From an optimization exercise on the open Yosys and OpenROAD flow, aimed at small area and a short achievable clock period; shortcuts taken in it are not production practice. At most, simulation tests tie the RTL to the original design; equivalence was not proved. Some runs may be left out. An edit can pass the tests and still lose a function that they never use. Function not checked in runs 2, 3 and 9: the RTL went through the layout flow alone. No activity file was given, so power comes from the tool's default toggle rates.

$ cat design/flow/config.mk
export PLATFORM = sky130hd
export DESIGN_NAME = arm
export DESIGN_NICKNAME = arm
export VERILOG_FILES = /design/flow/design.v
export SDC_FILE = /design/flow/constraint.sdc
export NUM_CORES = 4
export LEC_CHECK = 0
export CAP_MARGIN = 20
export CORE_MARGIN = 2
export CORE_UTILIZATION = 40
export SETUP_SLACK_MARGIN = 0.5
export SLEW_MARGIN = 20
$ cat design/flow/constraint.sdc
create_clock -name core_clock -period 16.0 [get_ports {clk}]
set_input_delay 3.2000 -clock core_clock [delete_from_list [all_inputs] [get_ports {clk}]]
set_output_delay 3.2000 -clock core_clock [all_outputs]
set_load 0.01 [all_outputs]
$ cat design/flow/design.v
module fulladder (A, B, cin, sum, cout);
	input logic A, B, cin;
	output logic sum, cout;
	assign sum = A ^ B ^ cin;
	assign cout = A&B | cin & (A^B);
endmodule
module fulladder32 (A, B, cin, sum, cout);
	input logic [31:0] A;
	input logic [31:0] B;
	input logic cin;
	output logic [31:0] sum;
	output logic cout;
	logic c0, c1, c2, c3, c4, c5, c6, c7, c8, c9, c10, c11, c12, c13, c14, c15, c16, c17, c18, c19, c20, c21, c22, c23, c24, c25, c26, c27, c28, c29, c30;
	fulladder FA0(.A(A[0]), .B(B[0]), .cin(cin), .sum(sum[0]), .cout(c0));
	fulladder FA1(.A(A[1]), .B(B[1]), .cin(c0), .sum(sum[1]), .cout(c1));
	fulladder FA2(.A(A[2]), .B(B[2]), .cin(c1), .sum(sum[2]), .cout(c2));
	fulladder FA3(.A(A[3]), .B(B[3]), .cin(c2), .sum(sum[3]), .cout(c3));
	fulladder FA4(.A(A[4]), .B(B[4]), .cin(c3), .sum(sum[4]), .cout(c4));
	fulladder FA5(.A(A[5]), .B(B[5]), .cin(c4), .sum(sum[5]), .cout(c5));
	fulladder FA6(.A(A[6]), .B(B[6]), .cin(c5), .sum(sum[6]), .cout(c6));
	fulladder FA7(.A(A[7]), .B(B[7]), .cin(c6), .sum(sum[7]), .cout(c7));
	fulladder FA8(.A(A[8]), .B(B[8]), .cin(c7), .sum(sum[8]), .cout(c8));
	fulladder FA9(.A(A[9]), .B(B[9]), .cin(c8), .sum(sum[9]), .cout(c9));
	fulladder FA10(.A(A[10]), .B(B[10]), .cin(c9), .sum(sum[10]), .cout(c10));
	fulladder FA11(.A(A[11]), .B(B[11]), .cin(c10), .sum(sum[11]), .cout(c11));
	fulladder FA12(.A(A[12]), .B(B[12]), .cin(c11), .sum(sum[12]), .cout(c12));
	fulladder FA13(.A(A[13]), .B(B[13]), .cin(c12), .sum(sum[13]), .cout(c13));
	fulladder FA14(.A(A[14]), .B(B[14]), .cin(c13), .sum(sum[14]), .cout(c14));
	fulladder FA15(.A(A[15]), .B(B[15]), .cin(c14), .sum(sum[15]), .cout(c15));
	fulladder FA16(.A(A[16]), .B(B[16]), .cin(c15), .sum(sum[16]), .cout(c16));
	fulladder FA17(.A(A[17]), .B(B[17]), .cin(c16), .sum(sum[17]), .cout(c17));
	fulladder FA18(.A(A[18]), .B(B[18]), .cin(c17), .sum(sum[18]), .cout(c18));
	fulladder FA19(.A(A[19]), .B(B[19]), .cin(c18), .sum(sum[19]), .cout(c19));
	fulladder FA20(.A(A[20]), .B(B[20]), .cin(c19), .sum(sum[20]), .cout(c20));
	fulladder FA21(.A(A[21]), .B(B[21]), .cin(c20), .sum(sum[21]), .cout(c21));
	fulladder FA22(.A(A[22]), .B(B[22]), .cin(c21), .sum(sum[22]), .cout(c22));
	fulladder FA23(.A(A[23]), .B(B[23]), .cin(c22), .sum(sum[23]), .cout(c23));
	fulladder FA24(.A(A[24]), .B(B[24]), .cin(c23), .sum(sum[24]), .cout(c24));
	fulladder FA25(.A(A[25]), .B(B[25]), .cin(c24), .sum(sum[25]), .cout(c25));
	fulladder FA26(.A(A[26]), .B(B[26]), .cin(c25), .sum(sum[26]), .cout(c26));
	fulladder FA27(.A(A[27]), .B(B[27]), .cin(c26), .sum(sum[27]), .cout(c27));
	fulladder FA28(.A(A[28]), .B(B[28]), .cin(c27), .sum(sum[28]), .cout(c28));
	fulladder FA29(.A(A[29]), .B(B[29]), .cin(c28), .sum(sum[29]), .cout(c29));
	fulladder FA30(.A(A[30]), .B(B[30]), .cin(c29), .sum(sum[30]), .cout(c30));
	fulladder FA31(.A(A[31]), .B(B[31]), .cin(c30), .sum(sum[31]), .cout(cout));
endmodule
module alu (a, b, ALUControl, Result, ALUFlags);
	input  logic  [31:0] a, b;
	input  logic [1:0] ALUControl;
	output logic [31:0] Result;
	output logic [3:0] ALUFlags;
	logic cout, x, diff_sign;
	logic [31:0] sum, b_mod;
	assign x = ~ALUControl[0] & ~ALUControl[1] & (a[31] == b[31]);
	assign diff_sign = a[31] ^ sum[31];
	fulladder32 FA(.A(a), .B(b_mod), .cin(ALUControl[0]), .sum(sum), .cout(cout));
   always_comb begin
		case (ALUControl[0])
			1'b0: b_mod = b;
			1'b1: b_mod = ~b;
		endcase;
		case (ALUControl)
			2'b00: Result = sum; 
         2'b01: Result = sum; 
			2'b10: Result = a & b;
			2'b11: Result = a | b;
      endcase
      ALUFlags[3] = Result[31];
      ALUFlags[2] = (Result == 32'b0);
		ALUFlags[1] = ~ALUControl[1] & cout;
      ALUFlags[0] = x & diff_sign & ~ALUControl[1];
	end
endmodule
module cond_unit (cond, flags, ALUFlags, flag_write, flags_out, cond_ex);
	input	 logic [3:0] cond, flags, ALUFlags;
	input  logic [1:0] flag_write;
	output logic cond_ex;
	output logic [3:0] flags_out;
	always_comb begin
		case (cond)
			4'b0000: cond_ex = flags[2];
			4'b0001: cond_ex = !flags[2];
			4'b0010: cond_ex = flags[1];
			4'b0011: cond_ex = !flags[1];
			4'b0100: cond_ex = flags[3];
			4'b0101: cond_ex = !flags[3];
			4'b0110: cond_ex = flags[0];
			4'b0111: cond_ex = !flags[0];
			4'b1000: cond_ex = !flags[2] && flags[1];
			4'b1001: cond_ex = flags[2] || !flags[1];
			4'b1010: cond_ex = !(flags[3] ^ flags[0]);
			4'b1011: cond_ex = flags[3] ^ flags[0];
			4'b1100: cond_ex = !flags[2] && !(flags[3] ^ flags[0]);
			4'b1101: cond_ex = flags[2] || (flags[3] ^ flags[0]);
			4'b1110: cond_ex = 1;
			default: cond_ex = 0;
		endcase
		case (flag_write)
			2'b11: flags_out = ALUFlags;
			2'b10: flags_out = {ALUFlags[3:2], 2'b00};
			2'b01: flags_out = {2'b00, ALUFlags[1:0]};
			2'b00: flags_out = 4'b0000;
			default: flags_out = 4'b0000;
		endcase
	end
endmodule
module hazard_unit (
	input logic Match_1E_M, Match_2E_M,
	input logic Match_1E_W, Match_2E_W,
	input logic Match_12D_E,
	input logic RegWriteM, RegWriteW, MemtoRegE, BranchTakenE, PCWrPendingF, PCSrcW,
	output logic [1:0] ForwardAE, ForwardBE, 
	output logic StallF, StallD, FlushD, FlushE
	);
	logic ldrStallD;
	assign ldrStallD = Match_12D_E & MemtoRegE;
	assign StallF = ldrStallD + PCWrPendingF;
	assign FlushD = PCWrPendingF + PCSrcW + BranchTakenE;
	assign FlushE = ldrStallD + BranchTakenE;
	assign StallD = ldrStallD;
	always_comb begin
		if 	  (Match_1E_M && RegWriteM) ForwardAE = 2'b10;
		else if (Match_1E_W && RegWriteW) ForwardAE = 2'b01;
		else 										 ForwardAE = 2'b00;
		if 	  (Match_2E_M && RegWriteM) ForwardBE = 2'b10;
		else if (Match_2E_W && RegWriteW) ForwardBE = 2'b01;
		else 										 ForwardBE = 2'b00;
	end
endmodule
module reg_file (clk, rst, wr_en, write_data, write_addr, read_addr1, read_addr2, read_data1, read_data2);
	input  logic  clk, rst, wr_en;
	input	 logic [3:0] write_addr, read_addr1, read_addr2;
	input	 logic [31:0] write_data;
	output logic [31:0] read_data1, read_data2;
	logic [31:0] memory [15:0];
	always_ff @(posedge clk) begin
		if(rst) begin
			for (int i = 0; i < 16; i++) memory[i] <= 32'b0;
		end else if(wr_en) begin
			memory[write_addr] <= write_data;
		end
	end
	always_comb begin
		read_data1 = (wr_en && write_addr == read_addr1) ? write_data : memory[read_addr1];
		read_data2 = (wr_en && write_addr == read_addr2) ? write_data : memory[read_addr2];
	end
endmodule
module arm (
    input  logic        clk, rst,
    input  logic [31:0] Instr,
    input  logic [31:0] ReadData,
    output logic [31:0] WriteData, 
    output logic [31:0] PC, ALUResult,
    output logic        MemWrite
);
    logic [31:0] PCF, PCPrime, PCPlus4F, PCPlus8D;  
    logic [ 3:0] RA1D, RA2D, RA1E, RA2E;                   
    logic [31:0] RD1D, RD2D, RD1E, RD2E;                   
    logic [ 3:0] ALUFlags, FlagsD, FlagsE;                 
    logic [31:0] ExtImmD, ExtImmE, SrcAE, SrcBE;         
    logic [31:0] ResultW;                     
    logic PCSrcD, PCSrcE, PCSrcM, PCSrcW, PCWrPendingF;
	 logic RegWriteD, RegWriteE, RegWriteM, RegWriteW;
	 logic MemtoRegD, MemtoRegE, MemtoRegM, MemtoRegW;
	 logic MemWriteD, MemWriteE, MemWriteM;
	 logic [1:0] ALUControlD, ALUControlE;
	 logic BranchD, BranchE;
	 logic ALUSrcD, ALUSrcE;
	 logic [1:0] ImmSrcD;
	 logic Match_1E_M, Match_2E_M;
	 logic Match_1E_W, Match_2E_W;
	 logic Match_12D_E;
	 logic BranchTakenE, StallF, StallD, FlushD, FlushE, ldrStallD, CondEx, CondExE;
	 logic [1:0] FlagWriteD, FlagWriteE, RegSrcD; 
	 logic [1:0] ForwardAE, ForwardBE;
	 logic [3:0] CondE, WA3E, WA3M, WA3W;
	 logic [31:0] ALUOutW, ALUOutM;
	 logic [31:0] InstrF, InstrD;
	 logic [31:0] ReadDataM, ReadDataW;
	 logic [31:0] WriteDataE, WriteDataM;
	 logic [31:0] ALUResultE;
	 assign InstrF = Instr;
	 assign ReadDataM = ReadData;
	 assign WriteData = WriteDataM;
	 assign MemWrite = MemWriteM;
	 assign PC = PCF;
	 assign ALUResult = ALUOutM;
    assign PCPrime = BranchTakenE ? ALUResultE : (PCSrcW ? ResultW : PCPlus4F);   
	 assign PCPlus4F = PCF + 'd4;                   
    assign PCPlus8D = PCPlus4F;              
    always_ff @(posedge clk) begin
        if (rst)          PCF <= '0; 
        else if (!StallF) PCF <= PCPrime;
		  else              PCF <= PCF;
    end
    assign RA1D = RegSrcD[0] ? 4'd15         : InstrD[19:16];
    assign RA2D = RegSrcD[1] ? InstrD[15:12] : InstrD[ 3: 0];
    reg_file u_reg_file (
        .clk       (clk),
        .rst       (rst),
        .wr_en     (RegWriteW),
        .write_data(ResultW),
        .write_addr(WA3W),
        .read_addr1(RA1D), 
        .read_addr2(RA2D),
        .read_data1(RD1D), 
        .read_data2(RD2D)
    );
    always_comb begin
        if      (ImmSrcD == 'b00) ExtImmD = {{24{InstrD[7]}},InstrD[7:0]};           
        else if (ImmSrcD == 'b01) ExtImmD = {20'b0, InstrD[11:0]};                  
        else                      ExtImmD = {{6{InstrD[23]}}, InstrD[23:0], 2'b00};  
    end
    assign SrcBE = ALUSrcE ? ExtImmE : WriteDataE;      
	 always_comb begin
		case (ForwardAE)
			2'b00: SrcAE = (RA1E == 'd15) ? (BranchTakenE ? PCPlus8D : PCF) : RD1E;  
			2'b01: SrcAE = ResultW;
			2'b10: SrcAE = ALUOutM;
			default: SrcAE = RD1E;
		endcase
		case (ForwardBE)
			2'b00: WriteDataE = (RA2E == 'd15) ? (BranchTakenE ? PCPlus8D : PCF) : RD2E;  
			2'b01: WriteDataE = ResultW;
			2'b10: WriteDataE = ALUOutM;
			default: WriteDataE = RD2E;
		endcase
	 end
    alu u_alu (
        .a          (SrcAE), 
        .b          (SrcBE),
        .ALUControl (ALUControlE),
        .Result     (ALUResultE),
        .ALUFlags   (ALUFlags)
    );
    assign ResultW = MemtoRegW ? ReadDataW : ALUOutW;     
	 assign Match_1E_M = (RA1E == WA3M);
	 assign Match_2E_M = (RA2E == WA3M);
	 assign Match_1E_W = (RA1E == WA3W);
	 assign Match_2E_W = (RA2E == WA3W);
	 assign Match_12D_E = ((RA1D == WA3E) + (RA2D == WA3E));
	 assign PCWrPendingF = (PCSrcD + PCSrcE + PCSrcM) & !BranchTakenE;
	 assign BranchTakenE = BranchE & CondExE;
	 cond_unit u_cond_unit (
			.cond			(CondE),
			.flags		(FlagsE),
			.ALUFlags   (ALUFlags),
			.flag_write (FlagWriteE),
			.flags_out  (FlagsD),
			.cond_ex		(CondExE)
	 );
	 hazard_unit u_hazard_unit (
			.Match_1E_M	(Match_1E_M),
			.Match_2E_M (Match_2E_M),
			.Match_1E_W (Match_1E_W),
			.Match_2E_W (Match_2E_W),
			.Match_12D_E(Match_12D_E),
			.RegWriteM  (RegWriteM),
			.RegWriteW  (RegWriteW),
			.MemtoRegE  (MemtoRegE),
			.BranchTakenE (BranchTakenE),
			.PCWrPendingF (PCWrPendingF),
			.PCSrcW (PCSrcW),
			.ForwardAE	(ForwardAE),
			.ForwardBE	(ForwardBE),
			.StallF (StallF),
			.StallD (StallD),
			.FlushD (FlushD),
			.FlushE (FlushE)
	 );
	 always_ff @(posedge clk) begin
			if (FlushD || rst) InstrD <= 32'b0;
			else if (!rst && !StallD) InstrD <= InstrF;
			if (!FlushE) begin
				PCSrcE <= PCSrcD;
				RegWriteE <= RegWriteD;
				MemtoRegE <= MemtoRegD;
				MemWriteE <= MemWriteD;
				ALUControlE <= ALUControlD;
				BranchE <= BranchD;
				ALUSrcE <= ALUSrcD;
				FlagWriteE <= FlagWriteD;
				CondE <= InstrD[31:28];
				FlagsE <= FlagsD;
				RD1E <= RD1D;
				RD2E <= RD2D;
				RA1E <= RA1D;
				RA2E <= RA2D;
				WA3E <= InstrD[15:12];
				ExtImmE <= ExtImmD;
			end else begin
				PCSrcE <= 0;
				RegWriteE <= 0;
				MemtoRegE <= 0;
				MemWriteE <= 0;
				ALUControlE <= 0;
				BranchE <= 0;
				ALUSrcE <= 0;
				FlagWriteE <= 0;
				CondE <= 4'b1111;
				FlagsE <= 0;
				RD1E <= 0;
				RD2E <= 0;
				WA3E <= 0;
				ExtImmE <= 0;
			end
			if (!BranchTakenE) begin
				PCSrcM <= PCSrcE & CondExE;
				RegWriteM <= RegWriteE & CondExE;
				MemtoRegM <= MemtoRegE;
				MemWriteM <= MemWriteE & CondExE;
				WriteDataM <= WriteDataE;
				ALUOutM <= ALUResultE;
				WA3M <= WA3E;
			end
			ReadDataW <= ReadDataM;
			ALUOutW <= ALUOutM;
			WA3W <= WA3M;
			PCSrcW <= PCSrcM;
			RegWriteW <= RegWriteM;
			MemtoRegW <= MemtoRegM;	
	 end
    always_comb begin
        casez (InstrD[27:20])
            8'b00?_0100_? : begin    
                PCSrcD    = 0;
                MemtoRegD = 0; 
                MemWriteD = 0; 
                ALUSrcD   = InstrD[25];  
                RegWriteD = 1;
                RegSrcD   = 'b00;
                ImmSrcD   = 'b00; 
                ALUControlD = 'b00;
					 FlagWriteD = {InstrD[20], InstrD[20]};
					 BranchD = 0;
            end
            8'b00?_0010_? : begin    
                PCSrcD    = 0; 
                MemtoRegD = 0; 
                MemWriteD = 0; 
                ALUSrcD   = InstrD[25];  
                RegWriteD = 1;
                RegSrcD   = 'b00;
                ImmSrcD   = 'b00; 
                ALUControlD = 'b01;
					 FlagWriteD = {InstrD[20], InstrD[20]};
					 BranchD = 0;
            end
            8'b000_0000_? : begin
                PCSrcD    = 0; 
                MemtoRegD = 0; 
                MemWriteD = 0; 
                ALUSrcD   = 0; 
                RegWriteD = 1;
                RegSrcD   = 'b00;
                ImmSrcD   = 'b00;     
                ALUControlD = 'b10; 
					 FlagWriteD = {InstrD[20], 1'b0};
					 BranchD = 0;
            end
            8'b000_1100_? : begin
                PCSrcD    = 0; 
                MemtoRegD = 0; 
                MemWriteD = 0; 
                ALUSrcD   = 0; 
                RegWriteD = 1;
                RegSrcD   = 'b00;
                ImmSrcD   = 'b00;     
                ALUControlD = 'b11;
					 FlagWriteD = {InstrD[20], 1'b0};
					 BranchD = 0;
            end
            8'b010_1100_1 : begin
                PCSrcD    = 0; 
                MemtoRegD = 1; 
                MemWriteD = 0; 
                ALUSrcD   = 1;
                RegWriteD = 1;
                RegSrcD   = 'b10;     
                ImmSrcD   = 'b01; 
                ALUControlD = 'b00;   
					 FlagWriteD = 00;
					 BranchD = 0;
            end
            8'b010_1100_0 : begin
					 PCSrcD    = 0; 
					 MemtoRegD = 0;  
					 MemWriteD = 1; 
					 ALUSrcD   = 1;
					 RegWriteD = 0;
					 RegSrcD   = 'b10;     
					 ImmSrcD   = 'b01; 
					 ALUControlD = 'b00;   
					 FlagWriteD = 00;
					 BranchD = 0;
            end
            8'b1010_???? : begin
					if(CondExE) begin
						 PCSrcD    = 1; 
						 MemtoRegD = 0;
						 MemWriteD = 0; 
						 ALUSrcD   = 1;
						 RegWriteD = 0;
						 RegSrcD   = 'b01;
						 ImmSrcD   = 'b10; 
						 ALUControlD = 'b00;   
						 FlagWriteD = 00;
						 BranchD = 1;
					 end else begin
						 PCSrcD    = 0; 
						 MemtoRegD = 0; 
						 MemWriteD = 0; 
						 ALUSrcD   = 0; 
						 RegWriteD = 0;
						 RegSrcD   = 'b00;
						 ImmSrcD   = 'b00;     
						 ALUControlD = 'b00;
						 FlagWriteD = 00;
						 BranchD = 0;
					 end
            end
			default: begin
					  PCSrcD    = 0; 
					  MemtoRegD = 0;  
					  MemWriteD = 0; 
					  ALUSrcD   = 0;
					  RegWriteD = 0;
					  RegSrcD   = 'b00;
					  ImmSrcD   = 'b00; 
					  ALUControlD = 'b00;   
					  FlagWriteD = 00;
					  BranchD = 0;
			end
        endcase
    end
endmodule
$ cat design/flow/run.sh
#!/bin/bash
# synth_recipe.tcl (not shown) runs the flow's synth.tcl, then flattens the netlist and writes it again
# the make line also repeats each setting of config.mk as NAME=value (left out here)
make -C /OpenROAD-flow-scripts/flow DESIGN_CONFIG=/design/flow/config.mk WORK_HOME=/design/flow/orfs CLKGATE_MAP_FILE= SYNTH_SCRIPT=/design/flow/synth_recipe.tcl finish
==> reports/qor.csv, run 1 <==
metric,value,unit
layout multi-input combinational cell count,3651,
power share of the combinational group,0.251,
Largest Register,u_reg_file.memory,
"most common cell after layout, fill and taps aside",nand2_1,
Pins Over Slew Limit,0,
Pre-Repair DR Iteration Count,14,
Slew headroom,0.226,
clk cell area share,0.0565,
Setup WS pre-CTS,-0.0129,ns
Final setup viols,0,
Met2 Wirelength,89000,µm
Max Fanout on Critical Path,3,
dpl cells,6396,
CTS tree,done,
fin area,52300,µm²
Die Area,116000,µm²
Compound-Gate Fraction of Synth Area,0.160,
Clock net power,2.12,mW
nets@finish,5099,
clock buf count,126,
Top Metal Used,met4,
switch share,0.347,
Peak Freq,66.0,MHz
fraction of area in multi-input gates,0.409,
Final WS setup,0.850,ns
Starting Density,0.403,
GRT busiest layer,met2,
WP data arrival,15.74,ns
Finished Layout Cells,6580,
Tot Pwr,6.48,mW
DR WL/cell,30.4,µm
number of flip-flops in the largest register,512,
Non-clk bufs,370,
biggest area consumer among synthesized cells,edfxtp_1,
vias in the first global route,38982,
clk root buf,clkbuf_16,
Top class by area,sequential cells,
Synth area leaders,"edfxtp_1 (39%), dfxtp_1 (11%), nand2_1 (7.0%)",
fraction of area in registers,0.433,
ys flop type,edfxtp_1,
Post-Syn Area per Cell,9.06,µm²
area taken by multi-input logic gates,21400,µm²
share of cells above drive strength 1,0.118,
most common cell in the netlist,nand2_1,
Die Span Y,341,µm
DR iter-0 viols,5972,
routed wl met3,23200,µm
CTS Buf Count,91,
area growth from synthesis to layout,15.3,%
status,finished clean,
Final Hold Fails,0,
Rows,123,
Post-Synth Adder-Cell Area,0.0163,
met1 WL,74200,µm
Leak Pwr,18.7,nW
slowest cell delay on critical path,0.49,ns
sw power,2.25,mW
critical path's slowest cell,fa_1,
sequential share of power,0.423,
Yosys cell types,95,
Post-synth EDFFs,591,
==> run 1: repair_timing <==
item | in CTS | in global routing
resized for setup | 18 | 37
pin swaps | 23 | 44
hold buffers | 0 | 0
hold endpoints to repair | 0 | 0
endpoints found under the setup margin | 1 | 1
gates cloned | 0 | 0
buffers inserted | 5 | 4
==> run 1: worst reg2reg max path: cells and delay by family, from the launching register on <==
family,cells,cell delay [ns]
buffers and inverters,4,0.27
adder cells (fa/ha/maj),31,11.77
AND/OR/NAND/NOR,5,1.27
AO/OA/AOI/OAI,3,0.47
flip-flops,1,0.45
XOR/XNOR,2,0.37
multiplexers,2,0.47
==> run 1: final timing paths <==
check                  from         to  slack, ns  cells after the start
setup / recovery    RA2E[3]  FlagsE[2]       0.85                     47
hold / removal    MemtoRegM  MemtoRegW       0.37                      0
setup reg to reg    RA2E[3]  FlagsE[2]       0.85                     47
hold reg to reg   MemtoRegM  MemtoRegW       0.37                      0
==> run 1: kinds of logic after synthesis <==
family          after synthesis
compound gates             1020
xor+xnor                     73
fa+ha+maj                    42
buf+inv                     522
flops                       836
mux                         159
simple gates               2357
**Run 1: the metal 1 layer**

Bar = 100 µm.
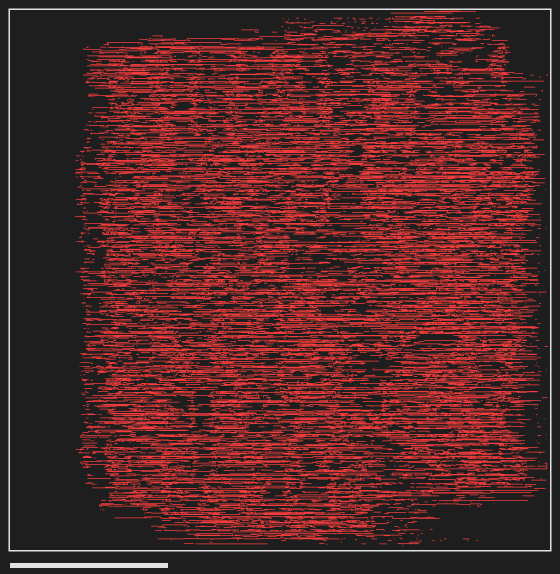
- longest straight run: 102 µm
- main direction: horizontal
- nets with wire on the layer: 4772
- share of all routed wire: 37%
- wire length on this layer: 74.2 mm
DRT Wirelength: 200000 µm
routed vias: 42162
grt met1 use: 0.431

**Run 1: the metal 2 layer**

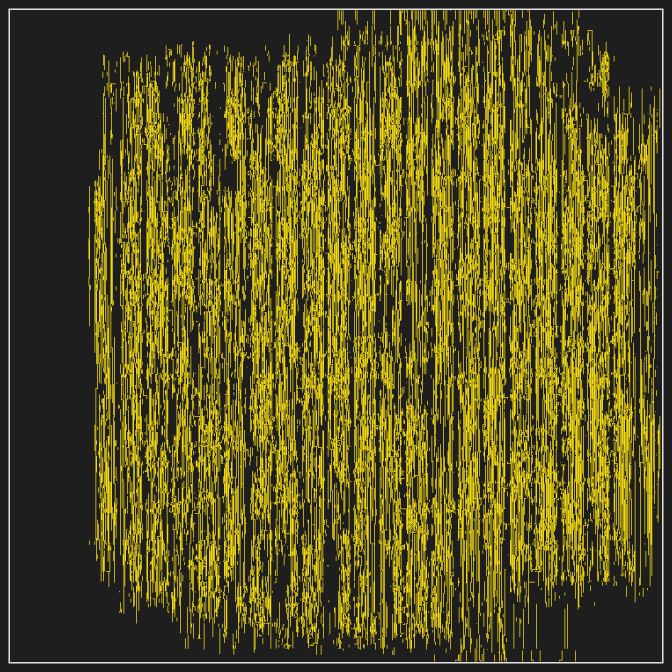
- wire length on this layer: 89.0 mm
- share of all routed wire: 45%
- main direction: vertical
- longest straight run: 137 µm
met2 global-route usage: 0.521

**Run 1: metal 3**

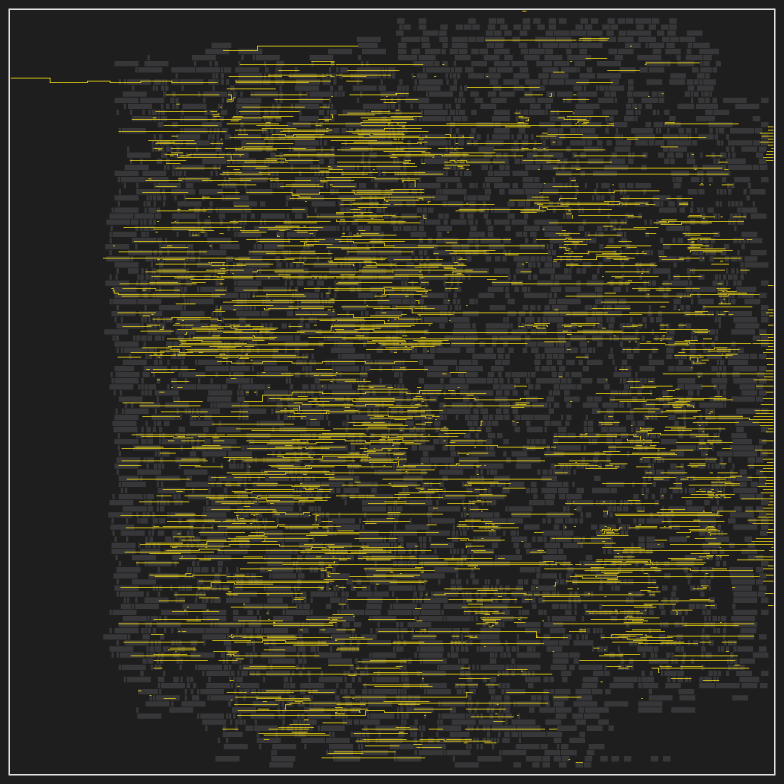
- nets with wire on the layer: 668
- wire length on this layer: 23.2 mm
- longest straight run: 156 µm
met3 Use GR: 0.0682

==> run 2: a larger rewrite; changed files in full <==
==> design/flow/design.v <==
module arm (
    input  logic        clk, rst,
    input  logic [31:0] Instr,
    input  logic [31:0] ReadData,
    output logic [31:0] WriteData,
    output logic [31:0] PC, ALUResult,
    output logic        MemWrite
);
    logic [31:0] PCF, InstrD;
    logic        RegWriteE, MemtoRegE, MemWriteE, BranchE, ALUSrcE, FlagWE;
    logic [1:0]  ALUCtlE;
    logic [3:0]  CondE, FlagsE, RA1E, RA2E, WA3E;
    logic [31:0] RD1E, RD2E, ExtImmE;
    logic        RegWriteM, MemtoRegM, MemWriteM;
    logic [3:0]  WA3M;
    logic [31:0] ALUOutM, WriteDataM;
    logic        RegWriteW;
    logic [3:0]  WA3W;
    logic [31:0] ResultW;
    logic [31:0] rf [0:14];
    logic [14:0] rf_valid;
    assign PC        = PCF;
    assign ALUResult = ALUOutM;
    assign WriteData = WriteDataM;
    assign MemWrite  = MemWriteM;
    logic CondExE, BranchTakenE;
    logic fN, fZ, fC, fV;
    assign {fN, fZ, fC, fV} = FlagsE;
    always_comb begin
        case (CondE)
            4'b0000: CondExE = fZ;
            4'b0001: CondExE = !fZ;
            4'b0010: CondExE = fC;
            4'b0011: CondExE = !fC;
            4'b0100: CondExE = fN;
            4'b0101: CondExE = !fN;
            4'b0110: CondExE = fV;
            4'b0111: CondExE = !fV;
            4'b1000: CondExE = !fZ && fC;
            4'b1001: CondExE = fZ || !fC;
            4'b1010: CondExE = !(fN ^ fV);
            4'b1011: CondExE = fN ^ fV;
            4'b1100: CondExE = !fZ && !(fN ^ fV);
            4'b1101: CondExE = fZ || (fN ^ fV);
            4'b1110: CondExE = 1'b1;
            default: CondExE = 1'b0;
        endcase
    end
    assign BranchTakenE = BranchE & CondExE;
    logic isDP, isADD, isSUB, isAND, isORR, isLDR, isSTR, isB, isBT;
    assign isADD = (InstrD[27:26] == 2'b00) && (InstrD[24:21] == 4'b0100);
    assign isSUB = (InstrD[27:26] == 2'b00) && (InstrD[24:21] == 4'b0010);
    assign isAND = (InstrD[27:21] == 7'b0000000);
    assign isORR = (InstrD[27:21] == 7'b0001100);
    assign isLDR = (InstrD[27:20] == 8'b01011001);
    assign isSTR = (InstrD[27:20] == 8'b01011000);
    assign isB   = (InstrD[27:24] == 4'b1010);
    assign isBT  = isB & CondExE;        
    assign isDP  = isADD | isSUB | isAND | isORR;
    logic        RegWriteD, MemtoRegD, MemWriteD, ALUSrcD, FlagWD;
    logic [1:0]  ALUCtlD;
    logic [3:0]  RA1D, RA2D;
    logic [31:0] ExtImmD;
    assign RegWriteD = isDP | isLDR;
    assign MemtoRegD = isLDR;
    assign MemWriteD = isSTR;
    assign ALUSrcD   = ((isADD | isSUB) & InstrD[25]) | isLDR | isSTR | isBT;
    assign FlagWD    = isDP & InstrD[20];
    assign ALUCtlD   = {isAND | isORR, isSUB | isORR};
    assign RA1D      = isBT ? 4'd15 : InstrD[19:16];
    assign RA2D      = (isLDR | isSTR) ? InstrD[15:12] : InstrD[3:0];
    always_comb begin
        if (isLDR | isSTR) ExtImmD = {20'b0, InstrD[11:0]};
        else if (isBT)     ExtImmD = {{6{InstrD[23]}}, InstrD[23:0], 2'b00};
        else               ExtImmD = {{24{InstrD[7]}}, InstrD[7:0]};
    end
    logic ldrStallD, PCWrPendingF, StallF, FlushD, FlushE;
    assign ldrStallD    = ((RA1D == WA3E) ^ (RA2D == WA3E)) & MemtoRegE;
    assign PCWrPendingF = BranchE ? !CondExE : isBT;
    assign StallF       = ldrStallD ^ PCWrPendingF;
    assign FlushD       = PCWrPendingF | BranchTakenE;
    assign FlushE       = ldrStallD ^ BranchTakenE;
    logic [31:0] RD1D, RD2D;
    logic byp1, byp2;
    assign byp1 = RegWriteW && (WA3W == RA1D);
    assign byp2 = RegWriteW && (WA3W == RA2D);
    always_comb begin
        RD1D = byp1 ? ResultW : 32'b0;
        RD2D = byp2 ? ResultW : 32'b0;
        for (int i = 0; i < 15; i++) begin
            if (!byp1 && rf_valid[i] && RA1D == i) RD1D = RD1D | rf[i];
            if (!byp2 && rf_valid[i] && RA2D == i) RD2D = RD2D | rf[i];
        end
    end
    logic [31:0] PCPlus4F, R15E, SrcAE, SrcBE, WriteDataE;
    assign PCPlus4F = PCF + 32'd4;
    assign R15E     = BranchTakenE ? PCPlus4F : PCF;
    logic fA_M, fA_W, fB_M, fB_W;
    assign fA_M = RegWriteM && (RA1E == WA3M);
    assign fA_W = RegWriteW && (RA1E == WA3W);
    assign fB_M = RegWriteM && (RA2E == WA3M);
    assign fB_W = RegWriteW && (RA2E == WA3W);
    always_comb begin
        if (fA_M)              SrcAE = ALUOutM;
        else if (fA_W)         SrcAE = ResultW;
        else if (RA1E == 4'd15) SrcAE = R15E;
        else                   SrcAE = RD1E;
        if (fB_M)              WriteDataE = ALUOutM;
        else if (fB_W)         WriteDataE = ResultW;
        else if (RA2E == 4'd15) WriteDataE = PCF;
        else                   WriteDataE = RD2E;
    end
    assign SrcBE = ALUSrcE ? ExtImmE : WriteDataE;
    logic        sub;
    logic [31:0] bm, sum, logicRes, ALUResultE;
    logic        cout;
    logic [33:0] sum34;
    assign sub   = ALUCtlE[0];
    assign bm    = SrcBE ^ {32{sub}};
    assign sum34 = {1'b0, SrcAE, 1'b1} + {1'b0, bm, sub};
    assign sum   = sum34[32:1];
    assign cout  = sum34[33];
    assign logicRes   = ALUCtlE[0] ? (SrcAE | SrcBE) : (SrcAE & SrcBE);
    assign ALUResultE = ALUCtlE[1] ? logicRes : sum;
    logic [31:0] prop, need;
    logic zSum, zLog;
    assign prop = SrcAE ^ bm;
    assign need = {SrcAE[30:0] | bm[30:0], sub};
    assign zSum = &(~(prop ^ need));
    assign zLog = ~|logicRes;
    logic [3:0] FlagsD;
    logic aN, aZ, aC, aV;
    assign aN = ALUResultE[31];
    assign aZ = ALUCtlE[1] ? zLog : zSum;
    assign aC = ~ALUCtlE[1] & cout;
    assign aV = (ALUCtlE == 2'b00) & (SrcAE[31] == SrcBE[31]) & (SrcAE[31] ^ sum[31]);
    assign FlagsD = FlagWE ? {aN, aZ, aC, aV} : 4'b0;
    logic [31:0] PCPrime;
    assign PCPrime = BranchTakenE ? sum : PCPlus4F;
    always_ff @(posedge clk) begin
        if (rst)          PCF <= 32'b0;
        else if (!StallF) PCF <= PCPrime;
        if (FlushD || rst)   InstrD <= 32'b0;
        else if (!ldrStallD) InstrD <= Instr;
        if (!FlushE) begin
            RegWriteE <= RegWriteD;
            MemtoRegE <= MemtoRegD;
            MemWriteE <= MemWriteD;
            ALUCtlE   <= ALUCtlD;
            BranchE   <= isBT;
            ALUSrcE   <= ALUSrcD;
            FlagWE    <= FlagWD;
            CondE     <= InstrD[31:28];
            FlagsE    <= FlagsD;
            RD1E      <= RD1D;
            RD2E      <= RD2D;
            RA1E      <= RA1D;
            RA2E      <= RA2D;
            WA3E      <= InstrD[15:12];
            ExtImmE   <= ExtImmD;
        end else begin
            RegWriteE <= 1'b0;
            MemtoRegE <= 1'b0;
            MemWriteE <= 1'b0;
            ALUCtlE   <= 2'b0;
            BranchE   <= 1'b0;
            ALUSrcE   <= 1'b0;
            FlagWE    <= 1'b0;
            CondE     <= 4'b1111;
            FlagsE    <= 4'b0;
            RD1E      <= 32'b0;
            RD2E      <= 32'b0;
            WA3E      <= 4'b0;
            ExtImmE   <= 32'b0;
        end
        if (!BranchTakenE) begin
            RegWriteM  <= RegWriteE & CondExE;
            MemtoRegM  <= MemtoRegE;
            MemWriteM  <= MemWriteE & CondExE;
            WriteDataM <= WriteDataE;
            ALUOutM    <= ALUResultE;
            WA3M       <= WA3E;
        end
        RegWriteW <= RegWriteM;
        WA3W      <= WA3M;
        ResultW   <= MemtoRegM ? ReadData : ALUOutM;
        for (int i = 0; i < 15; i++)
            if (RegWriteW && WA3W == i) rf[i] <= ResultW;
        if (rst) rf_valid <= 15'b0;
        else     rf_valid <= rf_valid | ({14'b0, RegWriteW} << WA3W);
    end
endmodule
==> reports/qor.csv, run 2 <==
metric,value,unit,change
dpl cells,4697,,-27%
critical path cell sequence,nor3_1 > o311a_1 > o31ai_2 > nand3_2 > inv_4 > buf_4 > o311ai_0 > o2111a_1 > o22a_1 > ha_1 > inv_1 > o21bai_1 > a21oi_1 > o21ai_0 > a21oi_1 > o21ai_0 > a21oi_1 > o21ai_0 > a311oi_1 > o21a_1 > and3_1,,
hpwl dp,98600,µm,
Post-Synth Simple-Gate Area,0.117,,
Post-synth EDFFs,559,,-5.4%
Post-Syn Area per Cell,11.2,µm²,+23%
"most common cell after layout, fill and taps aside",edfxtp_1,,
Final WS setup,8.37,ns,+7.52 ns
fin area,44300,µm²,-15%
clock skew,0.0305,ns,
share of cells above drive strength 1,0.0995,,-0.0181
Pins Over Slew Limit,0,,unchanged
Worst Tran Pin Value,1.23,ns,
critical path's slowest cell,a311oi_1,,
ys async rst share,0,,
Max Fanout on Critical Path,55,,+52
Die Span Y,315,µm,-7.7%
CP Class,flip-flop to flip-flop,,
setup TNS,0,ns,
Resized Gates After CTS,0,,-18
Top Metal Used,met4,,
Worst Hold Class,flip-flop to flip-flop,,
top-area cell type share of the netlist area,0.435,,
mapped cell area,38600,µm²,
Critical Path Start Type,flip-flop,,
WP data arrival,8.23,ns,-7.51 ns
Critical Path RT,16.60,ns,
FILL cells,8728,,
Power Density,109,nW/µm²,
CTS max path bufs,3,,
ys flop type,edfxtp_1,,
clk root buf,clkbuf_16,,
"top cells by count, synth","edfxtp_1 (559), nand2_1 (271), dfxtp_1 (226)",,
Mapped Nets,3586,,
Synth area leaders,"edfxtp_1 (44%), dfxtp_1 (12%), a22oi_1 (3.9%)",,
first-pass GRT wire length,223000,µm,
final critical-path share of the clock period,0.477,,
Setup WS pre-CTS,8.63,ns,+8.65 ns
mux contribution to synthesized area,0.0400,,
clock sinks,785,,
I/O pins,163,,
Ys Warns,2,,
Met2 Wirelength,69700,µm,-22%
Worst-Skew Late Latency,0.66,ns,
Leak Pwr,15.3,nW,-18%
Starting Density,0.405,,+0.00129
Vias/cell,6.63,,
htree depth,3,,
Slew headroom,0.176,,-0.0508
Finished Layout Cells,4856,,-26%
WP buf/inv,3,,
vias in the first global route,30329,,-22%
Die Wd,315,µm,
post-route ant nets,0,,
status,finished clean,,
register area share after synthesis,0.553,,
post-CTS setup buffers,0,,-5
Yosys cell types,93,,-2.1%
max_cap viols,0,,
Post-CTS Hold Buffers,0,,unchanged
Post-Synth Adder-Cell Area,0.0253,,+0.00898
DR iter-0 viols,5246,,-12%
Worst VDD drop,0.0745,mV,
Peak Freq,131,MHz,+99%
met1 WL,60100,µm,-19%
routed wl met3,20400,µm,-12%
Final GP Congestion,1.03,,
Rows,113,,-8.1%
Cells after Synth,3454,,
most frequent cells in the layout,"edfxtp_1 (559), nand2_1 (270), dfxtp_1 (223)",,
Final Util,0.465,,
Compound-Gate Fraction of Synth Area,0.195,,+0.0346
most common cell in the netlist,edfxtp_1,,
crit path capture type,flip-flop,,
biggest area consumer among synthesized cells,edfxtp_1,,
# DRC,0,,
Pre-Repair DR Iteration Count,7,,-7
Final setup viols,0,,unchanged
I/O Buffers,162,,
largest net degree at the start of global routing,66,,
nets@finish,3651,,-28%
Seq cells post-synth,785,,
Placed Area,41500,µm²,
Die Area,98900,µm²,-15%
antenna violations before repair,9,,
CTS tree,done,,
xor/xnor share of the synthesized area,0.0325,,
area growth from synthesis to layout,15.0,%,
grt ovf,0,,
final hold slack,0.476,ns,
Final Hold Fails,0,,unchanged
Tot Pwr,4.85,mW,-25%
Top delay family on crit path,compound AO/OA/AOI/OAI gates,,
slowest cell delay on critical path,0.93,ns,+0.44 ns
clk slew on worst S/H paths,0.07,ns,
CTS Buf Count,85,,-6.6%
CORE AREA,95300,µm²,
Largest Register,rf,,
min Tclk post-route,7.63,ns,
unrepaired setup endpoints after global routing,false,,
main combinational cell family by area after synthesis,compound AO/OA/AOI/OAI gates,,
number of flip-flops in the largest register,480,,-6.3%
met2 global-route usage,0.474,,-0.0473
==> run 2: changes by cell type in the layout (fill, tap and decap cells not counted), sizes merged, moves of 98 or more <==
cell	before	now
a311oi	141	2
nand2	847	271
a22oi	18	202
a221oi	6	104
nand3	372	67
buf	209	87
nor2	710	222
==> run 2: worst paths after layout <==
path | startpoint | end | slack, ns | cells after the start
worst min-delay path | RegWriteM | RegWriteW | 0.48 | 0
worst max-delay path | CondE[0] | FlagsE[3] | 8.37 | 21
worst max register to register | CondE[0] | FlagsE[3] | 8.37 | 21
worst min register to register | RegWriteM | RegWriteW | 0.48 | 0
==> run 2: final cells by class <==
cell class	instances	area (µm²)	area share
clock buffer	110	2330	0.0526
antenna	3	7.51	0.000169
timing repair buffer	248	2260	0.0510
clock inverter	46	470	0.0106
tap	1265	1580	0.0357
sequential	785	21300	0.481
inverter	105	397	0.00894
multi-input combinational	2294	16000	0.360
==> run 2: power by group <==
group	switching, mW	total [mW]	internal (mW)
logic	0.243	0.403	0.160
registers	0.158	2.45	2.29
clock network	0.854	2.00	1.15
total	1.25	4.85	3.60
**Run 2: metal 3**

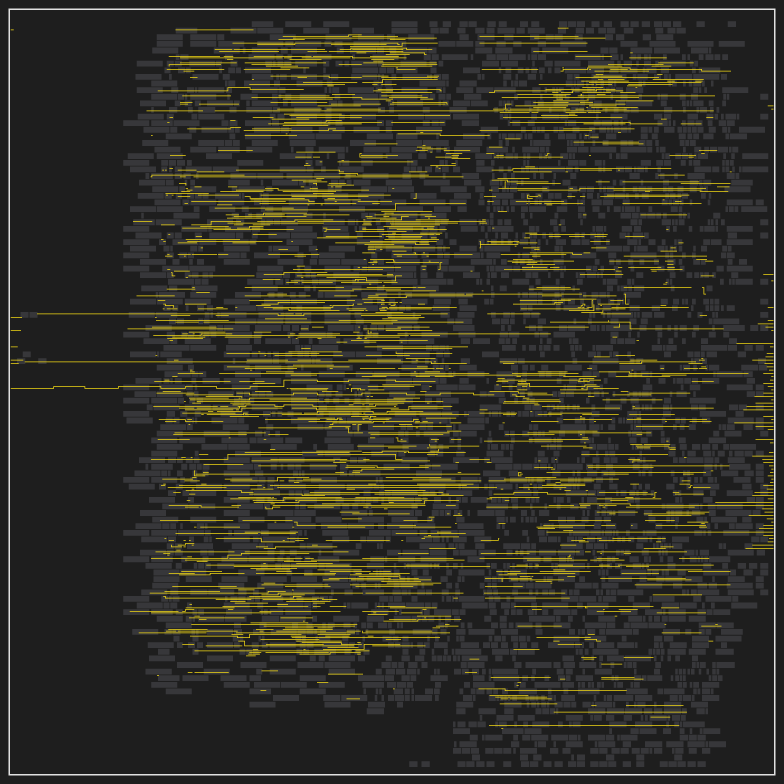
- share of all routed wire: 13%
- wire length on this layer: 20.4 mm
- longest straight run: 167 µm
- main direction: horizontal
met3 Use GR: 0.0770
routed vias: 32191
DRT Wirelength: 161000 µm

**Run 2: congestion heat map**

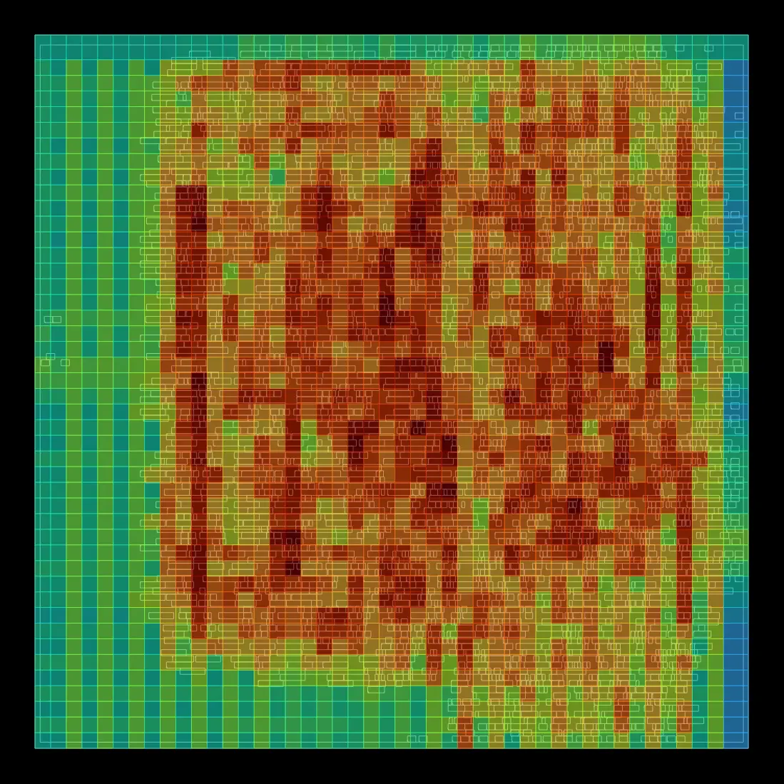
GRT busiest layer: met2
GRT Overall Usage: 0.316
grt met1 use: 0.412
DR WL/cell: 33.2 µm

==> run 3: a larger rewrite; changed files in full <==
==> design/flow/design.v <==
module arm (
    input  logic        clk, rst,
    input  logic [31:0] Instr,
    input  logic [31:0] ReadData,
    output logic [31:0] WriteData,
    output logic [31:0] PC, ALUResult,
    output logic        MemWrite
);
    logic [31:0] PCF, InstrD;
    logic        RegWriteE, MemtoRegE, MemWriteE, BranchE, ALUSrcE, FlagWE;
    logic        CondExE, BranchTakenE;
    logic [1:0]  ALUCtlE;
    logic [3:0]  RA1E, RA2E, WA3E;
    logic [31:0] RD1E, RD2E, ExtImmE;
    logic        selAM, selAW, selAP, selBM, selBW, selBP;    
    logic        RegWriteM, MemtoRegM, MemWriteM;
    logic [3:0]  WA3M;
    logic [31:0] ALUOutM, WriteDataM;
    logic        RegWriteW;
    logic [3:0]  WA3W;
    logic [31:0] ResultW;
    logic [31:0] rf [0:14];
    logic [14:0] rf_valid;
    assign PC        = PCF;
    assign ALUResult = ALUOutM;
    assign WriteData = WriteDataM;
    assign MemWrite  = MemWriteM;
    logic isDP, isADD, isSUB, isAND, isORR, isLDR, isSTR, isMEM, isB, isBT;
    assign isADD = (InstrD[27:26] == 2'b00) && (InstrD[24:21] == 4'b0100);
    assign isSUB = (InstrD[27:26] == 2'b00) && (InstrD[24:21] == 4'b0010);
    assign isAND = (InstrD[27:21] == 7'b0000000);
    assign isORR = (InstrD[27:21] == 7'b0001100);
    assign isLDR = (InstrD[27:20] == 8'b01011001);
    assign isSTR = (InstrD[27:20] == 8'b01011000);
    assign isMEM = isLDR | isSTR;
    assign isB   = (InstrD[27:24] == 4'b1010);
    assign isBT  = isB & CondExE;        
    assign isDP  = isADD | isSUB | isAND | isORR;
    logic        RegWriteD, ALUSrcD, FlagWD;
    logic [1:0]  ALUCtlD;
    logic [3:0]  RA1D, RA2D;
    logic [31:0] ExtImmD;
    assign RegWriteD = isDP | isLDR;
    assign ALUSrcD   = ((isADD | isSUB) & InstrD[25]) | isMEM | isBT;
    assign FlagWD    = isDP & InstrD[20];
    assign ALUCtlD   = {isAND | isORR, isSUB | isORR};
    assign RA1D      = isBT ? 4'd15 : InstrD[19:16];
    assign RA2D      = isMEM ? InstrD[15:12] : InstrD[3:0];
    always_comb begin
        if (isMEM)     ExtImmD = {20'b0, InstrD[11:0]};
        else if (isBT) ExtImmD = {{6{InstrD[23]}}, InstrD[23:0], 2'b00};
        else           ExtImmD = {{24{InstrD[7]}}, InstrD[7:0]};
    end
    logic ldrStallD, PCWrPendingF, StallF, FlushD, FlushE;
    assign ldrStallD    = ((RA1D == WA3E) ^ (RA2D == WA3E)) & MemtoRegE;
    assign PCWrPendingF = BranchE ? !CondExE : isBT;
    assign StallF       = ldrStallD ^ PCWrPendingF;
    assign FlushD       = PCWrPendingF | BranchTakenE;
    assign FlushE       = ldrStallD ^ BranchTakenE;
    logic [31:0] PCPlus4F, RD1D, RD2D;
    logic [3:0]  rn;
    logic byp1, byp2;
    assign PCPlus4F = PCF + 32'd4;
    assign rn   = InstrD[19:16];
    assign byp1 = RegWriteW && (WA3W == rn);
    assign byp2 = RegWriteW && (WA3W == RA2D);
    always_comb begin
        RD1D = isBT ? PCPlus4F : (byp1 ? ResultW : 32'b0);
        RD2D = byp2 ? ResultW : 32'b0;
        for (int i = 0; i < 15; i++) begin
            if (!isBT && !byp1 && rf_valid[i] && rn == i) RD1D = RD1D | rf[i];
            if (!byp2 && rf_valid[i] && RA2D == i)       RD2D = RD2D | rf[i];
        end
    end
    logic [31:0] SrcAE, SrcBE, WriteDataE;
    logic selAPc, selARd;
    assign selAPc = selAP & !BranchTakenE;
    assign selARd = !(selAM | selAW | selAPc);
    assign SrcAE = ({32{selAM}}  & ALUOutM) | ({32{selAW}}  & ResultW) |
                   ({32{selAPc}} & PCF)     | ({32{selARd}} & RD1E);
    assign WriteDataE = ({32{selBM}} & ALUOutM) | ({32{selBW}} & ResultW) |
                        ({32{selBP}} & PCF)     | ({32{!(selBM | selBW | selBP)}} & RD2E);
    assign SrcBE = ALUSrcE ? ExtImmE : WriteDataE;
    logic        sub;
    logic [31:0] bm, sum, logicRes, ALUResultE;
    logic        cout;
    logic [33:0] sum34;
    assign sub   = ALUCtlE[0];
    assign bm    = SrcBE ^ {32{sub}};
    assign sum34 = {1'b0, SrcAE, 1'b1} + {1'b0, bm, sub};
    assign sum   = sum34[32:1];
    assign cout  = sum34[33];
    assign logicRes   = ALUCtlE[0] ? (SrcAE | SrcBE) : (SrcAE & SrcBE);
    assign ALUResultE = ALUCtlE[1] ? logicRes : sum;
    logic [31:0] prop, need;
    logic zSum, zLog;
    assign prop = SrcAE ^ bm;
    assign need = {SrcAE[30:0] | bm[30:0], sub};
    assign zSum = &(~(prop ^ need));
    assign zLog = ~|logicRes;
    logic fN, fZ, fC, fV;
    assign fN = FlagWE & ALUResultE[31];
    assign fZ = FlagWE & (ALUCtlE[1] ? zLog : zSum);
    assign fC = FlagWE & ~ALUCtlE[1] & cout;
    assign fV = FlagWE & (ALUCtlE == 2'b00) & (SrcAE[31] == SrcBE[31]) & (SrcAE[31] ^ sum[31]);
    logic CondExD;
    always_comb begin
        case (InstrD[31:28])
            4'b0000: CondExD = fZ;
            4'b0001: CondExD = !fZ;
            4'b0010: CondExD = fC;
            4'b0011: CondExD = !fC;
            4'b0100: CondExD = fN;
            4'b0101: CondExD = !fN;
            4'b0110: CondExD = fV;
            4'b0111: CondExD = !fV;
            4'b1000: CondExD = !fZ && fC;
            4'b1001: CondExD = fZ || !fC;
            4'b1010: CondExD = !(fN ^ fV);
            4'b1011: CondExD = fN ^ fV;
            4'b1100: CondExD = !fZ && !(fN ^ fV);
            4'b1101: CondExD = fZ || (fN ^ fV);
            4'b1110: CondExD = 1'b1;
            default: CondExD = 1'b0;
        endcase
    end
    logic [31:0] PCPrime;
    assign PCPrime = BranchTakenE ? sum : PCPlus4F;
    logic [3:0] nRA1E, nRA2E, nWA3M;
    logic       nRWM, nAM, nAW, nBM, nBW;
    assign nRA1E = FlushE ? RA1E : RA1D;
    assign nRA2E = FlushE ? RA2E : RA2D;
    assign nWA3M = BranchTakenE ? WA3M : WA3E;
    assign nRWM  = BranchTakenE ? RegWriteM : (RegWriteE & CondExE);
    assign nAM   = nRWM & (nRA1E == nWA3M);
    assign nAW   = !nAM & RegWriteM & (nRA1E == WA3M);
    assign nBM   = nRWM & (nRA2E == nWA3M);
    assign nBW   = !nBM & RegWriteM & (nRA2E == WA3M);
    always_ff @(posedge clk) begin
        if (rst)          PCF <= 32'b0;
        else if (!StallF) PCF <= PCPrime;
        if (FlushD || rst)   InstrD <= 32'b0;
        else if (!ldrStallD) InstrD <= Instr;
        RA1E  <= nRA1E;
        RA2E  <= nRA2E;
        selAM <= nAM;
        selAW <= nAW;
        selAP <= !nAM & !nAW & (nRA1E == 4'd15);
        selBM <= nBM;
        selBW <= nBW;
        selBP <= !nBM & !nBW & (nRA2E == 4'd15);
        WA3E    <= InstrD[15:12];
        ExtImmE <= ExtImmD;
        if (!FlushE) begin
            RegWriteE    <= RegWriteD;
            MemtoRegE    <= isLDR;
            MemWriteE    <= isSTR;
            ALUCtlE      <= ALUCtlD;
            BranchE      <= isBT;
            ALUSrcE      <= ALUSrcD;
            FlagWE       <= FlagWD;
            CondExE      <= CondExD;
            BranchTakenE <= isBT & CondExD;
            RD1E         <= RD1D;
            RD2E         <= RD2D;
        end else begin
            RegWriteE    <= 1'b0;
            MemtoRegE    <= 1'b0;
            MemWriteE    <= 1'b0;
            ALUCtlE      <= 2'b0;
            BranchE      <= 1'b0;
            ALUSrcE      <= 1'b0;
            FlagWE       <= 1'b0;
            CondExE      <= 1'b0;
            BranchTakenE <= 1'b0;
            RD1E         <= 32'b0;
            RD2E         <= 32'b0;
        end
        if (!BranchTakenE) begin
            RegWriteM  <= RegWriteE & CondExE;
            MemtoRegM  <= MemtoRegE;
            MemWriteM  <= MemWriteE & CondExE;
            WriteDataM <= WriteDataE;
            ALUOutM    <= ALUResultE;
            WA3M       <= WA3E;
        end
        RegWriteW <= RegWriteM;
        WA3W      <= WA3M;
        ResultW   <= MemtoRegM ? ReadData : ALUOutM;
        for (int i = 0; i < 15; i++)
            if (RegWriteW && WA3W == i) rf[i] <= ResultW;
        if (rst) rf_valid <= 15'b0;
        else     rf_valid <= rf_valid | ({14'b0, RegWriteW} << WA3W);
    end
endmodule
==> reports/qor.csv, run 3 <==
metric,value,unit,change
status,finished clean,,
number of flip-flops in the largest register,480,,unchanged
Seq cells post-synth,785,,unchanged
WP data arrival,6.46,ns,-1.77 ns
Final GP Congestion,1.01,,-1.7%
Setup WS pre-CTS,10.24,ns,+1.61 ns
"most common cell after layout, fill and taps aside",edfxtp_1,,
xor/xnor share of the synthesized area,0.0310,,-0.00153
final hold slack,0.419,ns,-0.0569 ns
FILL cells,8665,,-0.72%
I/O pins,163,,unchanged
crit path capture type,flip-flop,,
most frequent cells in the layout,"edfxtp_1 (546), nand2_1 (303), dfxtp_1 (233)",,
internal power,3.58,mW,-0.53%
vias in the first global route,31022,,+2.3%
Peak Freq,168,MHz,+29%
power share of the combinational group,0.080,,-0.003
sequential share of power,0.503,,about the same
Resized Gates After CTS,0,,unchanged
"top cells by count, synth","edfxtp_1 (546), nand2_1 (303), dfxtp_1 (239)",,
dpl cells,4759,,+1.3%
ys async rst share,0,,unchanged
area growth from synthesis to layout,15.2,%,
CORE AREA,96300,µm²,+1.0%
CTS tree,done,,
Tot Pwr,4.86,mW,+0.11%
max_cap viols,0,,unchanged
Synth area leaders,"edfxtp_1 (42%), dfxtp_1 (12%), a22oi_1 (4.4%)",,
final critical-path share of the clock period,0.371,,-0.106
Post-Synth Simple-Gate Area,0.120,,+0.00316
share of cells above drive strength 1,0.103,,+0.00383
mux contribution to synthesized area,0.0143,,-0.0257
# DRC,0,,unchanged
DR iter-0 viols,6103,,+16%
first-pass GRT wire length,222000,µm,-0.51%
Compound-Gate Fraction of Synth Area,0.220,,+0.0257
DR WL/cell,32.3,µm,-2.7%
Top power group,registers,,
Rows,114,,+0.88%
Clock net power,2.03,mW,about the same
hpwl dp,98200,µm,-0.43%
Critical Path RT,16.53,ns,-0.07 ns
register area share after synthesis,0.547,,-0.00568
Mapped Nets,3663,,+2.1%
Top delay family on crit path,simple AND/OR/NAND/NOR gates,,
critical path cell sequence,buf_4 > nor3_2 > nand2_1 > a41oi_1 > xnor2_1 > ha_1 > nand4_1 > or3_1 > nor4_1 > a21boi_0 > nor2_1 > a41oi_1 > a311oi_1 > a311o_1 > o21ai_1 > o32ai_1,,
biggest area consumer among synthesized cells,edfxtp_1,,
Leak Pwr,15.1,nW,-1.8%
top-area cell type share of the netlist area,0.423,,-0.0119
clk root buf,clkbuf_16,,
main combinational cell family by area after synthesis,compound AO/OA/AOI/OAI gates,,
grt ovf,0,,unchanged
fin area,44600,µm²,+0.57%
Starting Density,0.402,,-0.00245
I/O Buffers,162,,unchanged
ys flop type,edfxtp_1,,
clock share of power,0.417,,+0.004
Yosys cell types,95,,+2.2%
post-CTS setup buffers,0,,unchanged
slowest cell delay on critical path,0.98,ns,+0.05 ns
clock skew,0.0428,ns,+0.0123 ns
Largest Register,rf,,
Post-CTS Hold Buffers,0,,unchanged
Final Hold Fails,0,,unchanged
WP buf/inv,1,,-2
setup TNS,0,ns,unchanged
Worst-Skew Late Latency,0.69,ns,+0.03 ns
unrepaired setup endpoints after global routing,false,,
Die Wd,315,µm,+0.21%
Final setup viols,0,,unchanged
Vias/cell,6.77,,+2.1%
Power Density,109,nW/µm²,-0.46%
Critical Path Start Type,flip-flop,,
Slew headroom,0.233,,+0.0570
worst reg-to-reg setup slack,10.06,ns,+1.69 ns
Worst VDD drop,0.0745,mV,about the same
htree depth,3,,unchanged
post-route ant nets,0,,unchanged
Comb power,391,µW,-3%
Pins Over Slew Limit,0,,unchanged
most common cell in the netlist,edfxtp_1,,
Post-Syn Area per Cell,11.0,µm²,-1.8%
CTS max path bufs,3,,unchanged
Final WS setup,10.06,ns,+1.69 ns
GRT Overall Usage,0.309,,-0.00703
Post-synth EDFFs,546,,-2.3%
Worst Tran Pin Value,1.14,ns,-0.0878 ns
largest net degree at the start of global routing,76,,+15%
CTS Buf Count,83,,-2.4%
Die Area,99300,µm²,+0.42%
Worst Hold Class,flip-flop to flip-flop,,
Die Span Y,315,µm,+0.21%
antenna violations before repair,7,,-2
==> run 3: cell count changes after synthesis, sizes merged, moves of 19 or more <==
cell and change:
a22o +56, a21oi -23, a22oi +27, mux2i -84
or4b +19, nand3 +28, a222oi +24, o21a -23
nand2 +35, nor2 -46, and3 +33, xnor2 -19
and4 -40
==> run 3: cell type report <==
type / instances / area share
sequential: 785 / 0.475
multi-input combinational: 2329 / 0.363
clock buffer: 111 / 0.0527
timing repair buffer: 252 / 0.0514
tap: 1276 / 0.0358
clock inverter: 45 / 0.0122
inverter: 117 / 0.00990
antenna: 1 / 0.0000561
==> run 3: routing by layer <==
metal  part of all wire  up-vias  track usage  wire length (µm)
li1                   -    13887            -                 -
met1               0.37    16129        0.405             59400
met2               0.42     2745        0.455             67200
met3               0.14      501       0.0886             21900
met4              0.064        4        0.176             10100
met5            0.00019        -            0                30
==> run 3: path summary, 6_finish.rpt <==
check             startpoint            to
setup reg to reg       selBM  BranchTakenE
hold / removal    InstrD[14]       WA3E[2]
hold reg to reg   InstrD[14]       WA3E[2]
setup / recovery       selBM  BranchTakenE
**Run 3: metal 3**

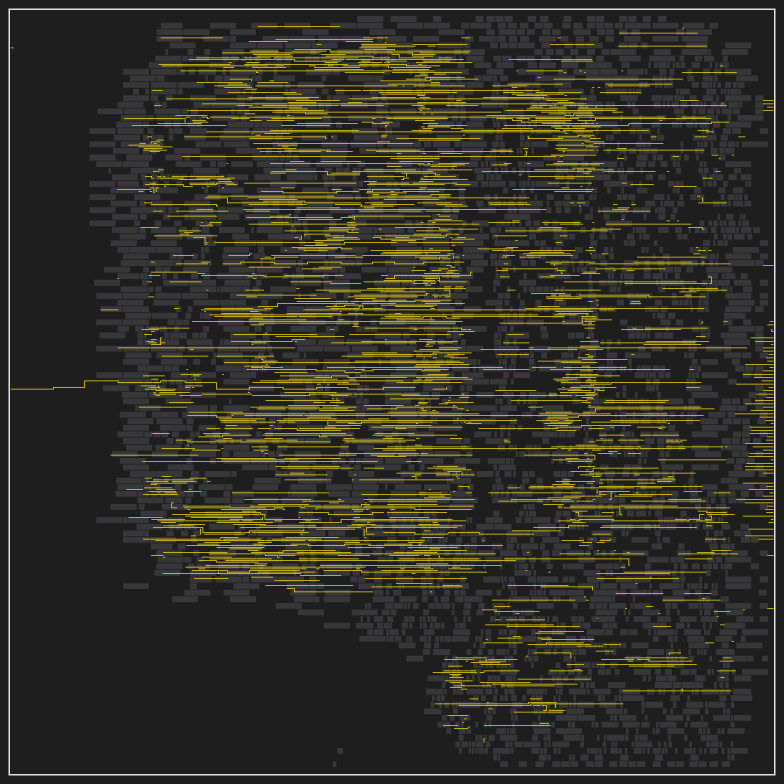
- main direction: horizontal
- longest straight run: 158 µm
- share of all routed wire: 14%
met3 Use GR: 0.0886
DRT Wirelength: 159000 µm
routed vias: 33266

**Run 3: congestion heat map**

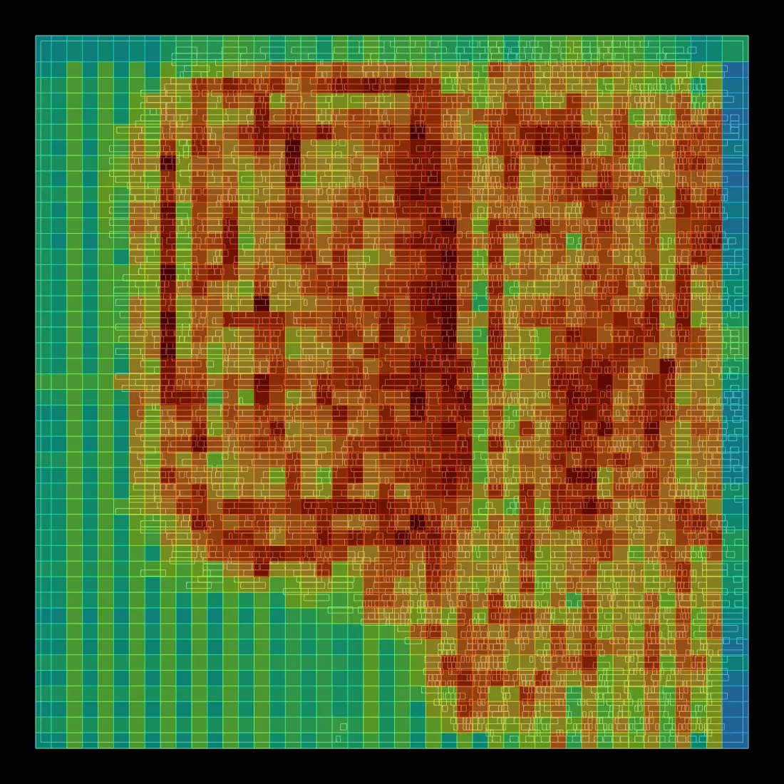
Final Util: 0.463
met2 global-route usage: 0.455

==> run 4: a larger rewrite; changed files in full <==
removed: design/flow/run.sh
==> design/flow/design.v <==
module arm (
    input  logic        clk, rst,
    input  logic [31:0] Instr,
    input  logic [31:0] ReadData,
    output logic [31:0] WriteData,
    output logic [31:0] PC, ALUResult,
    output logic        MemWrite
);
    logic [31:0] PCF, InstrD;
    logic        RegWriteE, MemtoRegE, MemWriteE, BranchE, ALUSrcE, FlagWE;
    logic        CondExE, BranchTakenE;
    logic        SubE, LogE, OrrE;               
    logic [3:0]  RA1E, RA2E, WA3E;
    logic [31:0] RD1E, RD2E;
    logic [23:0] ImmE;
    logic        ImmMemE, ImmBrE;                
    logic        selAM, selAP, selAR, selBM, selBP, selBR;    
    logic        RegWriteM, MemtoRegM, MemWriteM;
    logic [3:0]  WA3M;
    logic [31:0] ALUOutM, WriteDataM;
    logic [31:0] rf [0:14];
    logic [14:0] rf_valid;
    assign PC        = PCF;
    assign ALUResult = ALUOutM;
    assign WriteData = WriteDataM;
    assign MemWrite  = MemWriteM;
    logic isDP, isADD, isSUB, isAND, isORR, isLDR, isSTR, isMEM, isB, isBT;
    assign isADD = (InstrD[27:26] == 2'b00) && (InstrD[24:21] == 4'b0100);
    assign isSUB = (InstrD[27:26] == 2'b00) && (InstrD[24:21] == 4'b0010);
    assign isAND = (InstrD[27:21] == 7'b0000000);
    assign isORR = (InstrD[27:21] == 7'b0001100);
    assign isLDR = (InstrD[27:20] == 8'b01011001);
    assign isSTR = (InstrD[27:20] == 8'b01011000);
    assign isMEM = isLDR | isSTR;
    assign isB   = (InstrD[27:24] == 4'b1010);
    assign isBT  = isB & CondExE;        
    assign isDP  = isADD | isSUB | isAND | isORR;
    logic [3:0] rn, RA1D, RA2D;
    assign rn   = InstrD[19:16];
    assign RA1D = isBT ? 4'd15 : rn;
    assign RA2D = isMEM ? InstrD[15:12] : InstrD[3:0];
    logic ldrStallD, PCWrPendingF, StallF, FlushD, FlushE;
    assign ldrStallD    = ((RA1D == WA3E) ^ (RA2D == WA3E)) & MemtoRegE;
    assign PCWrPendingF = BranchE ? !CondExE : isBT;
    assign StallF       = ldrStallD ^ PCWrPendingF;
    assign FlushD       = PCWrPendingF | BranchTakenE;
    assign FlushE       = ldrStallD ^ BranchTakenE;
    logic [31:0] PCPlus4F, ResultM, RD1D, RD2D, AO1, AO2;
    logic [3:0]  nRA1E, nRA2E;
    logic        fwdW1, fwdW2;
    logic [14:0] rs1, rs2;
    assign PCPlus4F = PCF + 32'd4;
    assign ResultM  = MemtoRegM ? ReadData : ALUOutM;
    assign nRA1E = FlushE ? RA1E : RA1D;
    assign nRA2E = FlushE ? RA2E : RA2D;
    assign fwdW1 = RegWriteM && (FlushE ? (RA1E == WA3M) : (RA1D == WA3M));
    assign fwdW2 = RegWriteM && (FlushE ? (RA2E == WA3M) : (RA2D == WA3M));
    always_comb
        for (int i = 0; i < 15; i++) begin
            rs1[i] = !isBT && rf_valid[i] && rn == i;
            rs2[i] = rf_valid[i] && RA2D == i;
        end
    assign RD1D = fwdW1 ? ResultM : AO1;
    assign RD2D = fwdW2 ? ResultM : AO2;
    for (genvar b = 0; b < 32; b++) begin : g_rd
        logic [17:0] c1, s1, c2, s2;
        logic [5:0]  n1, n2;
        for (genvar i = 0; i < 15; i++) begin : g_col
            assign c1[i] = rf[i][b];
            assign c2[i] = rf[i][b];
        end
        assign c1[17:15] = {2'b0, PCPlus4F[b]};
        assign s1        = {2'b0, isBT, rs1};
        assign c2[17:15] = 3'b0;
        assign s2        = {3'b0, rs2};
        for (genvar k = 0; k < 5; k++) begin : g_ao
            rf_aoi222 u1 (.a0(c1[3*k]), .s0(s1[3*k]), .a1(c1[3*k+1]), .s1(s1[3*k+1]),
                          .a2(c1[3*k+2]), .s2(s1[3*k+2]), .yn(n1[k]));
            rf_aoi222 u2 (.a0(c2[3*k]), .s0(s2[3*k]), .a1(c2[3*k+1]), .s1(s2[3*k+1]),
                          .a2(c2[3*k+2]), .s2(s2[3*k+2]), .yn(n2[k]));
        end
        rf_nand2 u1x (.a(c1[15]), .b(s1[15]), .y(n1[5]));
        rf_nand6 u1o (.a(n1), .y(AO1[b]));
        rf_nand5 u2o (.a(n2[4:0]), .y(AO2[b]));
        assign n2[5] = 1'b1;
    end
    logic [31:0] ExtImmE, SrcAE, SrcBE, WriteDataE;
    logic selAPc, selARd;
    always_comb begin
        if (ImmMemE)     ExtImmE = {20'b0, ImmE[11:0]};
        else if (ImmBrE) ExtImmE = {{6{ImmE[23]}}, ImmE[23:0], 2'b00};
        else             ExtImmE = {{24{ImmE[7]}}, ImmE[7:0]};
    end
    assign selAPc = selAP & !BranchTakenE;
    assign selARd = selAR | (selAP & BranchTakenE);
    assign SrcAE = ({32{selAM}} & ALUOutM) | ({32{selAPc}} & PCF) | ({32{selARd}} & RD1E);
    assign WriteDataE = ({32{selBM}} & ALUOutM) | ({32{selBP}} & PCF) | ({32{selBR}} & RD2E);
    assign SrcBE = ALUSrcE ? ExtImmE : WriteDataE;
    logic [31:0] bm, sum, gen, prp, ALUResultE;
    logic        cout;
    logic [33:0] sum34;
    assign bm    = SrcBE ^ {32{SubE}};
    assign sum34 = {1'b0, SrcAE, 1'b1} + {1'b0, bm, SubE};
    assign sum   = sum34[32:1];
    assign cout  = sum34[33];
    assign gen   = SrcAE & bm;         
    assign prp   = SrcAE ^ bm;
    assign ALUResultE = LogE ? (OrrE ? (gen | prp) : gen) : sum;
    logic [31:0] need;
    logic zSum, zLog;
    assign need = {SrcAE[30:0] | bm[30:0], SubE};
    assign zSum = &(~(prp ^ need));
    assign zLog = ~|(OrrE ? (gen | prp) : gen);
    logic fN, fZ, fC, fV;
    assign fN = FlagWE & ALUResultE[31];
    assign fZ = FlagWE & (LogE ? zLog : zSum);
    assign fC = FlagWE & ~LogE & cout;
    assign fV = FlagWE & ~LogE & ~SubE & (SrcAE[31] == SrcBE[31]) & (SrcAE[31] ^ sum[31]);
    logic CondExD;
    always_comb begin
        case (InstrD[31:28])
            4'b0000: CondExD = fZ;
            4'b0001: CondExD = !fZ;
            4'b0010: CondExD = fC;
            4'b0011: CondExD = !fC;
            4'b0100: CondExD = fN;
            4'b0101: CondExD = !fN;
            4'b0110: CondExD = fV;
            4'b0111: CondExD = !fV;
            4'b1000: CondExD = !fZ && fC;
            4'b1001: CondExD = fZ || !fC;
            4'b1010: CondExD = !(fN ^ fV);
            4'b1011: CondExD = fN ^ fV;
            4'b1100: CondExD = !fZ && !(fN ^ fV);
            4'b1101: CondExD = fZ || (fN ^ fV);
            4'b1110: CondExD = 1'b1;
            default: CondExD = 1'b0;
        endcase
    end
    logic [31:0] PCPrime;
    assign PCPrime = BranchTakenE ? sum : PCPlus4F;
    logic [3:0] nWA3M;
    logic       nRWM, nAM, nBM;
    assign nWA3M = BranchTakenE ? WA3M : WA3E;
    assign nRWM  = BranchTakenE ? RegWriteM : (RegWriteE & CondExE);
    assign nAM   = nRWM & (nRA1E == nWA3M);
    assign nBM   = nRWM & (nRA2E == nWA3M);
    always_ff @(posedge clk) begin
        if (rst)          PCF <= 32'b0;
        else if (!StallF) PCF <= PCPrime;
        if (FlushD || rst)   InstrD <= 32'b0;
        else if (!ldrStallD) InstrD <= Instr;
        RA1E    <= nRA1E;
        RA2E    <= nRA2E;
        selAM   <= nAM;
        selAP   <= !nAM & !fwdW1 & (nRA1E == 4'd15);
        selAR   <= !nAM & (fwdW1 | (!FlushE & (nRA1E != 4'd15)));
        selBM   <= nBM;
        selBP   <= !nBM & !fwdW2 & (nRA2E == 4'd15);
        selBR   <= !nBM & (fwdW2 | (!FlushE & (nRA2E != 4'd15)));
        WA3E    <= InstrD[15:12];
        RD1E    <= RD1D;
        RD2E    <= RD2D;
        ImmE    <= InstrD[23:0];
        ImmMemE <= isMEM;
        ImmBrE  <= isBT;
        if (!FlushE) begin
            RegWriteE    <= isDP | isLDR;
            MemtoRegE    <= isLDR;
            MemWriteE    <= isSTR;
            SubE         <= isSUB;
            LogE         <= isAND | isORR;
            OrrE         <= isORR;
            BranchE      <= isBT;
            ALUSrcE      <= ((isADD | isSUB) & InstrD[25]) | isMEM | isBT;
            FlagWE       <= isDP & InstrD[20];
            CondExE      <= CondExD;
            BranchTakenE <= isBT & CondExD;
        end else begin
            RegWriteE    <= 1'b0;
            MemtoRegE    <= 1'b0;
            MemWriteE    <= 1'b0;
            SubE         <= 1'b0;
            LogE         <= 1'b0;
            OrrE         <= 1'b0;
            BranchE      <= 1'b0;
            ALUSrcE      <= 1'b0;
            FlagWE       <= 1'b0;
            CondExE      <= 1'b0;
            BranchTakenE <= 1'b0;
        end
        if (!BranchTakenE) begin
            RegWriteM  <= RegWriteE & CondExE;
            MemtoRegM  <= MemtoRegE;
            MemWriteM  <= MemWriteE & CondExE;
            WriteDataM <= WriteDataE;
            ALUOutM    <= ALUResultE;
            WA3M       <= WA3E;
        end
        for (int i = 0; i < 15; i++)
            if (RegWriteM && WA3M == i) rf[i] <= ResultM;
        rf_valid <= (rst ? 15'b0 : rf_valid) | ({14'b0, RegWriteM} << WA3M);
    end
endmodule
module rf_aoi222 (
    input  logic a0, s0, a1, s1, a2, s2,
    output logic yn
);
    assign yn = ~((a0 & s0) | (a1 & s1) | (a2 & s2));
endmodule
module rf_nand5 (
    input  logic [4:0] a,
    output logic       y
);
    assign y = ~&a;
endmodule
module rf_nand2 (
    input  logic a, b,
    output logic y
);
    assign y = ~(a & b);
endmodule
module rf_nand6 (
    input  logic [5:0] a,
    output logic       y
);
    assign y = ~&a;
endmodule
==> design/flow/flow/run.sh <==
#!/bin/bash
# Layout flow: the standard ORFS flow, with
#  - port buffers of a fast, small cell instead of the default delay buffer,
#  - a clock tree without dummy balancing loads,
#  - timing repair aimed below the 16 ns clock (the clock and the SDC are unchanged;
#    repair only tries to leave more slack than the default margin).
set -euo pipefail
cd "$(dirname "$0")/.."
export BUFFER_PORTS_ARGS="-buffer_cell sky130_fd_sc_hd__buf_2"
export SETUP_SLACK_MARGIN=11.5
export CTS_ARGS="-sink_clustering_enable -repair_clock_nets -dont_use_dummy_load"
bash standard.sh > standard.log 2>&1
==> design/flow/standard.sh <==
#!/bin/bash
# synth_recipe.tcl (not shown) runs the flow's synth.tcl, then flattens the netlist and writes it again
# the make line also repeats each setting of config.mk as NAME=value (left out here)
make -C /OpenROAD-flow-scripts/flow DESIGN_CONFIG=/design/flow/config.mk WORK_HOME=/design/flow/orfs CLKGATE_MAP_FILE= SYNTH_SCRIPT=/design/flow/synth_recipe.tcl "${@:-finish}"
==> design/flow/config.mk <==
export PLATFORM = sky130hd
export DESIGN_NAME = arm
export DESIGN_NICKNAME = arm
export VERILOG_FILES = /design/flow/design.v
export SDC_FILE = /design/flow/constraint.sdc
export NUM_CORES = 4
export LEC_CHECK = 0
export CAP_MARGIN = 20
export CORE_MARGIN = 2
export CORE_UTILIZATION = 55
export CTS_BUF_LIST = sky130_fd_sc_hd__clkbuf_4 sky130_fd_sc_hd__clkbuf_8
export SLEW_MARGIN = 20
export SYNTH_HIERARCHICAL = 1
export SYNTH_MINIMUM_KEEP_SIZE = 0
**Run 4: metal 3**

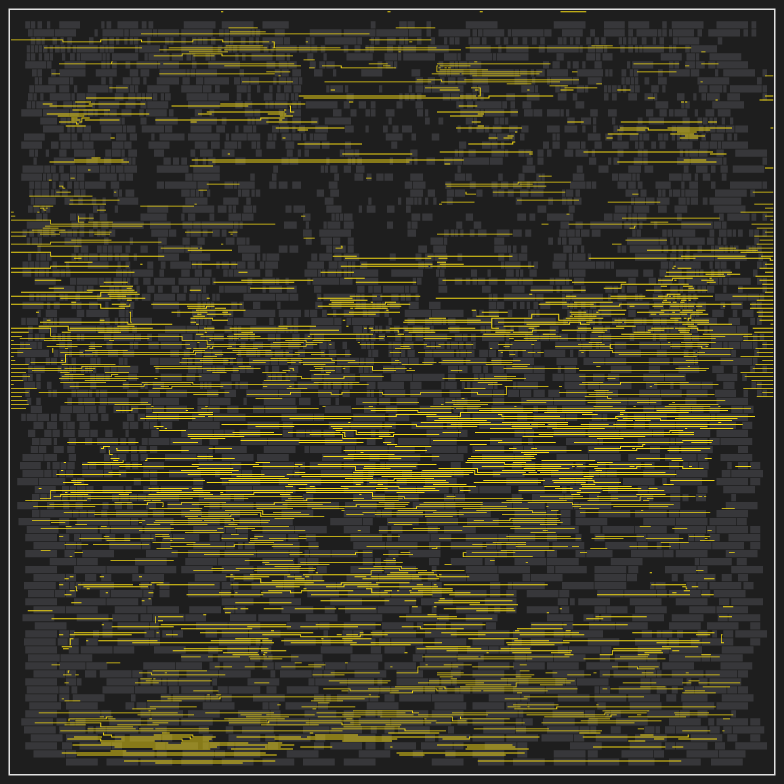
- longest straight run: 99.8 µm
- share of all routed wire: 14%
- wire length on this layer: 20.5 mm
- main direction: horizontal
- nets with wire on the layer: 603
met3 Use GR: 0.0996
routed vias: 30733
DRT Wirelength: 142000 µm

**Run 4: congestion heat map**

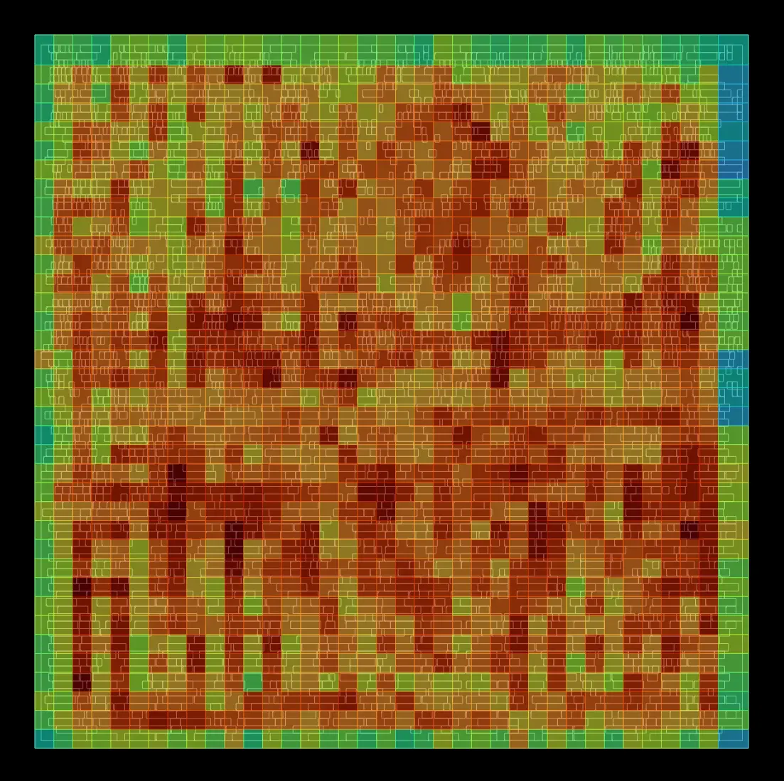
GRT Overall Usage: 0.411
met2 global-route usage: 0.612
Final Util: 0.634
grt met1 use: 0.552

==> reports/qor.csv, run 4 <==
metric,value,unit,change
status,finished clean,,
routed wl met3,20500,µm,-6.6%
most frequent cells in the layout,"edfxtp_1 (546), a222oi_1 (368), nand2_1 (264)",,
WP buf/inv,1,,unchanged
Pins Over Slew Limit,0,,unchanged
CP Class,flip-flop to output pin,,
Ys Warns,8,,
Power Density,101,nW/µm²,-7.2%
dpl cells,3944,,-17%
Post-Syn Area per Cell,11.9,µm²,+8.6%
antenna violations before repair,6,,-1
final critical-path share of the clock period,0.282,,-0.0891
Die Area,67300,µm²,-32%
max_cap viols,0,,unchanged
Worst Hold Class,flip-flop to flip-flop,,
vias in the first global route,29017,,-6.5%
hold path startpoint,InstrD[7],,
Top delay family on crit path,flip-flops,,
register area share after synthesis,0.568,,+0.0214
CTS max path bufs,3,,unchanged
setup TNS,0,ns,unchanged
Seq cells post-synth,745,,-5.1%
post-route ant nets,0,,unchanged
Final WS setup,11.49,ns,+1.43 ns
Sequential Area,20400,µm²,
Post-synth EDFFs,546,,unchanged
I/O pins,163,,unchanged
ys async rst share,0,,unchanged
Starting Density,0.556,,+0.154
layout multi-input combinational cell count,1996,,-14%
crit path capture type,output pin,,
Worst Tran Pin Value,1.09,ns,-0.0568 ns
Critical Path RT,12.80,ns,-3.73 ns
Non-clock buffering overhead,0.0527,,+0.00127
Largest Register,rf,,
first-pass GRT wire length,199000,µm,-10%
Rows,93,,-18%
Yosys cell types,81,,-15%
Synth area leaders,"edfxtp_1 (46%), dfxtp_1 (11%), a222oi_1 (10%)",,
Pre-Repair DR Iteration Count,14,,
FILL cells,5131,,-41%
Cells after Synth,3012,,
post-CTS setup buffers,66,,+66
"top cells by count, synth","edfxtp_1 (546), a222oi_1 (368), nand2_1 (266)",,
area taken by multi-input logic gates,14800,µm²,
htree depth,3,,unchanged
Max Fanout on Critical Path,9,,
fraction of area in registers,0.500,,+0.0248
CORE AREA,64500,µm²,-33%
min Tclk post-route,4.51,ns,
slowest cell delay on critical path,0.50,ns,-0.48 ns
DR WL/cell,34.6,µm,+7.1%
Met2 Wirelength,61400,µm,-8.7%
I/O Buffers,162,,unchanged
unrepaired setup endpoints after global routing,true,,
clock buf count,78,,-30%
WP data arrival,1.31,ns,-5.15 ns
Final GP Congestion,0.989,,-1.9%
mapped cell area,35900,µm²,
Die Wd,259,µm,-18%
fin area,40900,µm²,-8.4%
most common cell in the netlist,edfxtp_1,,
fraction of area in multi-input gates,0.362,,about the same
Post-CTS Hold Buffers,0,,unchanged
Non-clk bufs,330,,+31%
inverters,117,,unchanged
Die Span Y,259,µm,-18%
top-area cell type share of the netlist area,0.457,,+0.0338
Seq cells,745,,-5.1%
Mapped Nets,3166,,-14%
hpwl dp,88700,µm,-9.7%
Resized Gates After CTS,43,,+43
GRT busiest layer,met2,,
Final Hold Fails,0,,unchanged
Top class by area,sequential cells,,
Reg-to-Reg Start,ALUOutM[17],,
CTS tree,done,,
Setup WS pre-CTS,10.52,ns,+0.279 ns
clk cell area share,0.0478,,-0.0171
DR iter-0 viols,6789,,+11%
Vias/cell,7.46,,+10%
critical path's slowest cell,dfxtp_2,,
Worst VDD drop,0.0827,mV,+11%
grt ovf,0,,unchanged
CTS Buf Count,78,,-6.0%
clock sinks,745,,
met1 WL,51100,µm,-14%
Critical Path Start Type,flip-flop,,
# DRC,0,,unchanged
Slew headroom,0.275,,+0.0420
share of cells above drive strength 1,0.192,,+0.0887
n_taps,855,,-33%
clock skew,0.0776,ns,+0.0348 ns
nets@finish,3422,,
Finished Layout Cells,4122,,
ys flop type,edfxtp_1,,
crit path from,PCF[25],,
final hold slack,0.348,ns,-0.0716 ns
largest net degree at the start of global routing,84,,+11%
number of flip-flops in the largest register,480,,unchanged
ANT cells,1,,unchanged
Placed Area,37800,µm²,
"most common cell after layout, fill and taps aside",edfxtp_1,,
Top Metal Used,met5,,
critical path cell sequence,buf_2,,
biggest area consumer among synthesized cells,edfxtp_1,,
Peak Freq,222,MHz,+32%
Tot Pwr,4.13,mW,-15%
Final setup viols,0,,unchanged
Leak Pwr,15.3,nW,+1.3%
area growth from synthesis to layout,13.9,%,
Worst-Skew Late Latency,0.65,ns,-0.04 ns
clk slew on worst S/H paths,0.06,ns,
clk root buf,clkbuf_16,,
-- run 4: cell count changes after synthesis, moves of 26 or more --
cell      delta
a222oi_1   +279
a22oi_1    -201
a22o_1     -135
a221oi_1   -117
clkbuf_1   -102
a31oi_1     -79
mux2_2      +57
nor2_1      -51
dfxtp_1     -40
nand2_1     -37
nand3_1     +34
and4_1      +29
buf_1       -26
-- run 4: kinds of logic after synthesis --
family,Yosys count,synth area share
DFF,745,0.568
AOI/OAI and AO/OA,808,0.180
adders and majority gates,88,0.0307
muxes,129,0.0399
and+or+nand+nor,835,0.118
xor gates and xnor gates,135,0.0330
buffers and inverters,272,0.0299
-- run 4: final timing paths --
path,to,slack (ns),depth (start not counted)
setup / recovery,PC[25],11.49,1
setup reg to reg,CondExE,11.58,18
hold reg to reg,ImmE[7],0.35,0
hold / removal,ImmE[7],0.35,0
-- run 4: where the power goes --
part           total [mW]  internal [mW]  switching, mW
Clock                1.55          0.852          0.696
Combinational       0.387          0.128          0.259
Sequential           2.20           2.15         0.0521
Total                4.13           3.13           1.01
==> inputs of run 5 (changes only) <==
--- a/design/flow/config.mk
+++ b/design/flow/config.mk
@@ -9,4 +9,3 @@
 export CORE_MARGIN = 2
-export CORE_UTILIZATION = 55
-export CTS_BUF_LIST = sky130_fd_sc_hd__clkbuf_4 sky130_fd_sc_hd__clkbuf_8
+export CORE_UTILIZATION = 40
 export SLEW_MARGIN = 20
**Run 5: the metal 2 layer**

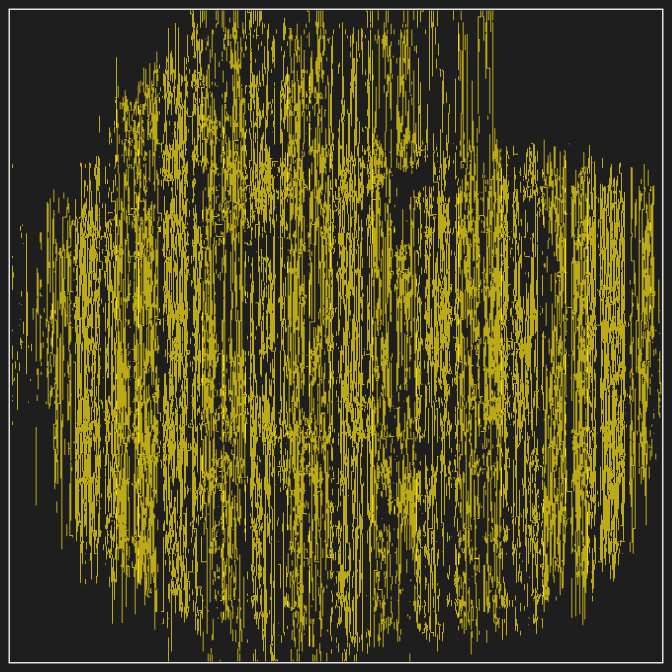
- main direction: vertical
- wire length on this layer: 64.9 mm
- share of all routed wire: 42%
- nets with wire on the layer: 2948
met2 global-route usage: 0.479
routed vias: 30601
DRT Wirelength: 153000 µm

**Run 5: metal 4**

Bar = 100 µm.
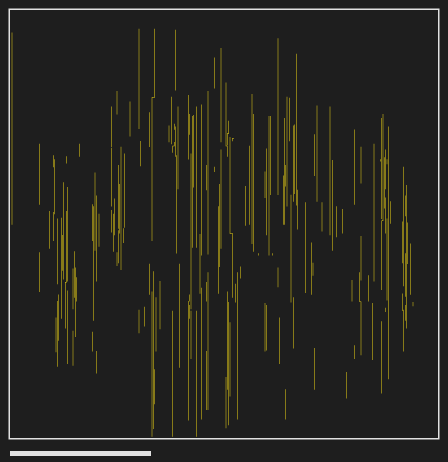
- wire length on this layer: 7890 µm
- longest straight run: 179 µm
- share of all routed wire: 5.2%

==> reports/qor.csv, run 5 <==
metric,value,unit,change
status,finished clean,,
Critical Path Start Type,flip-flop,,
WP buf/inv,1,,unchanged
Final Hold Fails,0,,unchanged
final critical-path share of the clock period,0.285,,+0.00309
Comb power,396,µW,+2%
routed wl met3,21400,µm,+4.3%
Leak Pwr,15.3,nW,+0.39%
Rows,109,,+17%
Die Area,92100,µm²,+37%
clk root buf,clkbuf_16,,
Worst-Skew Late Latency,0.67,ns,+0.02 ns
vias in the first global route,28475,,-1.9%
Pre-Repair DR Iteration Count,13,,-1
largest net degree at the start of global routing,67,,-20%
crit path from,ALUOutM[18],,
clk slew on worst S/H paths,0.06,ns,about the same
sw power,1.02,mW,+1.5%
internal power,3.18,mW,+1.7%
Pins Over Slew Limit,0,,unchanged
dpl cells,4257,,+7.9%
register area share after synthesis,0.568,,unchanged
Post-Syn Area per Cell,11.9,µm²,unchanged
most frequent cells in the layout,"edfxtp_1 (546), a222oi_1 (368), nand2_1 (265)",,
htree depth,3,,unchanged
Ys Warns,8,,unchanged
post-route ant nets,0,,unchanged
Worst path depth,1,,unchanged
hpwl dp,94100,µm,+6.1%
share of cells above drive strength 1,0.197,,+0.00532
area growth from synthesis to layout,15.4,%,
sequential share of power,0.523,,-0.009
Peak Freq,219,MHz,-1.1%
top-area cell type share of the netlist area,0.457,,unchanged
CP Class,flip-flop to output pin,,
Post-synth EDFFs,546,,unchanged
max_cap viols,0,,unchanged
CORE AREA,88600,µm²,+38%
antenna violations before repair,6,,unchanged
Top Metal Used,met5,,
"top cells by count, synth","edfxtp_1 (546), a222oi_1 (368), nand2_1 (266)",,
Final setup viols,0,,unchanged
ys async rst share,0,,unchanged
xor/xnor share of the synthesized area,0.0330,,unchanged
Max Fanout on Critical Path,4,,-5
critical path's slowest cell,edfxtp_1,,
Vias/cell,6.91,,-7.3%
Yosys cell types,81,,unchanged
min Tclk post-route,4.56,ns,+0.0495 ns
I/O pins,163,,unchanged
grt met1 use,0.430,,-0.122
Cells after Synth,3012,,unchanged
hold endpoint,ImmE[5],,
Slew headroom,0.258,,-0.0166
GRT busiest layer,met2,,
power share of the combinational group,0.094,,about the same
nets@finish,3415,,-0.20%
hold depth,0,,unchanged
WP data arrival,1.36,ns,+0.05 ns
most common cell in the netlist,edfxtp_1,,
Post-CTS Hold Buffers,0,,unchanged
hold path startpoint,InstrD[5],,
Compound-Gate Fraction of Synth Area,0.180,,unchanged
biggest area consumer among synthesized cells,edfxtp_1,,
clock skew,0.0988,ns,+0.0211 ns
CTS Buf Count,82,,+5.1%
Worst Hold Class,flip-flop to flip-flop,,
worst reg-to-reg setup slack,11.56,ns,-0.02 ns
main combinational cell family by area after synthesis,compound AO/OA/AOI/OAI gates,,
Reg-to-Reg Start,selBP,,
Post-Synth Adder-Cell Area,0.0307,,unchanged
# DRC,0,,unchanged
GRT Overall Usage,0.323,,-0.0882
final hold slack,0.348,ns,+0.000420 ns
Critical Path RT,12.80,ns,about the same
Top power group,registers,,
critical path cell sequence,buf_2,,
DR iter-0 viols,6127,,-9.8%
mapped cell area,35900,µm²,unchanged
Largest Register,rf,,
Met2 Wirelength,64900,µm,+5.7%
clock share of power,0.383,,+0.008
Die Span Y,303,µm,+17%
I/O Buffers,162,,unchanged
unrepaired setup endpoints after global routing,true,,
ys flop type,edfxtp_1,,
Finished Layout Cells,4426,,+7.4%
DR WL/cell,34.6,µm,about the same
setup TNS,0,ns,unchanged
CTS max path bufs,3,,unchanged
switch share,0.243,,-0.000449
CP Capture Point,ALUResult[18],,
slowest cell delay on critical path,0.52,ns,+0.02 ns
met3 Use GR,0.102,,+0.00243
met1 WL,58800,µm,+15%
Worst Reg-to-Reg Cells,17,,-1
Mapped Nets,3166,,unchanged
Final GP Congestion,1.07,,+7.8%
clock sinks,745,,unchanged
Power Density,101,nW/µm²,+0.34%
Top delay family on crit path,flip-flops,,
r2r endpoint,BranchTakenE,,
grt ovf,0,,unchanged
Worst VDD drop,0.0753,mV,-8.9%
Die Wd,303,µm,+17%
Seq group,2.20,mW,about the same
Worst Tran Pin Value,1.11,ns,+0.0249 ns
"most common cell after layout, fill and taps aside",edfxtp_1,,
Starting Density,0.405,,-0.152
mux contribution to synthesized area,0.0399,,unchanged
first-pass GRT wire length,209000,µm,+4.9%
CTS tree,done,,
number of flip-flops in the largest register,480,,unchanged
crit path capture type,output pin,,
Synth area leaders,"edfxtp_1 (46%), dfxtp_1 (11%), a222oi_1 (10%)",,
Clock net power,1.61,mW,+4%
Post-Synth Simple-Gate Area,0.118,,unchanged
Seq cells post-synth,745,,unchanged
## run 5: cell counts after synthesis
Identical to the previous run, type by type.
## run 5: what timing repair did
action | CTS | global route
resized for setup | 59 | 67
gates cloned | 0 | 0
endpoints found under the setup margin | 184 | 124
pin swaps | 12 | 36
setup buffers | 39 | 46
## run 5: layout make-up
cell class	count	area (µm²)
fillers	8120	47300
inverters	117	447
diodes	2	5.00
multi-input cells	1995	14800
flip-flops and latches	745	20500
well taps	1165	1460
repair buffers	320	2190
clock buffers	82	2050
## run 5: logic make-up after synthesis
kind of cell	count (synthesis)
DFF	745
adders and majority gates	88
buffers and inverters	272
and+or+nand+nor	835
xor gates and xnor gates	135
muxes	129
AOI/OAI and AO/OA	808
## run 5: stage by stage
| step | worst slack, ns | power [mW] | util | cell area, µm² |
|---|---|---|---|---|
| after global placement | 10.52 | 2.58 | 0.431 | 38200 |
| after detailed placement | 10.53 | 2.58 | 0.431 | 38200 |
| after floorplan | 11.77 | 2.42 | - | 35900 |
| after CTS | 11.37 | 4.17 | 0.460 | 40800 |
| final | 11.44 | 4.20 | 0.467 | 41400 |
| after global routing | 11.39 | 4.31 | 0.467 | 41400 |
**Run 5: metal 3**

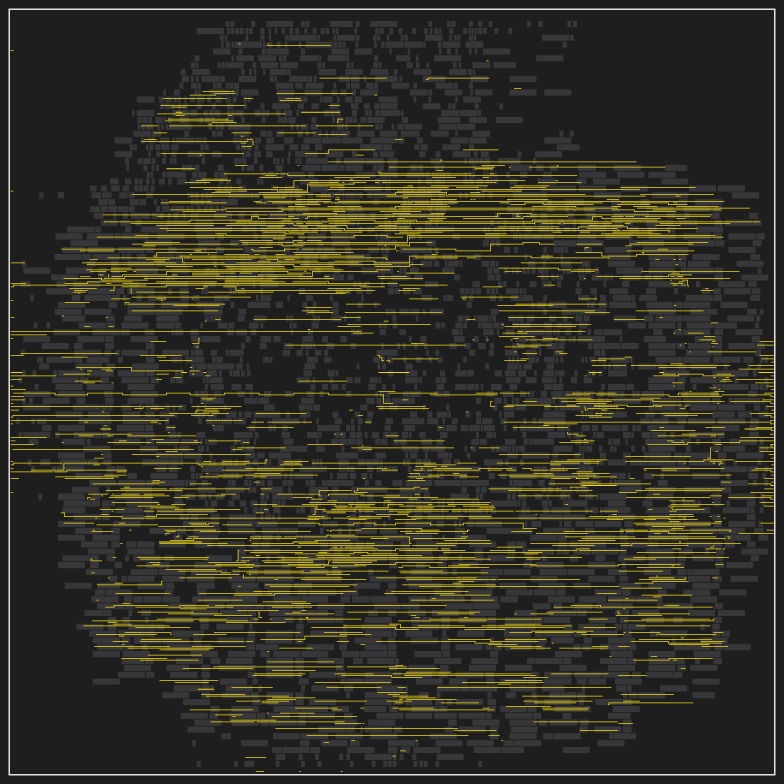

==> inputs of run 6 (changes only) <==
--- a/design/flow/flow/run.sh
+++ b/design/flow/flow/run.sh
@@ -9,3 +9,3 @@
 export BUFFER_PORTS_ARGS="-buffer_cell sky130_fd_sc_hd__buf_2"
-export SETUP_SLACK_MARGIN=11.5
+export SETUP_SLACK_MARGIN=12.5
 export CTS_ARGS="-sink_clustering_enable -repair_clock_nets -dont_use_dummy_load"
**Run 6: metal 3**

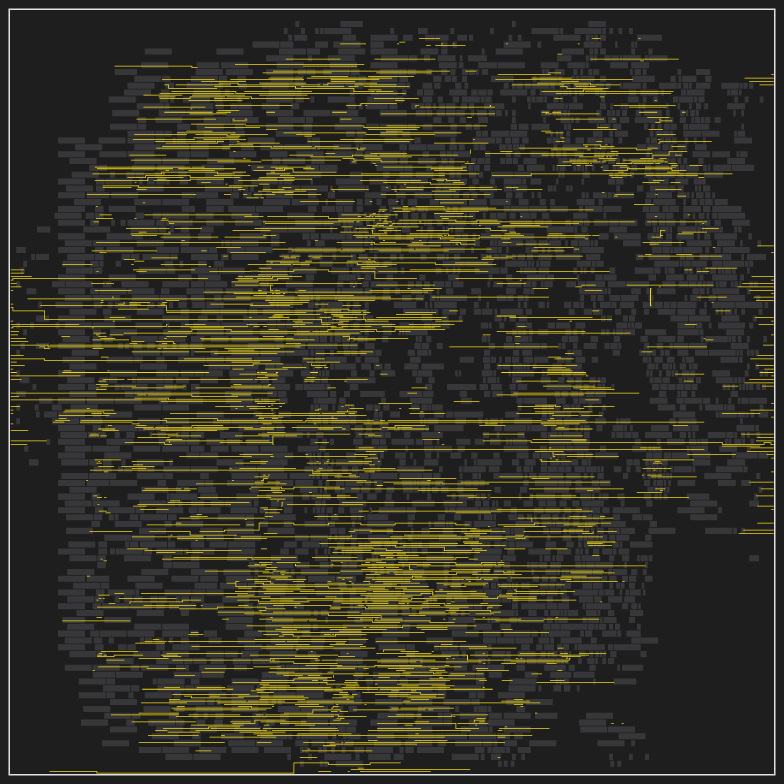
- longest straight run: 157 µm
- main direction: horizontal
- share of all routed wire: 14%
DRT Wirelength: 162000 µm
met3 Use GR: 0.0987
routed vias: 32423

**Run 6: the metal 2 layer**

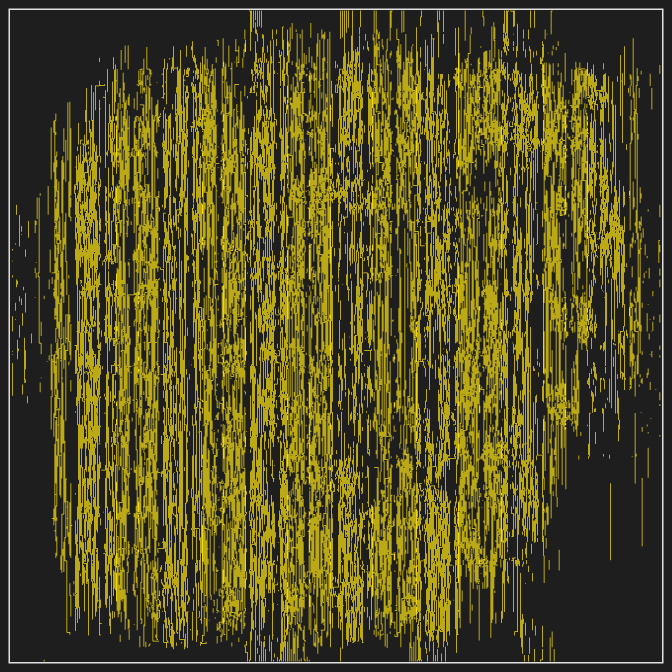
- main direction: vertical
- longest straight run: 103 µm
- share of all routed wire: 43%
- wire length on this layer: 69.5 mm
- nets with wire on the layer: 3218
met2 global-route usage: 0.504

==> reports/qor.csv, run 6 <==
metric,value,unit,change
vias in the first global route,30742,,+8.0%
Final GP Congestion,0.968,,-9.1%
Worst Reg-to-Reg Cells,17,,unchanged
min Tclk post-route,4.61,ns,+0.0511 ns
most frequent cells in the layout,"edfxtp_1 (546), a222oi_1 (368), buf_4 (284)",,
grt ovf,0,,unchanged
hold depth,0,,unchanged
top-area cell type share of the netlist area,0.457,,unchanged
hpwl dp,93300,µm,-0.90%
ANT cells,5,,+3
Die Area,92100,µm²,unchanged
# DRC,0,,unchanged
fin area,46400,µm²,+12%
"most common cell after layout, fill and taps aside",edfxtp_1,,
final hold slack,0.349,ns,+0.00113 ns
ys flop type,edfxtp_1,,
status,finished clean,,
Max Fanout on Critical Path,4,,unchanged
number of flip-flops in the largest register,480,,unchanged
DR WL/cell,34.7,µm,+0.48%
n_taps,1165,,unchanged
CP Class,flip-flop to output pin,,
Worst Hold Class,flip-flop to flip-flop,,
Post-Synth Adder-Cell Area,0.0307,,unchanged
largest net degree at the start of global routing,67,,unchanged
dpl cells,4260,,+0.070%
Top delay family on crit path,flip-flops,,
Slew headroom,0.300,,+0.0422
slowest cell delay on critical path,0.59,ns,+0.07 ns
max_cap viols,0,,unchanged
CORE AREA,88600,µm²,unchanged
main combinational cell family by area after synthesis,compound AO/OA/AOI/OAI gates,,
Leak Pwr,17.3,nW,+13%
Pins Over Slew Limit,0,,unchanged
hold endpoint,ImmE[11],,
Top Metal Used,met5,,
Worst Tran Pin Value,1.05,ns,-0.0634 ns
unrepaired setup endpoints after global routing,true,,
crit path capture type,output pin,,
Cells after Synth,3012,,unchanged
Placed Area,38900,µm²,+1.8%
WP buf/inv,1,,unchanged
CTS max path bufs,3,,unchanged
Met2 Wirelength,69500,µm,+7.2%
Critical Path RT,12.80,ns,about the same
Worst-Skew Late Latency,0.65,ns,-0.02 ns
clk cell area share,0.0442,,-0.00535
area growth from synthesis to layout,29.4,%,
Die Wd,303,µm,unchanged
crit path from,ALUOutM[24],,
Power Density,93.5,nW/µm²,-7.8%
Non-clk bufs,558,,+74%
I/O Buffers,162,,unchanged
CTS Buf Count,82,,unchanged
mux contribution to synthesized area,0.0399,,unchanged
htree depth,3,,unchanged
ys async rst share,0,,unchanged
Largest Register,rf,,
Synth area leaders,"edfxtp_1 (46%), dfxtp_1 (11%), a222oi_1 (10%)",,
clock sinks,745,,unchanged
register area share after synthesis,0.568,,unchanged
layout multi-input combinational cell count,1998,,+0.15%
Post-Synth Simple-Gate Area,0.118,,unchanged
CTS tree,done,,
Die Span Y,303,µm,unchanged
Compound-Gate Fraction of Synth Area,0.180,,unchanged
post-route ant nets,0,,unchanged
routed wl met3,22800,µm,+6.8%
Seq cells post-synth,745,,unchanged
hold path startpoint,InstrD[11],,
Seq cells,745,,unchanged
I/O pins,163,,unchanged
xor/xnor share of the synthesized area,0.0330,,unchanged
Setup WS pre-CTS,10.75,ns,+0.217 ns
biggest area consumer among synthesized cells,edfxtp_1,,
r2r endpoint,ALUOutM[30],,
area taken by multi-input logic gates,16900,µm²,+14%
share of cells above drive strength 1,0.315,,+0.117
FILL cells,7534,,-7.2%
Non-clock buffering overhead,0.107,,+0.0543
met1 WL,60800,µm,+3.4%
Final Util,0.523,,+0.0565
mapped cell area,35900,µm²,unchanged
clk root buf,clkbuf_16,,
Starting Density,0.405,,unchanged
clock buf count,82,,unchanged
worst reg-to-reg setup slack,11.58,ns,+0.02 ns
nets@finish,3656,,+7.1%
Final WS setup,11.39,ns,-0.0511 ns
GRT Overall Usage,0.342,,+0.0198
WP data arrival,1.41,ns,+0.05 ns
clock skew,0.0445,ns,-0.0542 ns
==> run 6: worst max path at each step <==
stage | depth (start not counted) | end | slack, ns
after floorplan | 4 | InstrD[10] | 12.04
after global routing | 1 | ALUResult[24] | 11.41
after detailed placement | 12 | RD2E[6] | 10.75
after CTS | 1 | ALUResult[25] | 11.40
final | 1 | ALUResult[24] | 11.39
after global placement | 12 | RD2E[13] | 10.92
==> run 6: per-module statistics from Yosys, one instance, submodules excluded <==
module	copies in the design	area, µm²	cells inside
rf_nand2	32	3.75	1
arm	1	31700	2532
rf_nand5	32	11.3	2
rf_nand6	32	13.8	2
rf_aoi222	320	10.0	1
==> run 6: power breakdown <==
part | switching (mW) | internal [mW]
registers | 0.0497 | 2.14
clock network | 0.722 | 0.895
logic | 0.323 | 0.210
total | 1.09 | 3.25
==> run 6: metal layers <==
layer  GRT usage  vias to the layer above
met1       0.461                    15976
met4       0.170                       12
met5     0.00362                        -
met2       0.504                     2718
li1            -                    13155
met3      0.0987                      562
==> run 6: timing repair <==
action | CTS | global route
hold buffers | 0 | 0
buffers inserted | 236 | 67
pin swaps | 141 | 111
gates cloned | 19 | 1
setup endpoints to repair | 292 | 249
gates resized for setup | 409 | 157
==> inputs of run 7 (changes only) <==
--- a/design/flow/flow/run.sh
+++ b/design/flow/flow/run.sh
@@ -9,4 +9,4 @@
 export BUFFER_PORTS_ARGS="-buffer_cell sky130_fd_sc_hd__buf_2"
-export SETUP_SLACK_MARGIN=12.5
-export CTS_ARGS="-sink_clustering_enable -repair_clock_nets -dont_use_dummy_load"
+export SETUP_SLACK_MARGIN=11.5
+export CTS_ARGS="-sink_clustering_enable -repair_clock_nets -dont_use_dummy_load -buf_list {sky130_fd_sc_hd__clkbuf_8 sky130_fd_sc_hd__clkbuf_16} -sink_clustering_size 30 -sink_clustering_max_diameter 80"
 bash standard.sh > standard.log 2>&1
--- a/design/flow/config.mk
+++ b/design/flow/config.mk
@@ -9,3 +9,3 @@
 export CORE_MARGIN = 2
-export CORE_UTILIZATION = 40
+export CORE_UTILIZATION = 55
 export SLEW_MARGIN = 20
**Run 7: metal 3**

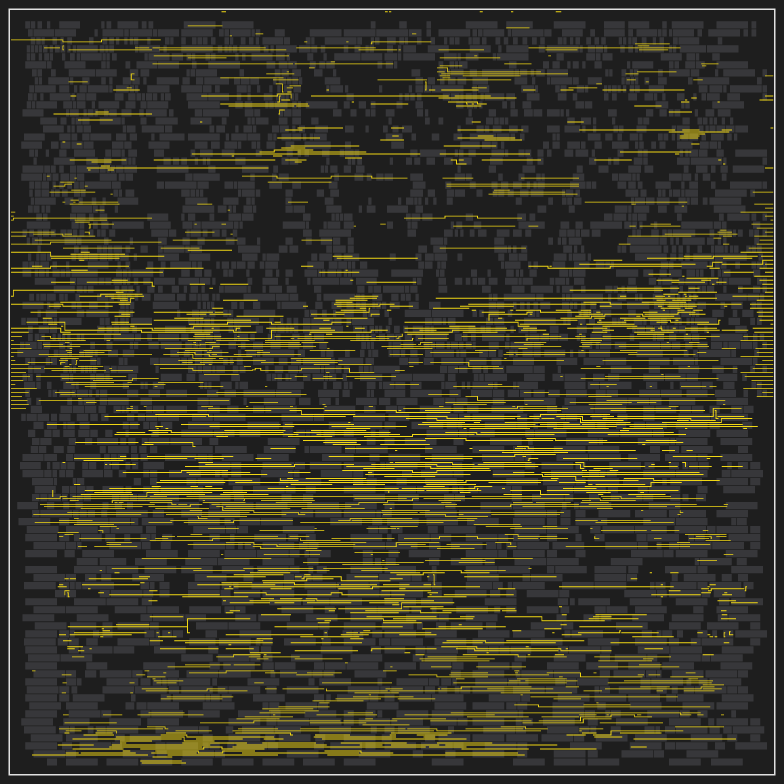
DRT Wirelength: 141000 µm
routed vias: 30527

**Run 7: the metal 2 layer**

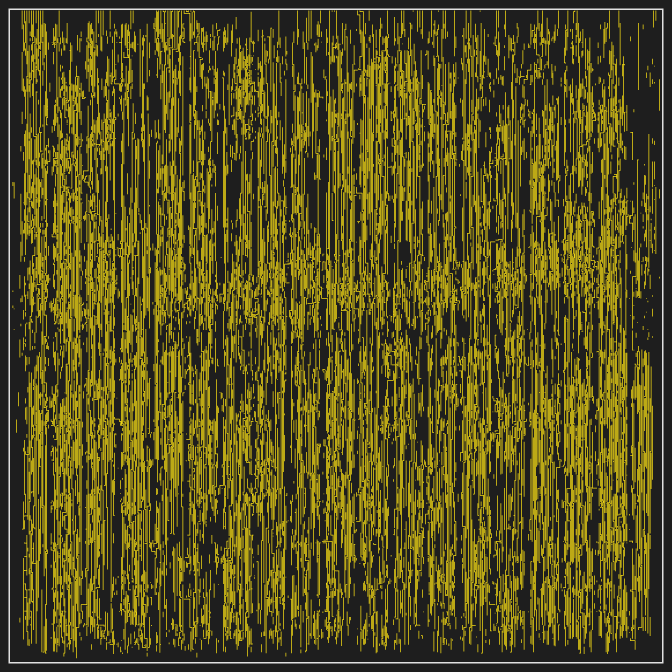
- share of all routed wire: 43%
- longest straight run: 101 µm
- wire length on this layer: 61.4 mm
met2 global-route usage: 0.605

==> reports/qor.csv, run 7 <==
metric,value,unit,change
Post-CTS Hold Buffers,0,,unchanged
Max Fanout on Critical Path,2,,-2
ys async rst share,0,,unchanged
ys flop type,edfxtp_1,,
Rows,93,,
met3 Use GR,0.0885,,-0.0102
WP data arrival,1.37,ns,-0.04 ns
Die Wd,259,µm,-15%
grt met1 use,0.552,,+0.0907
clock skew,0.113,ns,+0.0687 ns
setup TNS,0,ns,
Top delay family on crit path,flip-flops,,
I/O Buffers,162,,unchanged
# DRC,0,,unchanged
Vias/cell,7.45,,
mapped cell area,35900,µm²,unchanged
slowest cell delay on critical path,0.52,ns,-0.07 ns
Pins Over Slew Limit,0,,unchanged
Setup WS pre-CTS,10.52,ns,-0.224 ns
htree depth,2,,-1
Critical Path Start Type,flip-flop,,
number of flip-flops in the largest register,480,,unchanged
critical path's slowest cell,edfxtp_1,,
Critical Path RT,12.80,ns,about the same
GRT busiest layer,met2,,
Tot Pwr,3.61,mW,
final critical-path share of the clock period,0.285,,
met1 WL,51000,µm,-16%
Final GP Congestion,0.989,,+2.1%
Post-synth EDFFs,546,,
Peak Freq,219,MHz,
grt ovf,0,,unchanged
Finished Layout Cells,4097,,
DR iter-0 viols,6864,,
DR WL/cell,34.5,µm,-0.77%
critical path cell sequence,buf_2,,
Slew headroom,0.292,,-0.00871
clk slew on worst S/H paths,0.12,ns,
post-CTS setup buffers,68,,-71%
most common cell in the netlist,edfxtp_1,,
CTS max path bufs,3,,unchanged
register area share after synthesis,0.568,,unchanged
Worst Tran Pin Value,1.06,ns,+0.0131 ns
Leak Pwr,14.8,nW,-14%
Final setup viols,0,,
routed wl met3,19600,µm,-14%
Yosys cell types,81,,
most frequent cells in the layout,"edfxtp_1 (546), a222oi_1 (368), nand2_1 (262)",,
crit path capture type,output pin,,
Starting Density,0.556,,+0.152
Top Metal Used,met4,,
CP Class,flip-flop to output pin,,
Worst VDD drop,0.0798,mV,
unrepaired setup endpoints after global routing,true,,
dpl cells,3944,,-7.4%
top-area cell type share of the netlist area,0.457,,unchanged
Final Util,0.621,,+0.0972
Final Hold Fails,0,,
vias in the first global route,28465,,-7.4%
Met2 Wirelength,61400,µm,-12%
"most common cell after layout, fill and taps aside",edfxtp_1,,
CTS Buf Count,38,,-54%
CTS tree,done,,
nets@finish,3397,,-7.1%
Die Span Y,259,µm,-15%
Worst Hold Class,flip-flop to flip-flop,,
Mapped Nets,3166,,
clock sinks,745,,unchanged
min Tclk post-route,4.57,ns,-0.0448 ns
Ys Warns,8,,
fin area,40000,µm²,-14%
Worst-Skew Late Latency,0.65,ns,about the same
Die Area,67300,µm²,-27%
Post-Syn Area per Cell,11.9,µm²,
WP buf/inv,1,,unchanged
Synth area leaders,"edfxtp_1 (46%), dfxtp_1 (11%), a222oi_1 (10%)",,
Placed Area,37800,µm²,-3.0%
FILL cells,5237,,-30%
largest net degree at the start of global routing,84,,+25%
max_cap viols,0,,unchanged
first-pass GRT wire length,197000,µm,
Pre-Repair DR Iteration Count,14,,
I/O pins,163,,unchanged
Largest Register,rf,,
Seq cells post-synth,745,,unchanged
Power Density,90.3,nW/µm²,-3.5%
antenna violations before repair,3,,
GRT Overall Usage,0.406,,+0.0634
hpwl dp,88700,µm,-4.9%
CORE AREA,64500,µm²,-27%
Cells after Synth,3012,,unchanged
biggest area consumer among synthesized cells,edfxtp_1,,
area growth from synthesis to layout,11.6,%,
"top cells by count, synth","edfxtp_1 (546), a222oi_1 (368), nand2_1 (266)",,
Final WS setup,11.43,ns,+0.0448 ns
share of cells above drive strength 1,0.189,,-0.125
final hold slack,0.346,ns,-0.00359 ns
status,finished clean,,
Resized Gates After CTS,45,,-89%
clk root buf,clkbuf_16,,
post-route ant nets,0,,unchanged
[run 7: final timing paths]
check / start / endpoint / slack (ns) / cells past startpoint
hold reg to reg: InstrD[9] / ImmE[9] / 0.35 / 0
setup reg to reg: InstrD[24] / RD2E[5] / 11.59 / 13
hold / removal: InstrD[9] / ImmE[9] / 0.35 / 0
setup / recovery: ALUOutM[25] / ALUResult[25] / 11.43 / 1
[run 7: area by class of cell]
class                   count  area (µm²)  share of cell area
multi-input cells        1996       14900               0.371
inverters                 117         447              0.0112
diodes                      1        2.50           0.0000626
well taps                 855        1070              0.0267
clock buffers              38         951              0.0238
flip-flops and latches    745       20400               0.511
repair buffers            345        2240              0.0561
[run 7: report_power, final]
group,total [mW],internal (mW),switching (mW)
logic,0.393,0.132,0.261
clock network,1.03,0.426,0.602
registers,2.19,2.14,0.0505
[run 7: logic make-up (layout without fill, tap and decap cells)]
family,Yosys count,after routing,share of synthesized area
other cells,0,1,0
simple gates,835,836,0.118
buf+inv,272,500,0.0299
fa+ha+maj,88,88,0.0307
flops,745,745,0.568
xor+xnor,135,135,0.0330
compound gates,808,808,0.180
mux,129,129,0.0399
==> inputs of run 8 (changes only) <==
--- a/design/flow/flow/run.sh
+++ b/design/flow/flow/run.sh
@@ -10,3 +10,3 @@
 export SETUP_SLACK_MARGIN=11.5
-export CTS_ARGS="-sink_clustering_enable -repair_clock_nets -dont_use_dummy_load -buf_list {sky130_fd_sc_hd__clkbuf_8 sky130_fd_sc_hd__clkbuf_16} -sink_clustering_size 30 -sink_clustering_max_diameter 80"
+export CTS_ARGS="-sink_clustering_enable -repair_clock_nets -dont_use_dummy_load -buf_list {sky130_fd_sc_hd__clkbuf_8} -sink_clustering_size 20 -sink_clustering_max_diameter 50"
 bash standard.sh > standard.log 2>&1
--- a/design/flow/config.mk
+++ b/design/flow/config.mk
@@ -7,6 +7,6 @@
 export LEC_CHECK = 0
-export CAP_MARGIN = 20
+export CAP_MARGIN = 10
 export CORE_MARGIN = 2
-export CORE_UTILIZATION = 55
-export SLEW_MARGIN = 20
+export CORE_UTILIZATION = 65
+export SLEW_MARGIN = 10
 export SYNTH_HIERARCHICAL = 1
==> reports/qor.csv, run 8 <==
metric,value,unit,change
met2 global-route usage,0.688,,+0.0825
register area share after synthesis,0.568,,unchanged
crit path from,ALUOutM[18],,
Worst Hold Class,flip-flop to flip-flop,,
sw power,910,µW,-0.39%
dpl cells,3791,,-3.9%
sequential share of power,0.613,,+0.006
CP Capture Point,ALUResult[18],,
Largest Register,rf,,
status,finished clean,,
hpwl dp,85200,µm,-4.0%
Final WS setup,11.36,ns,-0.0773 ns
Placed Area,37600,µm²,-0.55%
Critical Path RT,12.80,ns,about the same
CTS tree,done,,
grt ovf,0,,unchanged
Final setup viols,0,,unchanged
worst reg-to-reg setup slack,11.49,ns,-0.10 ns
unrepaired setup endpoints after global routing,true,,
Vias/cell,7.83,,+5.1%
Top power group,registers,,
Worst VDD drop,0.0942,mV,+18%
final hold slack,0.355,ns,+0.00930 ns
max_cap viols,0,,unchanged
internal power,2.66,mW,-1.4%
post-route ant nets,0,,unchanged
Die Wd,239,µm,-7.9%
Synth area leaders,"edfxtp_1 (46%), dfxtp_1 (11%), a222oi_1 (10%)",,
first-pass GRT wire length,191000,µm,-2.8%
Post-CTS Hold Buffers,0,,unchanged
ys flop type,edfxtp_1,,
Power Density,89.5,nW/µm²,-0.90%
Seq group,2.19,mW,about the same
WP buf/inv,1,,unchanged
clock skew,0.124,ns,+0.0105 ns
Seq cells post-synth,745,,unchanged
Setup WS pre-CTS,10.59,ns,+0.0664 ns
CP Class,flip-flop to output pin,,
Tot Pwr,3.57,mW,-1.1%
Die Area,57100,µm²,-15%
I/O pins,163,,unchanged
Final Hold Fails,0,,unchanged
Pins Over Slew Limit,0,,unchanged
switch share,0.255,,+0.00188
Post-synth EDFFs,546,,unchanged
clk slew on worst S/H paths,0.08,ns,-0.04 ns
setup TNS,0,ns,unchanged
Met2 Wirelength,57900,µm,-5.6%
Peak Freq,215,MHz,-1.7%
Worst path depth,1,,unchanged
critical path cell sequence,buf_2,,
Pre-Repair DR Iteration Count,15,,+1
power share of the combinational group,0.112,,+0.003
clock share of power,0.275,,-0.010
I/O Buffers,162,,unchanged
Clock net power,981,µW,-5%
mapped cell area,35900,µm²,unchanged
Reg-to-Reg Start,ALUOutM[30],,
Final Util,0.729,,+0.108
fin area,39900,µm²,-0.24%
==> run 8: cell type report <==
type,instances,area (µm²),area share
inverter,117,449,0.0113
antenna,3,7.51,0.000188
sequential,745,20500,0.512
timing repair buffer,348,2310,0.0579
clock buffer,69,950,0.0238
multi-input combinational,1996,14900,0.372
tap,704,881,0.0221
==> run 8: cells by family after synthesis <==
| family | synth area share |
|---|---|
| adder cells (fa/ha/maj) | 0.0307 |
| buffers and inverters | 0.0299 |
| XOR/XNOR | 0.0330 |
| AND/OR/NAND/NOR | 0.118 |
| AO/OA/AOI/OAI | 0.180 |
| flip-flops | 0.568 |
| multiplexers | 0.0399 |
==> run 8: worst min-delay path by stage <==
stage	from	endpoint	slack [ns]	cells past startpoint
6_report	InstrD[8]	ImmE[8]	0.35	0
2_1_floorplan	InstrD[23]	ImmE[23]	0.33	0
3_5_place_dp	InstrD[5]	ImmE[5]	0.34	0
5_1_grt	InstrD[8]	ImmE[8]	0.36	0
3_3_place_gp	InstrD[4]	ImmE[4]	0.33	0
4_1_cts	InstrD[8]	ImmE[8]	0.36	0
**Run 8: wires after detailed routing**

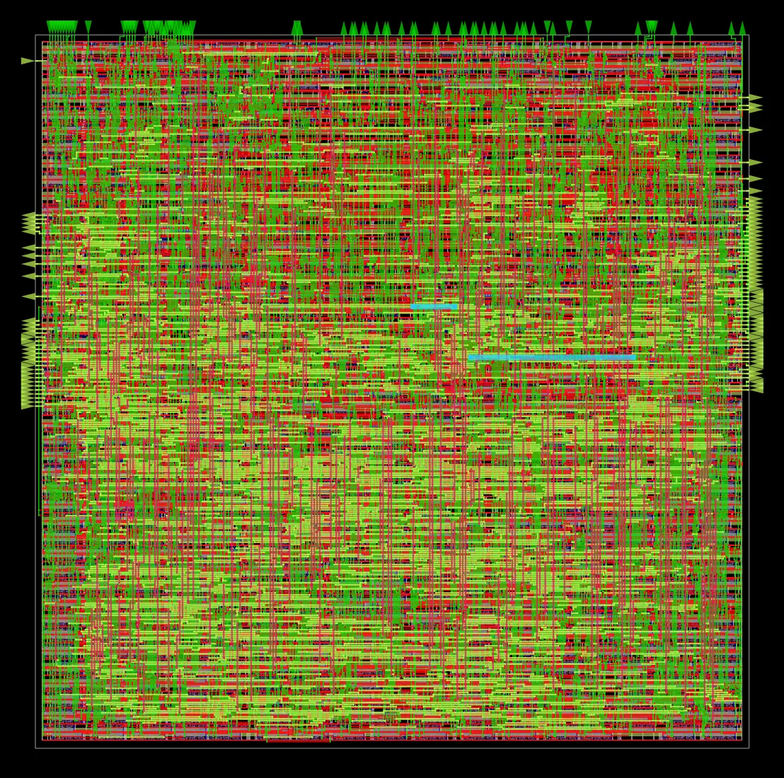
DRT Wirelength: 136000 µm
Top Metal Used: met5
DR WL/cell: 34.1 µm

**Run 8: the metal 1 layer**

Bar = 50 µm.
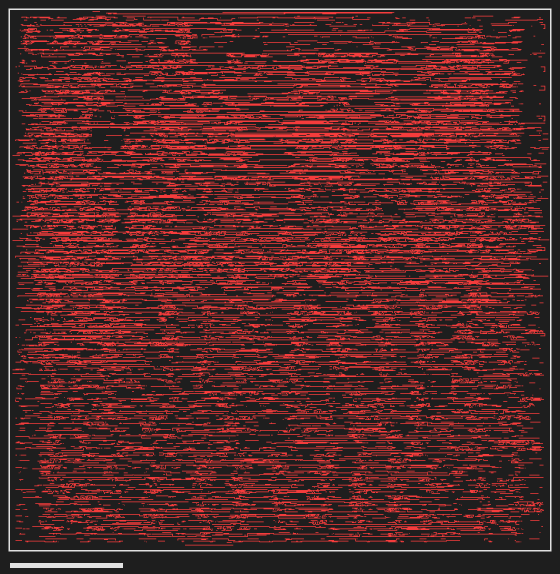
- main direction: horizontal
- longest straight run: 83.9 µm
- share of all routed wire: 33%
grt met1 use: 0.604
routed vias: 31181

==> inputs of run 9 (changes only) <==
--- a/design/flow/design.v
+++ b/design/flow/design.v
@@ -20,2 +20,3 @@
     logic [31:0] ALUOutM, WriteDataM;
+    logic [31:0] ALUOutMo;                       
     logic [31:0] rf [0:14];
@@ -23,3 +24,3 @@
     assign PC        = PCF;
-    assign ALUResult = ALUOutM;
+    assign ALUResult = ALUOutMo;
     assign WriteData = WriteDataM;
@@ -199,2 +200,3 @@
         end
+        if (!(BranchE & CondExE)) ALUOutMo <= ALUResultE;
         for (int i = 0; i < 15; i++)
--- a/design/flow/flow/run.sh
+++ b/design/flow/flow/run.sh
@@ -10,3 +10,3 @@
 export SETUP_SLACK_MARGIN=11.5
-export CTS_ARGS="-sink_clustering_enable -repair_clock_nets -dont_use_dummy_load -buf_list {sky130_fd_sc_hd__clkbuf_8} -sink_clustering_size 20 -sink_clustering_max_diameter 50"
+export CTS_ARGS="-sink_clustering_enable -repair_clock_nets -dont_use_dummy_load -buf_list {sky130_fd_sc_hd__clkbuf_8 sky130_fd_sc_hd__clkbuf_16} -sink_clustering_size 24 -sink_clustering_max_diameter 60"
 bash standard.sh > standard.log 2>&1
--- a/design/flow/config.mk
+++ b/design/flow/config.mk
@@ -7,6 +7,6 @@
 export LEC_CHECK = 0
-export CAP_MARGIN = 10
+export CAP_MARGIN = 20
 export CORE_MARGIN = 2
-export CORE_UTILIZATION = 65
-export SLEW_MARGIN = 10
+export CORE_UTILIZATION = 55
+export SLEW_MARGIN = 20
 export SYNTH_HIERARCHICAL = 1
==> reports/qor.csv, run 9 <==
metric,value,unit,change
status,finished clean,,
first-pass GRT wire length,206000,µm,+7.7%
Seq cells post-synth,777,,+4.3%
ANT cells,6,,+3
main combinational cell family by area after synthesis,compound AO/OA/AOI/OAI gates,,
biggest area consumer among synthesized cells,edfxtp_1,,
Compound-Gate Fraction of Synth Area,0.178,,-0.00211
clock buf count,51,,-26%
CP Capture Point,CondExE,,
Worst path depth,19,,+18
slowest cell delay on critical path,0.51,ns,
Power Density,98.0,nW/µm²,+9.5%
max_cap viols,0,,unchanged
hold endpoint,ImmE[8],,
Max Fanout on Critical Path,23,,
Slew headroom,0.330,,
Worst-Skew Late Latency,0.66,ns,
Seq cells,777,,+4.3%
Sequential Area,21400,µm²,+4.7%
Met2 Wirelength,62500,µm,+7.8%
hold depth,0,,unchanged
mapped cell area,37000,µm²,+3.2%
Die Area,69400,µm²,+22%
layout multi-input combinational cell count,2010,,+0.70%
worst reg-to-reg setup slack,11.44,ns,-0.05 ns
FILL cells,5263,,
Pins Over Slew Limit,0,,unchanged
DR WL/cell,35.1,µm,+3.0%
grt ovf,0,,unchanged
I/O pins,163,,unchanged
dpl cells,4015,,+5.9%
critical path cell sequence,buf_12 > o211ai_1 > buf_6 > buf_4 > a21oi_1 > a311oi_2 > xnor2_2 > ha_4 > nand2_2 > or4_4 > o211ai_1 > buf_4 > a31oi_4 > a21oi_4 > mux2i_4 > mux2i_2 > o311ai_2 > a211oi_2 > a21oi_1,,
Post-synth EDFFs,578,,+5.9%
final hold slack,0.312,ns,-0.0433 ns
crit path from,ALUSrcE,,
hold path startpoint,InstrD[8],,
Peak Freq,219,MHz,+1.9%
Vias/cell,7.45,,-4.9%
Final WS setup,11.44,ns,+0.0860 ns
register area share after synthesis,0.576,,+0.00821
Post-Synth Adder-Cell Area,0.0297,,-0.000959
fraction of area in multi-input gates,0.364,,-0.00866
ys flop type,edfxtp_1,,
Top class by area,sequential cells,,
largest net degree at the start of global routing,80,,
Die Wd,263,µm,+10%
grt met1 use,0.555,,-0.0492
Reg-to-Reg Start,ALUSrcE,,
setup TNS,0,ns,unchanged
clk cell area share,0.0303,,+0.00651
nets@finish,3487,,
Final Util,0.629,,-0.0994
unrepaired setup endpoints after global routing,true,,
hpwl dp,92100,µm,+8.1%
post-route ant nets,0,,unchanged
CP Class,flip-flop to flip-flop,,
Tot Pwr,4.13,mW,+16%
I/O Buffers,162,,unchanged
CTS tree,done,,
Placed Area,39000,µm²,+3.7%
fin area,42100,µm²,+5.5%
n_taps,873,,+24%
Non-clk bufs,365,,+4.9%
Largest Register,rf,,
Worst VDD drop,0.115,mV,+22%
Pre-Repair DR Iteration Count,14,,-1
Non-clock buffering overhead,0.0598,,+0.00188
Top Metal Used,met5,,
Post-Synth Simple-Gate Area,0.118,,-0.000440
inverters,128,,+9.4%
GRT busiest layer,met2,,
Die Span Y,263,µm,
WP buf/inv,4,,+3
area taken by multi-input logic gates,15300,µm²,+3.1%
Worst Hold Class,flip-flop to flip-flop,,
xor/xnor share of the synthesized area,0.0300,,-0.00292
Setup WS pre-CTS,9.87,ns,-0.716 ns
Final setup viols,0,,unchanged
Post-CTS Hold Buffers,0,,unchanged
crit path capture type,flip-flop,,
Final Hold Fails,0,,unchanged
fraction of area in registers,0.508,,-0.00401
clk slew on worst S/H paths,0.10,ns,+0.02 ns
mux contribution to synthesized area,0.0377,,-0.00223
met2 global-route usage,0.606,,-0.0817
Synth area leaders,"edfxtp_1 (47%), dfxtp_1 (11%), a222oi_1 (10%)",,
clock skew,0.104,ns,-0.0201 ns
"top cells by count, synth","edfxtp_1 (578), a222oi_1 (371), nand2_1 (256)",,
Critical Path RT,16.47,ns,+3.67 ns
## run 9: changes by cell type after synthesis, sizes merged, moves of 9 or more
cell	before	now
xnor2	82	68
or3	20	5
and3	68	87
edfxtp	546	578
and2	13	23
inv	114	127
nand3	130	103
a21oi	118	105
nand2	266	257
o41ai	3	16
nor2	126	156
o21ai	120	108
## run 9: worst register-to-register path, delay by kind of cell, from the launching register on
kind            cells  cell delay, ns
fa+ha+maj           1            0.33
mux                 2            0.70
simple gates        2            0.56
flops               1            0.44
xor+xnor            1            0.19
compound gates      9            1.47
buf+inv             4            0.68
## run 9: timing repair
action	CTS	global route
resized for setup	103	91
pin swaps	60	45
gates cloned	3	4
setup endpoints to repair	203	150
buffers inserted	96	34
## run 9: Yosys stat by module, one instance, submodules excluded
module / cells / times used / flip-flops and latches
rf_nand6: 2 / 32 / 0
rf_aoi222: 1 / 320 / 0
rf_nand2: 1 / 32 / 0
arm: 2592 / 1 / 777
rf_nand5: 2 / 32 / 0
## run 9: power by group
part / total, mW / switching [mW] / internal [mW]
Sequential: 2.36 / 0.0716 / 2.29
Combinational: 0.551 / 0.370 / 0.181
Clock: 1.21 / 0.651 / 0.561
Total: 4.13 / 1.09 / 3.03
**Run 9: metal 3**

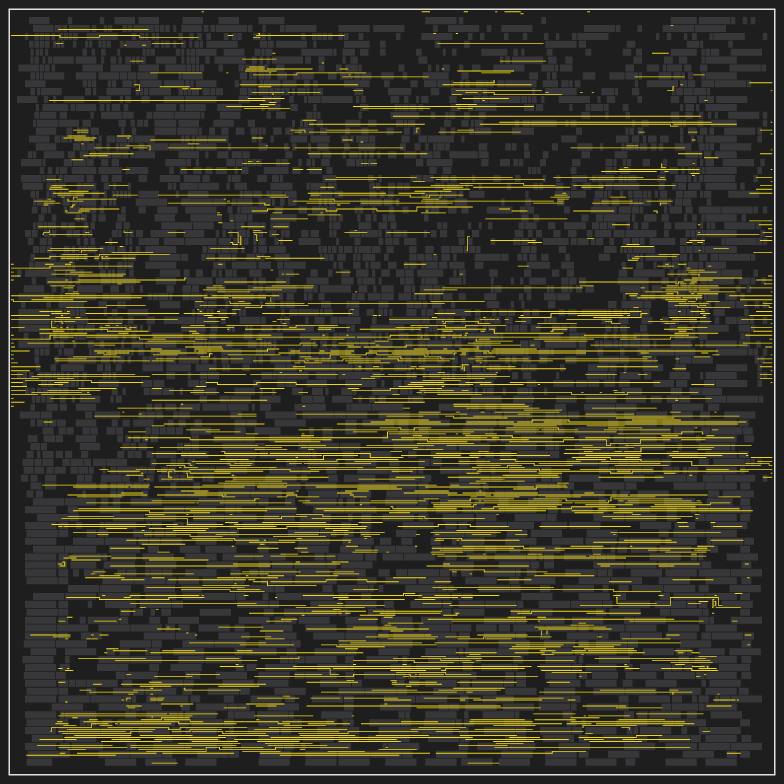
- share of all routed wire: 14%
- nets with wire on the layer: 637
- wire length on this layer: 21.1 mm
routed vias: 31366
DRT Wirelength: 148000 µm
met3 Use GR: 0.0971

**Run 9: metal 4**

Bar = 100 µm.
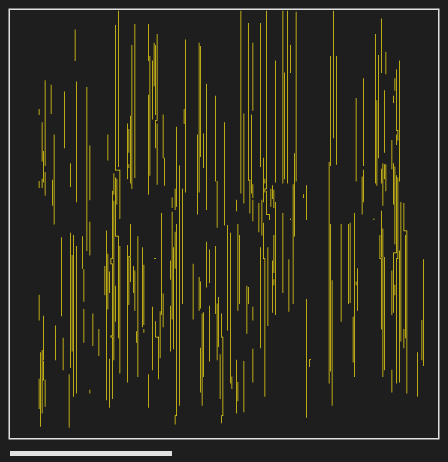


## Gallery

The metal 1 layer.
Bar = 100 µm.
shot_01.png
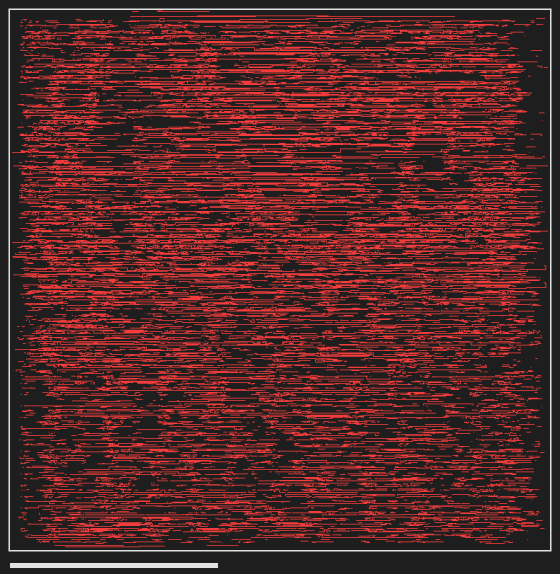
shot_02.png
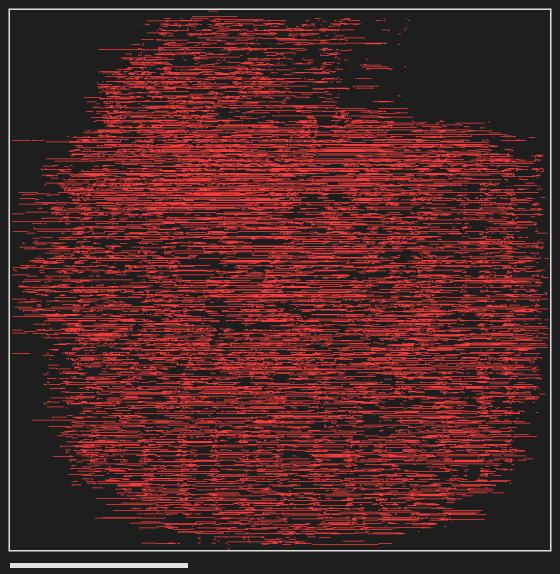
shot_03.png
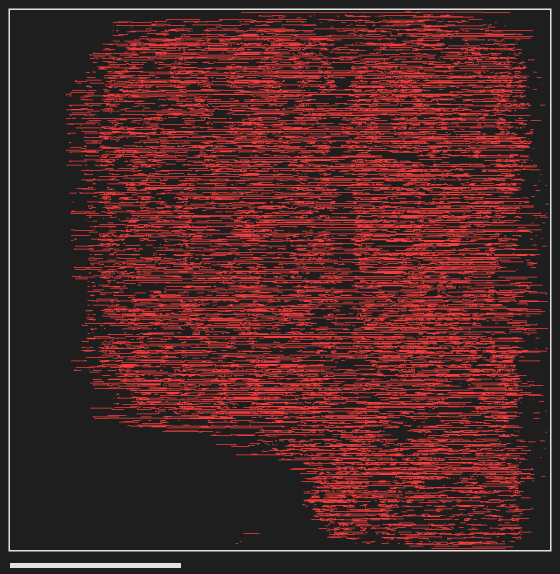
shot_04.png
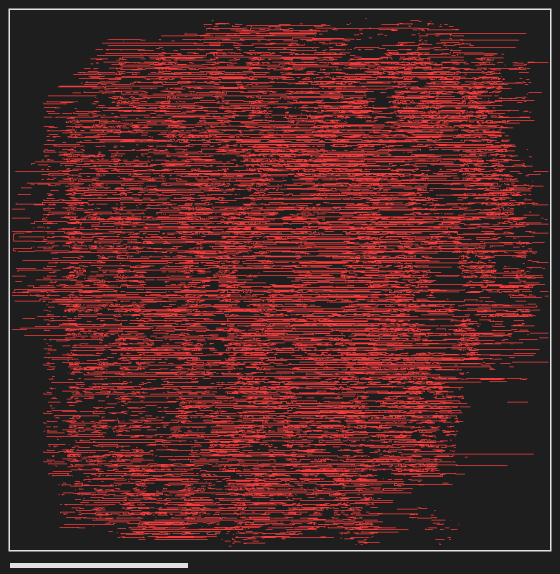
Run 5 is shot_02.png.
Run 3 is shot_03.png.
Run 7 is shot_01.png.
Run 6 is shot_04.png.
- smallest die: shot_01.png

Key to shot_04.png:
- longest straight run: 107 µm
- main direction: horizontal


==> layout pictures side by side <==
Congestion heat map.
image #1
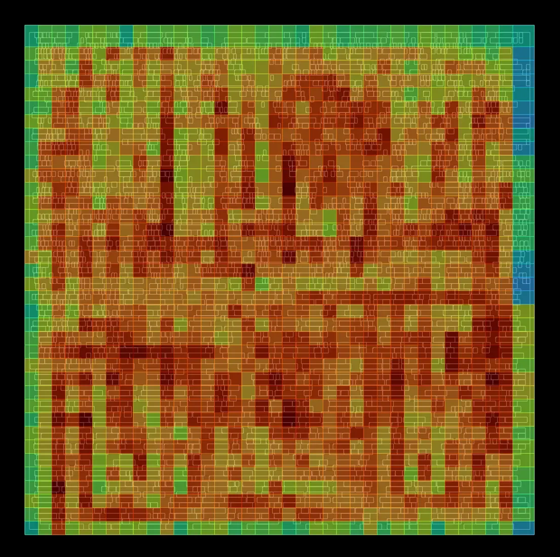
image #2
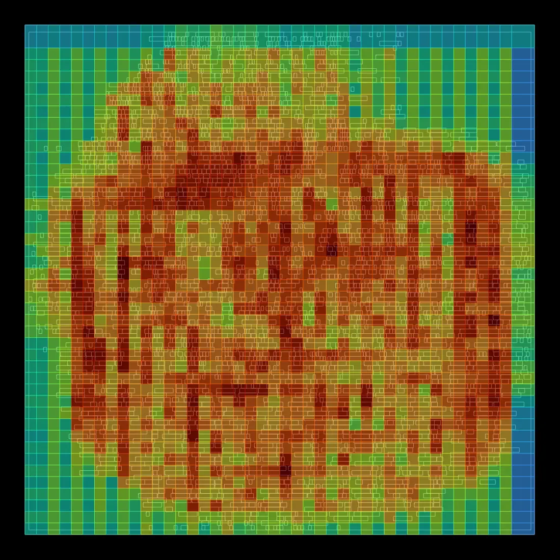
image #3
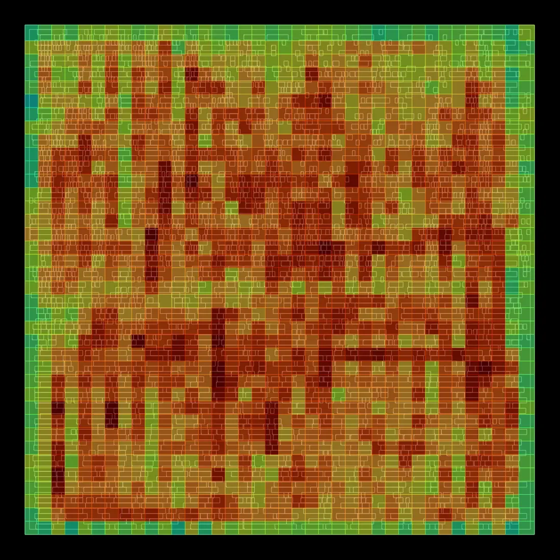
image #4
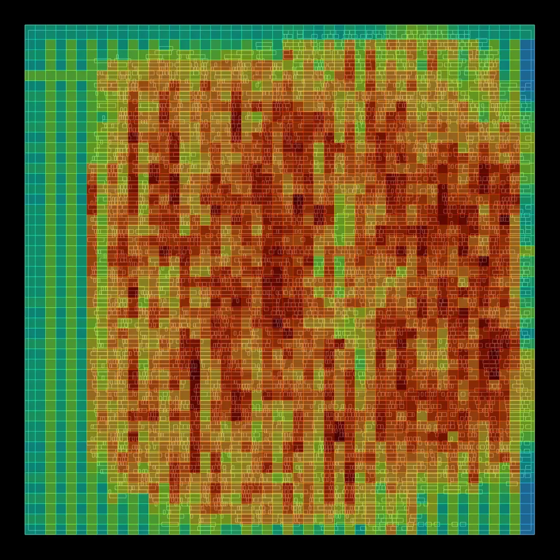
image #5
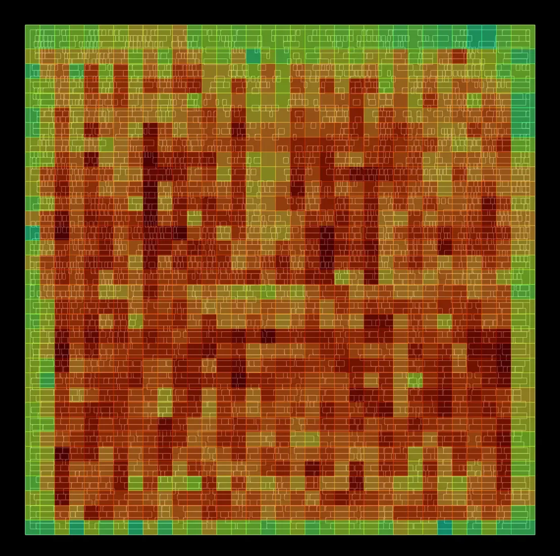
- highest utilization: image #5
Run 1 is image #4.
Run 7 is image #1.
Run 8 is image #5.
Run 5 is image #2.
Run 9 is image #3.

Setup slack of run 9, layout unchanged: 11.442 ns with ideal ports, 11.442 ns with driving cells assumed (clock clkbuf_16, inputs buf_2), 11.064 ns with port delays also shifted by the 0.678 ns mid clock arrival.
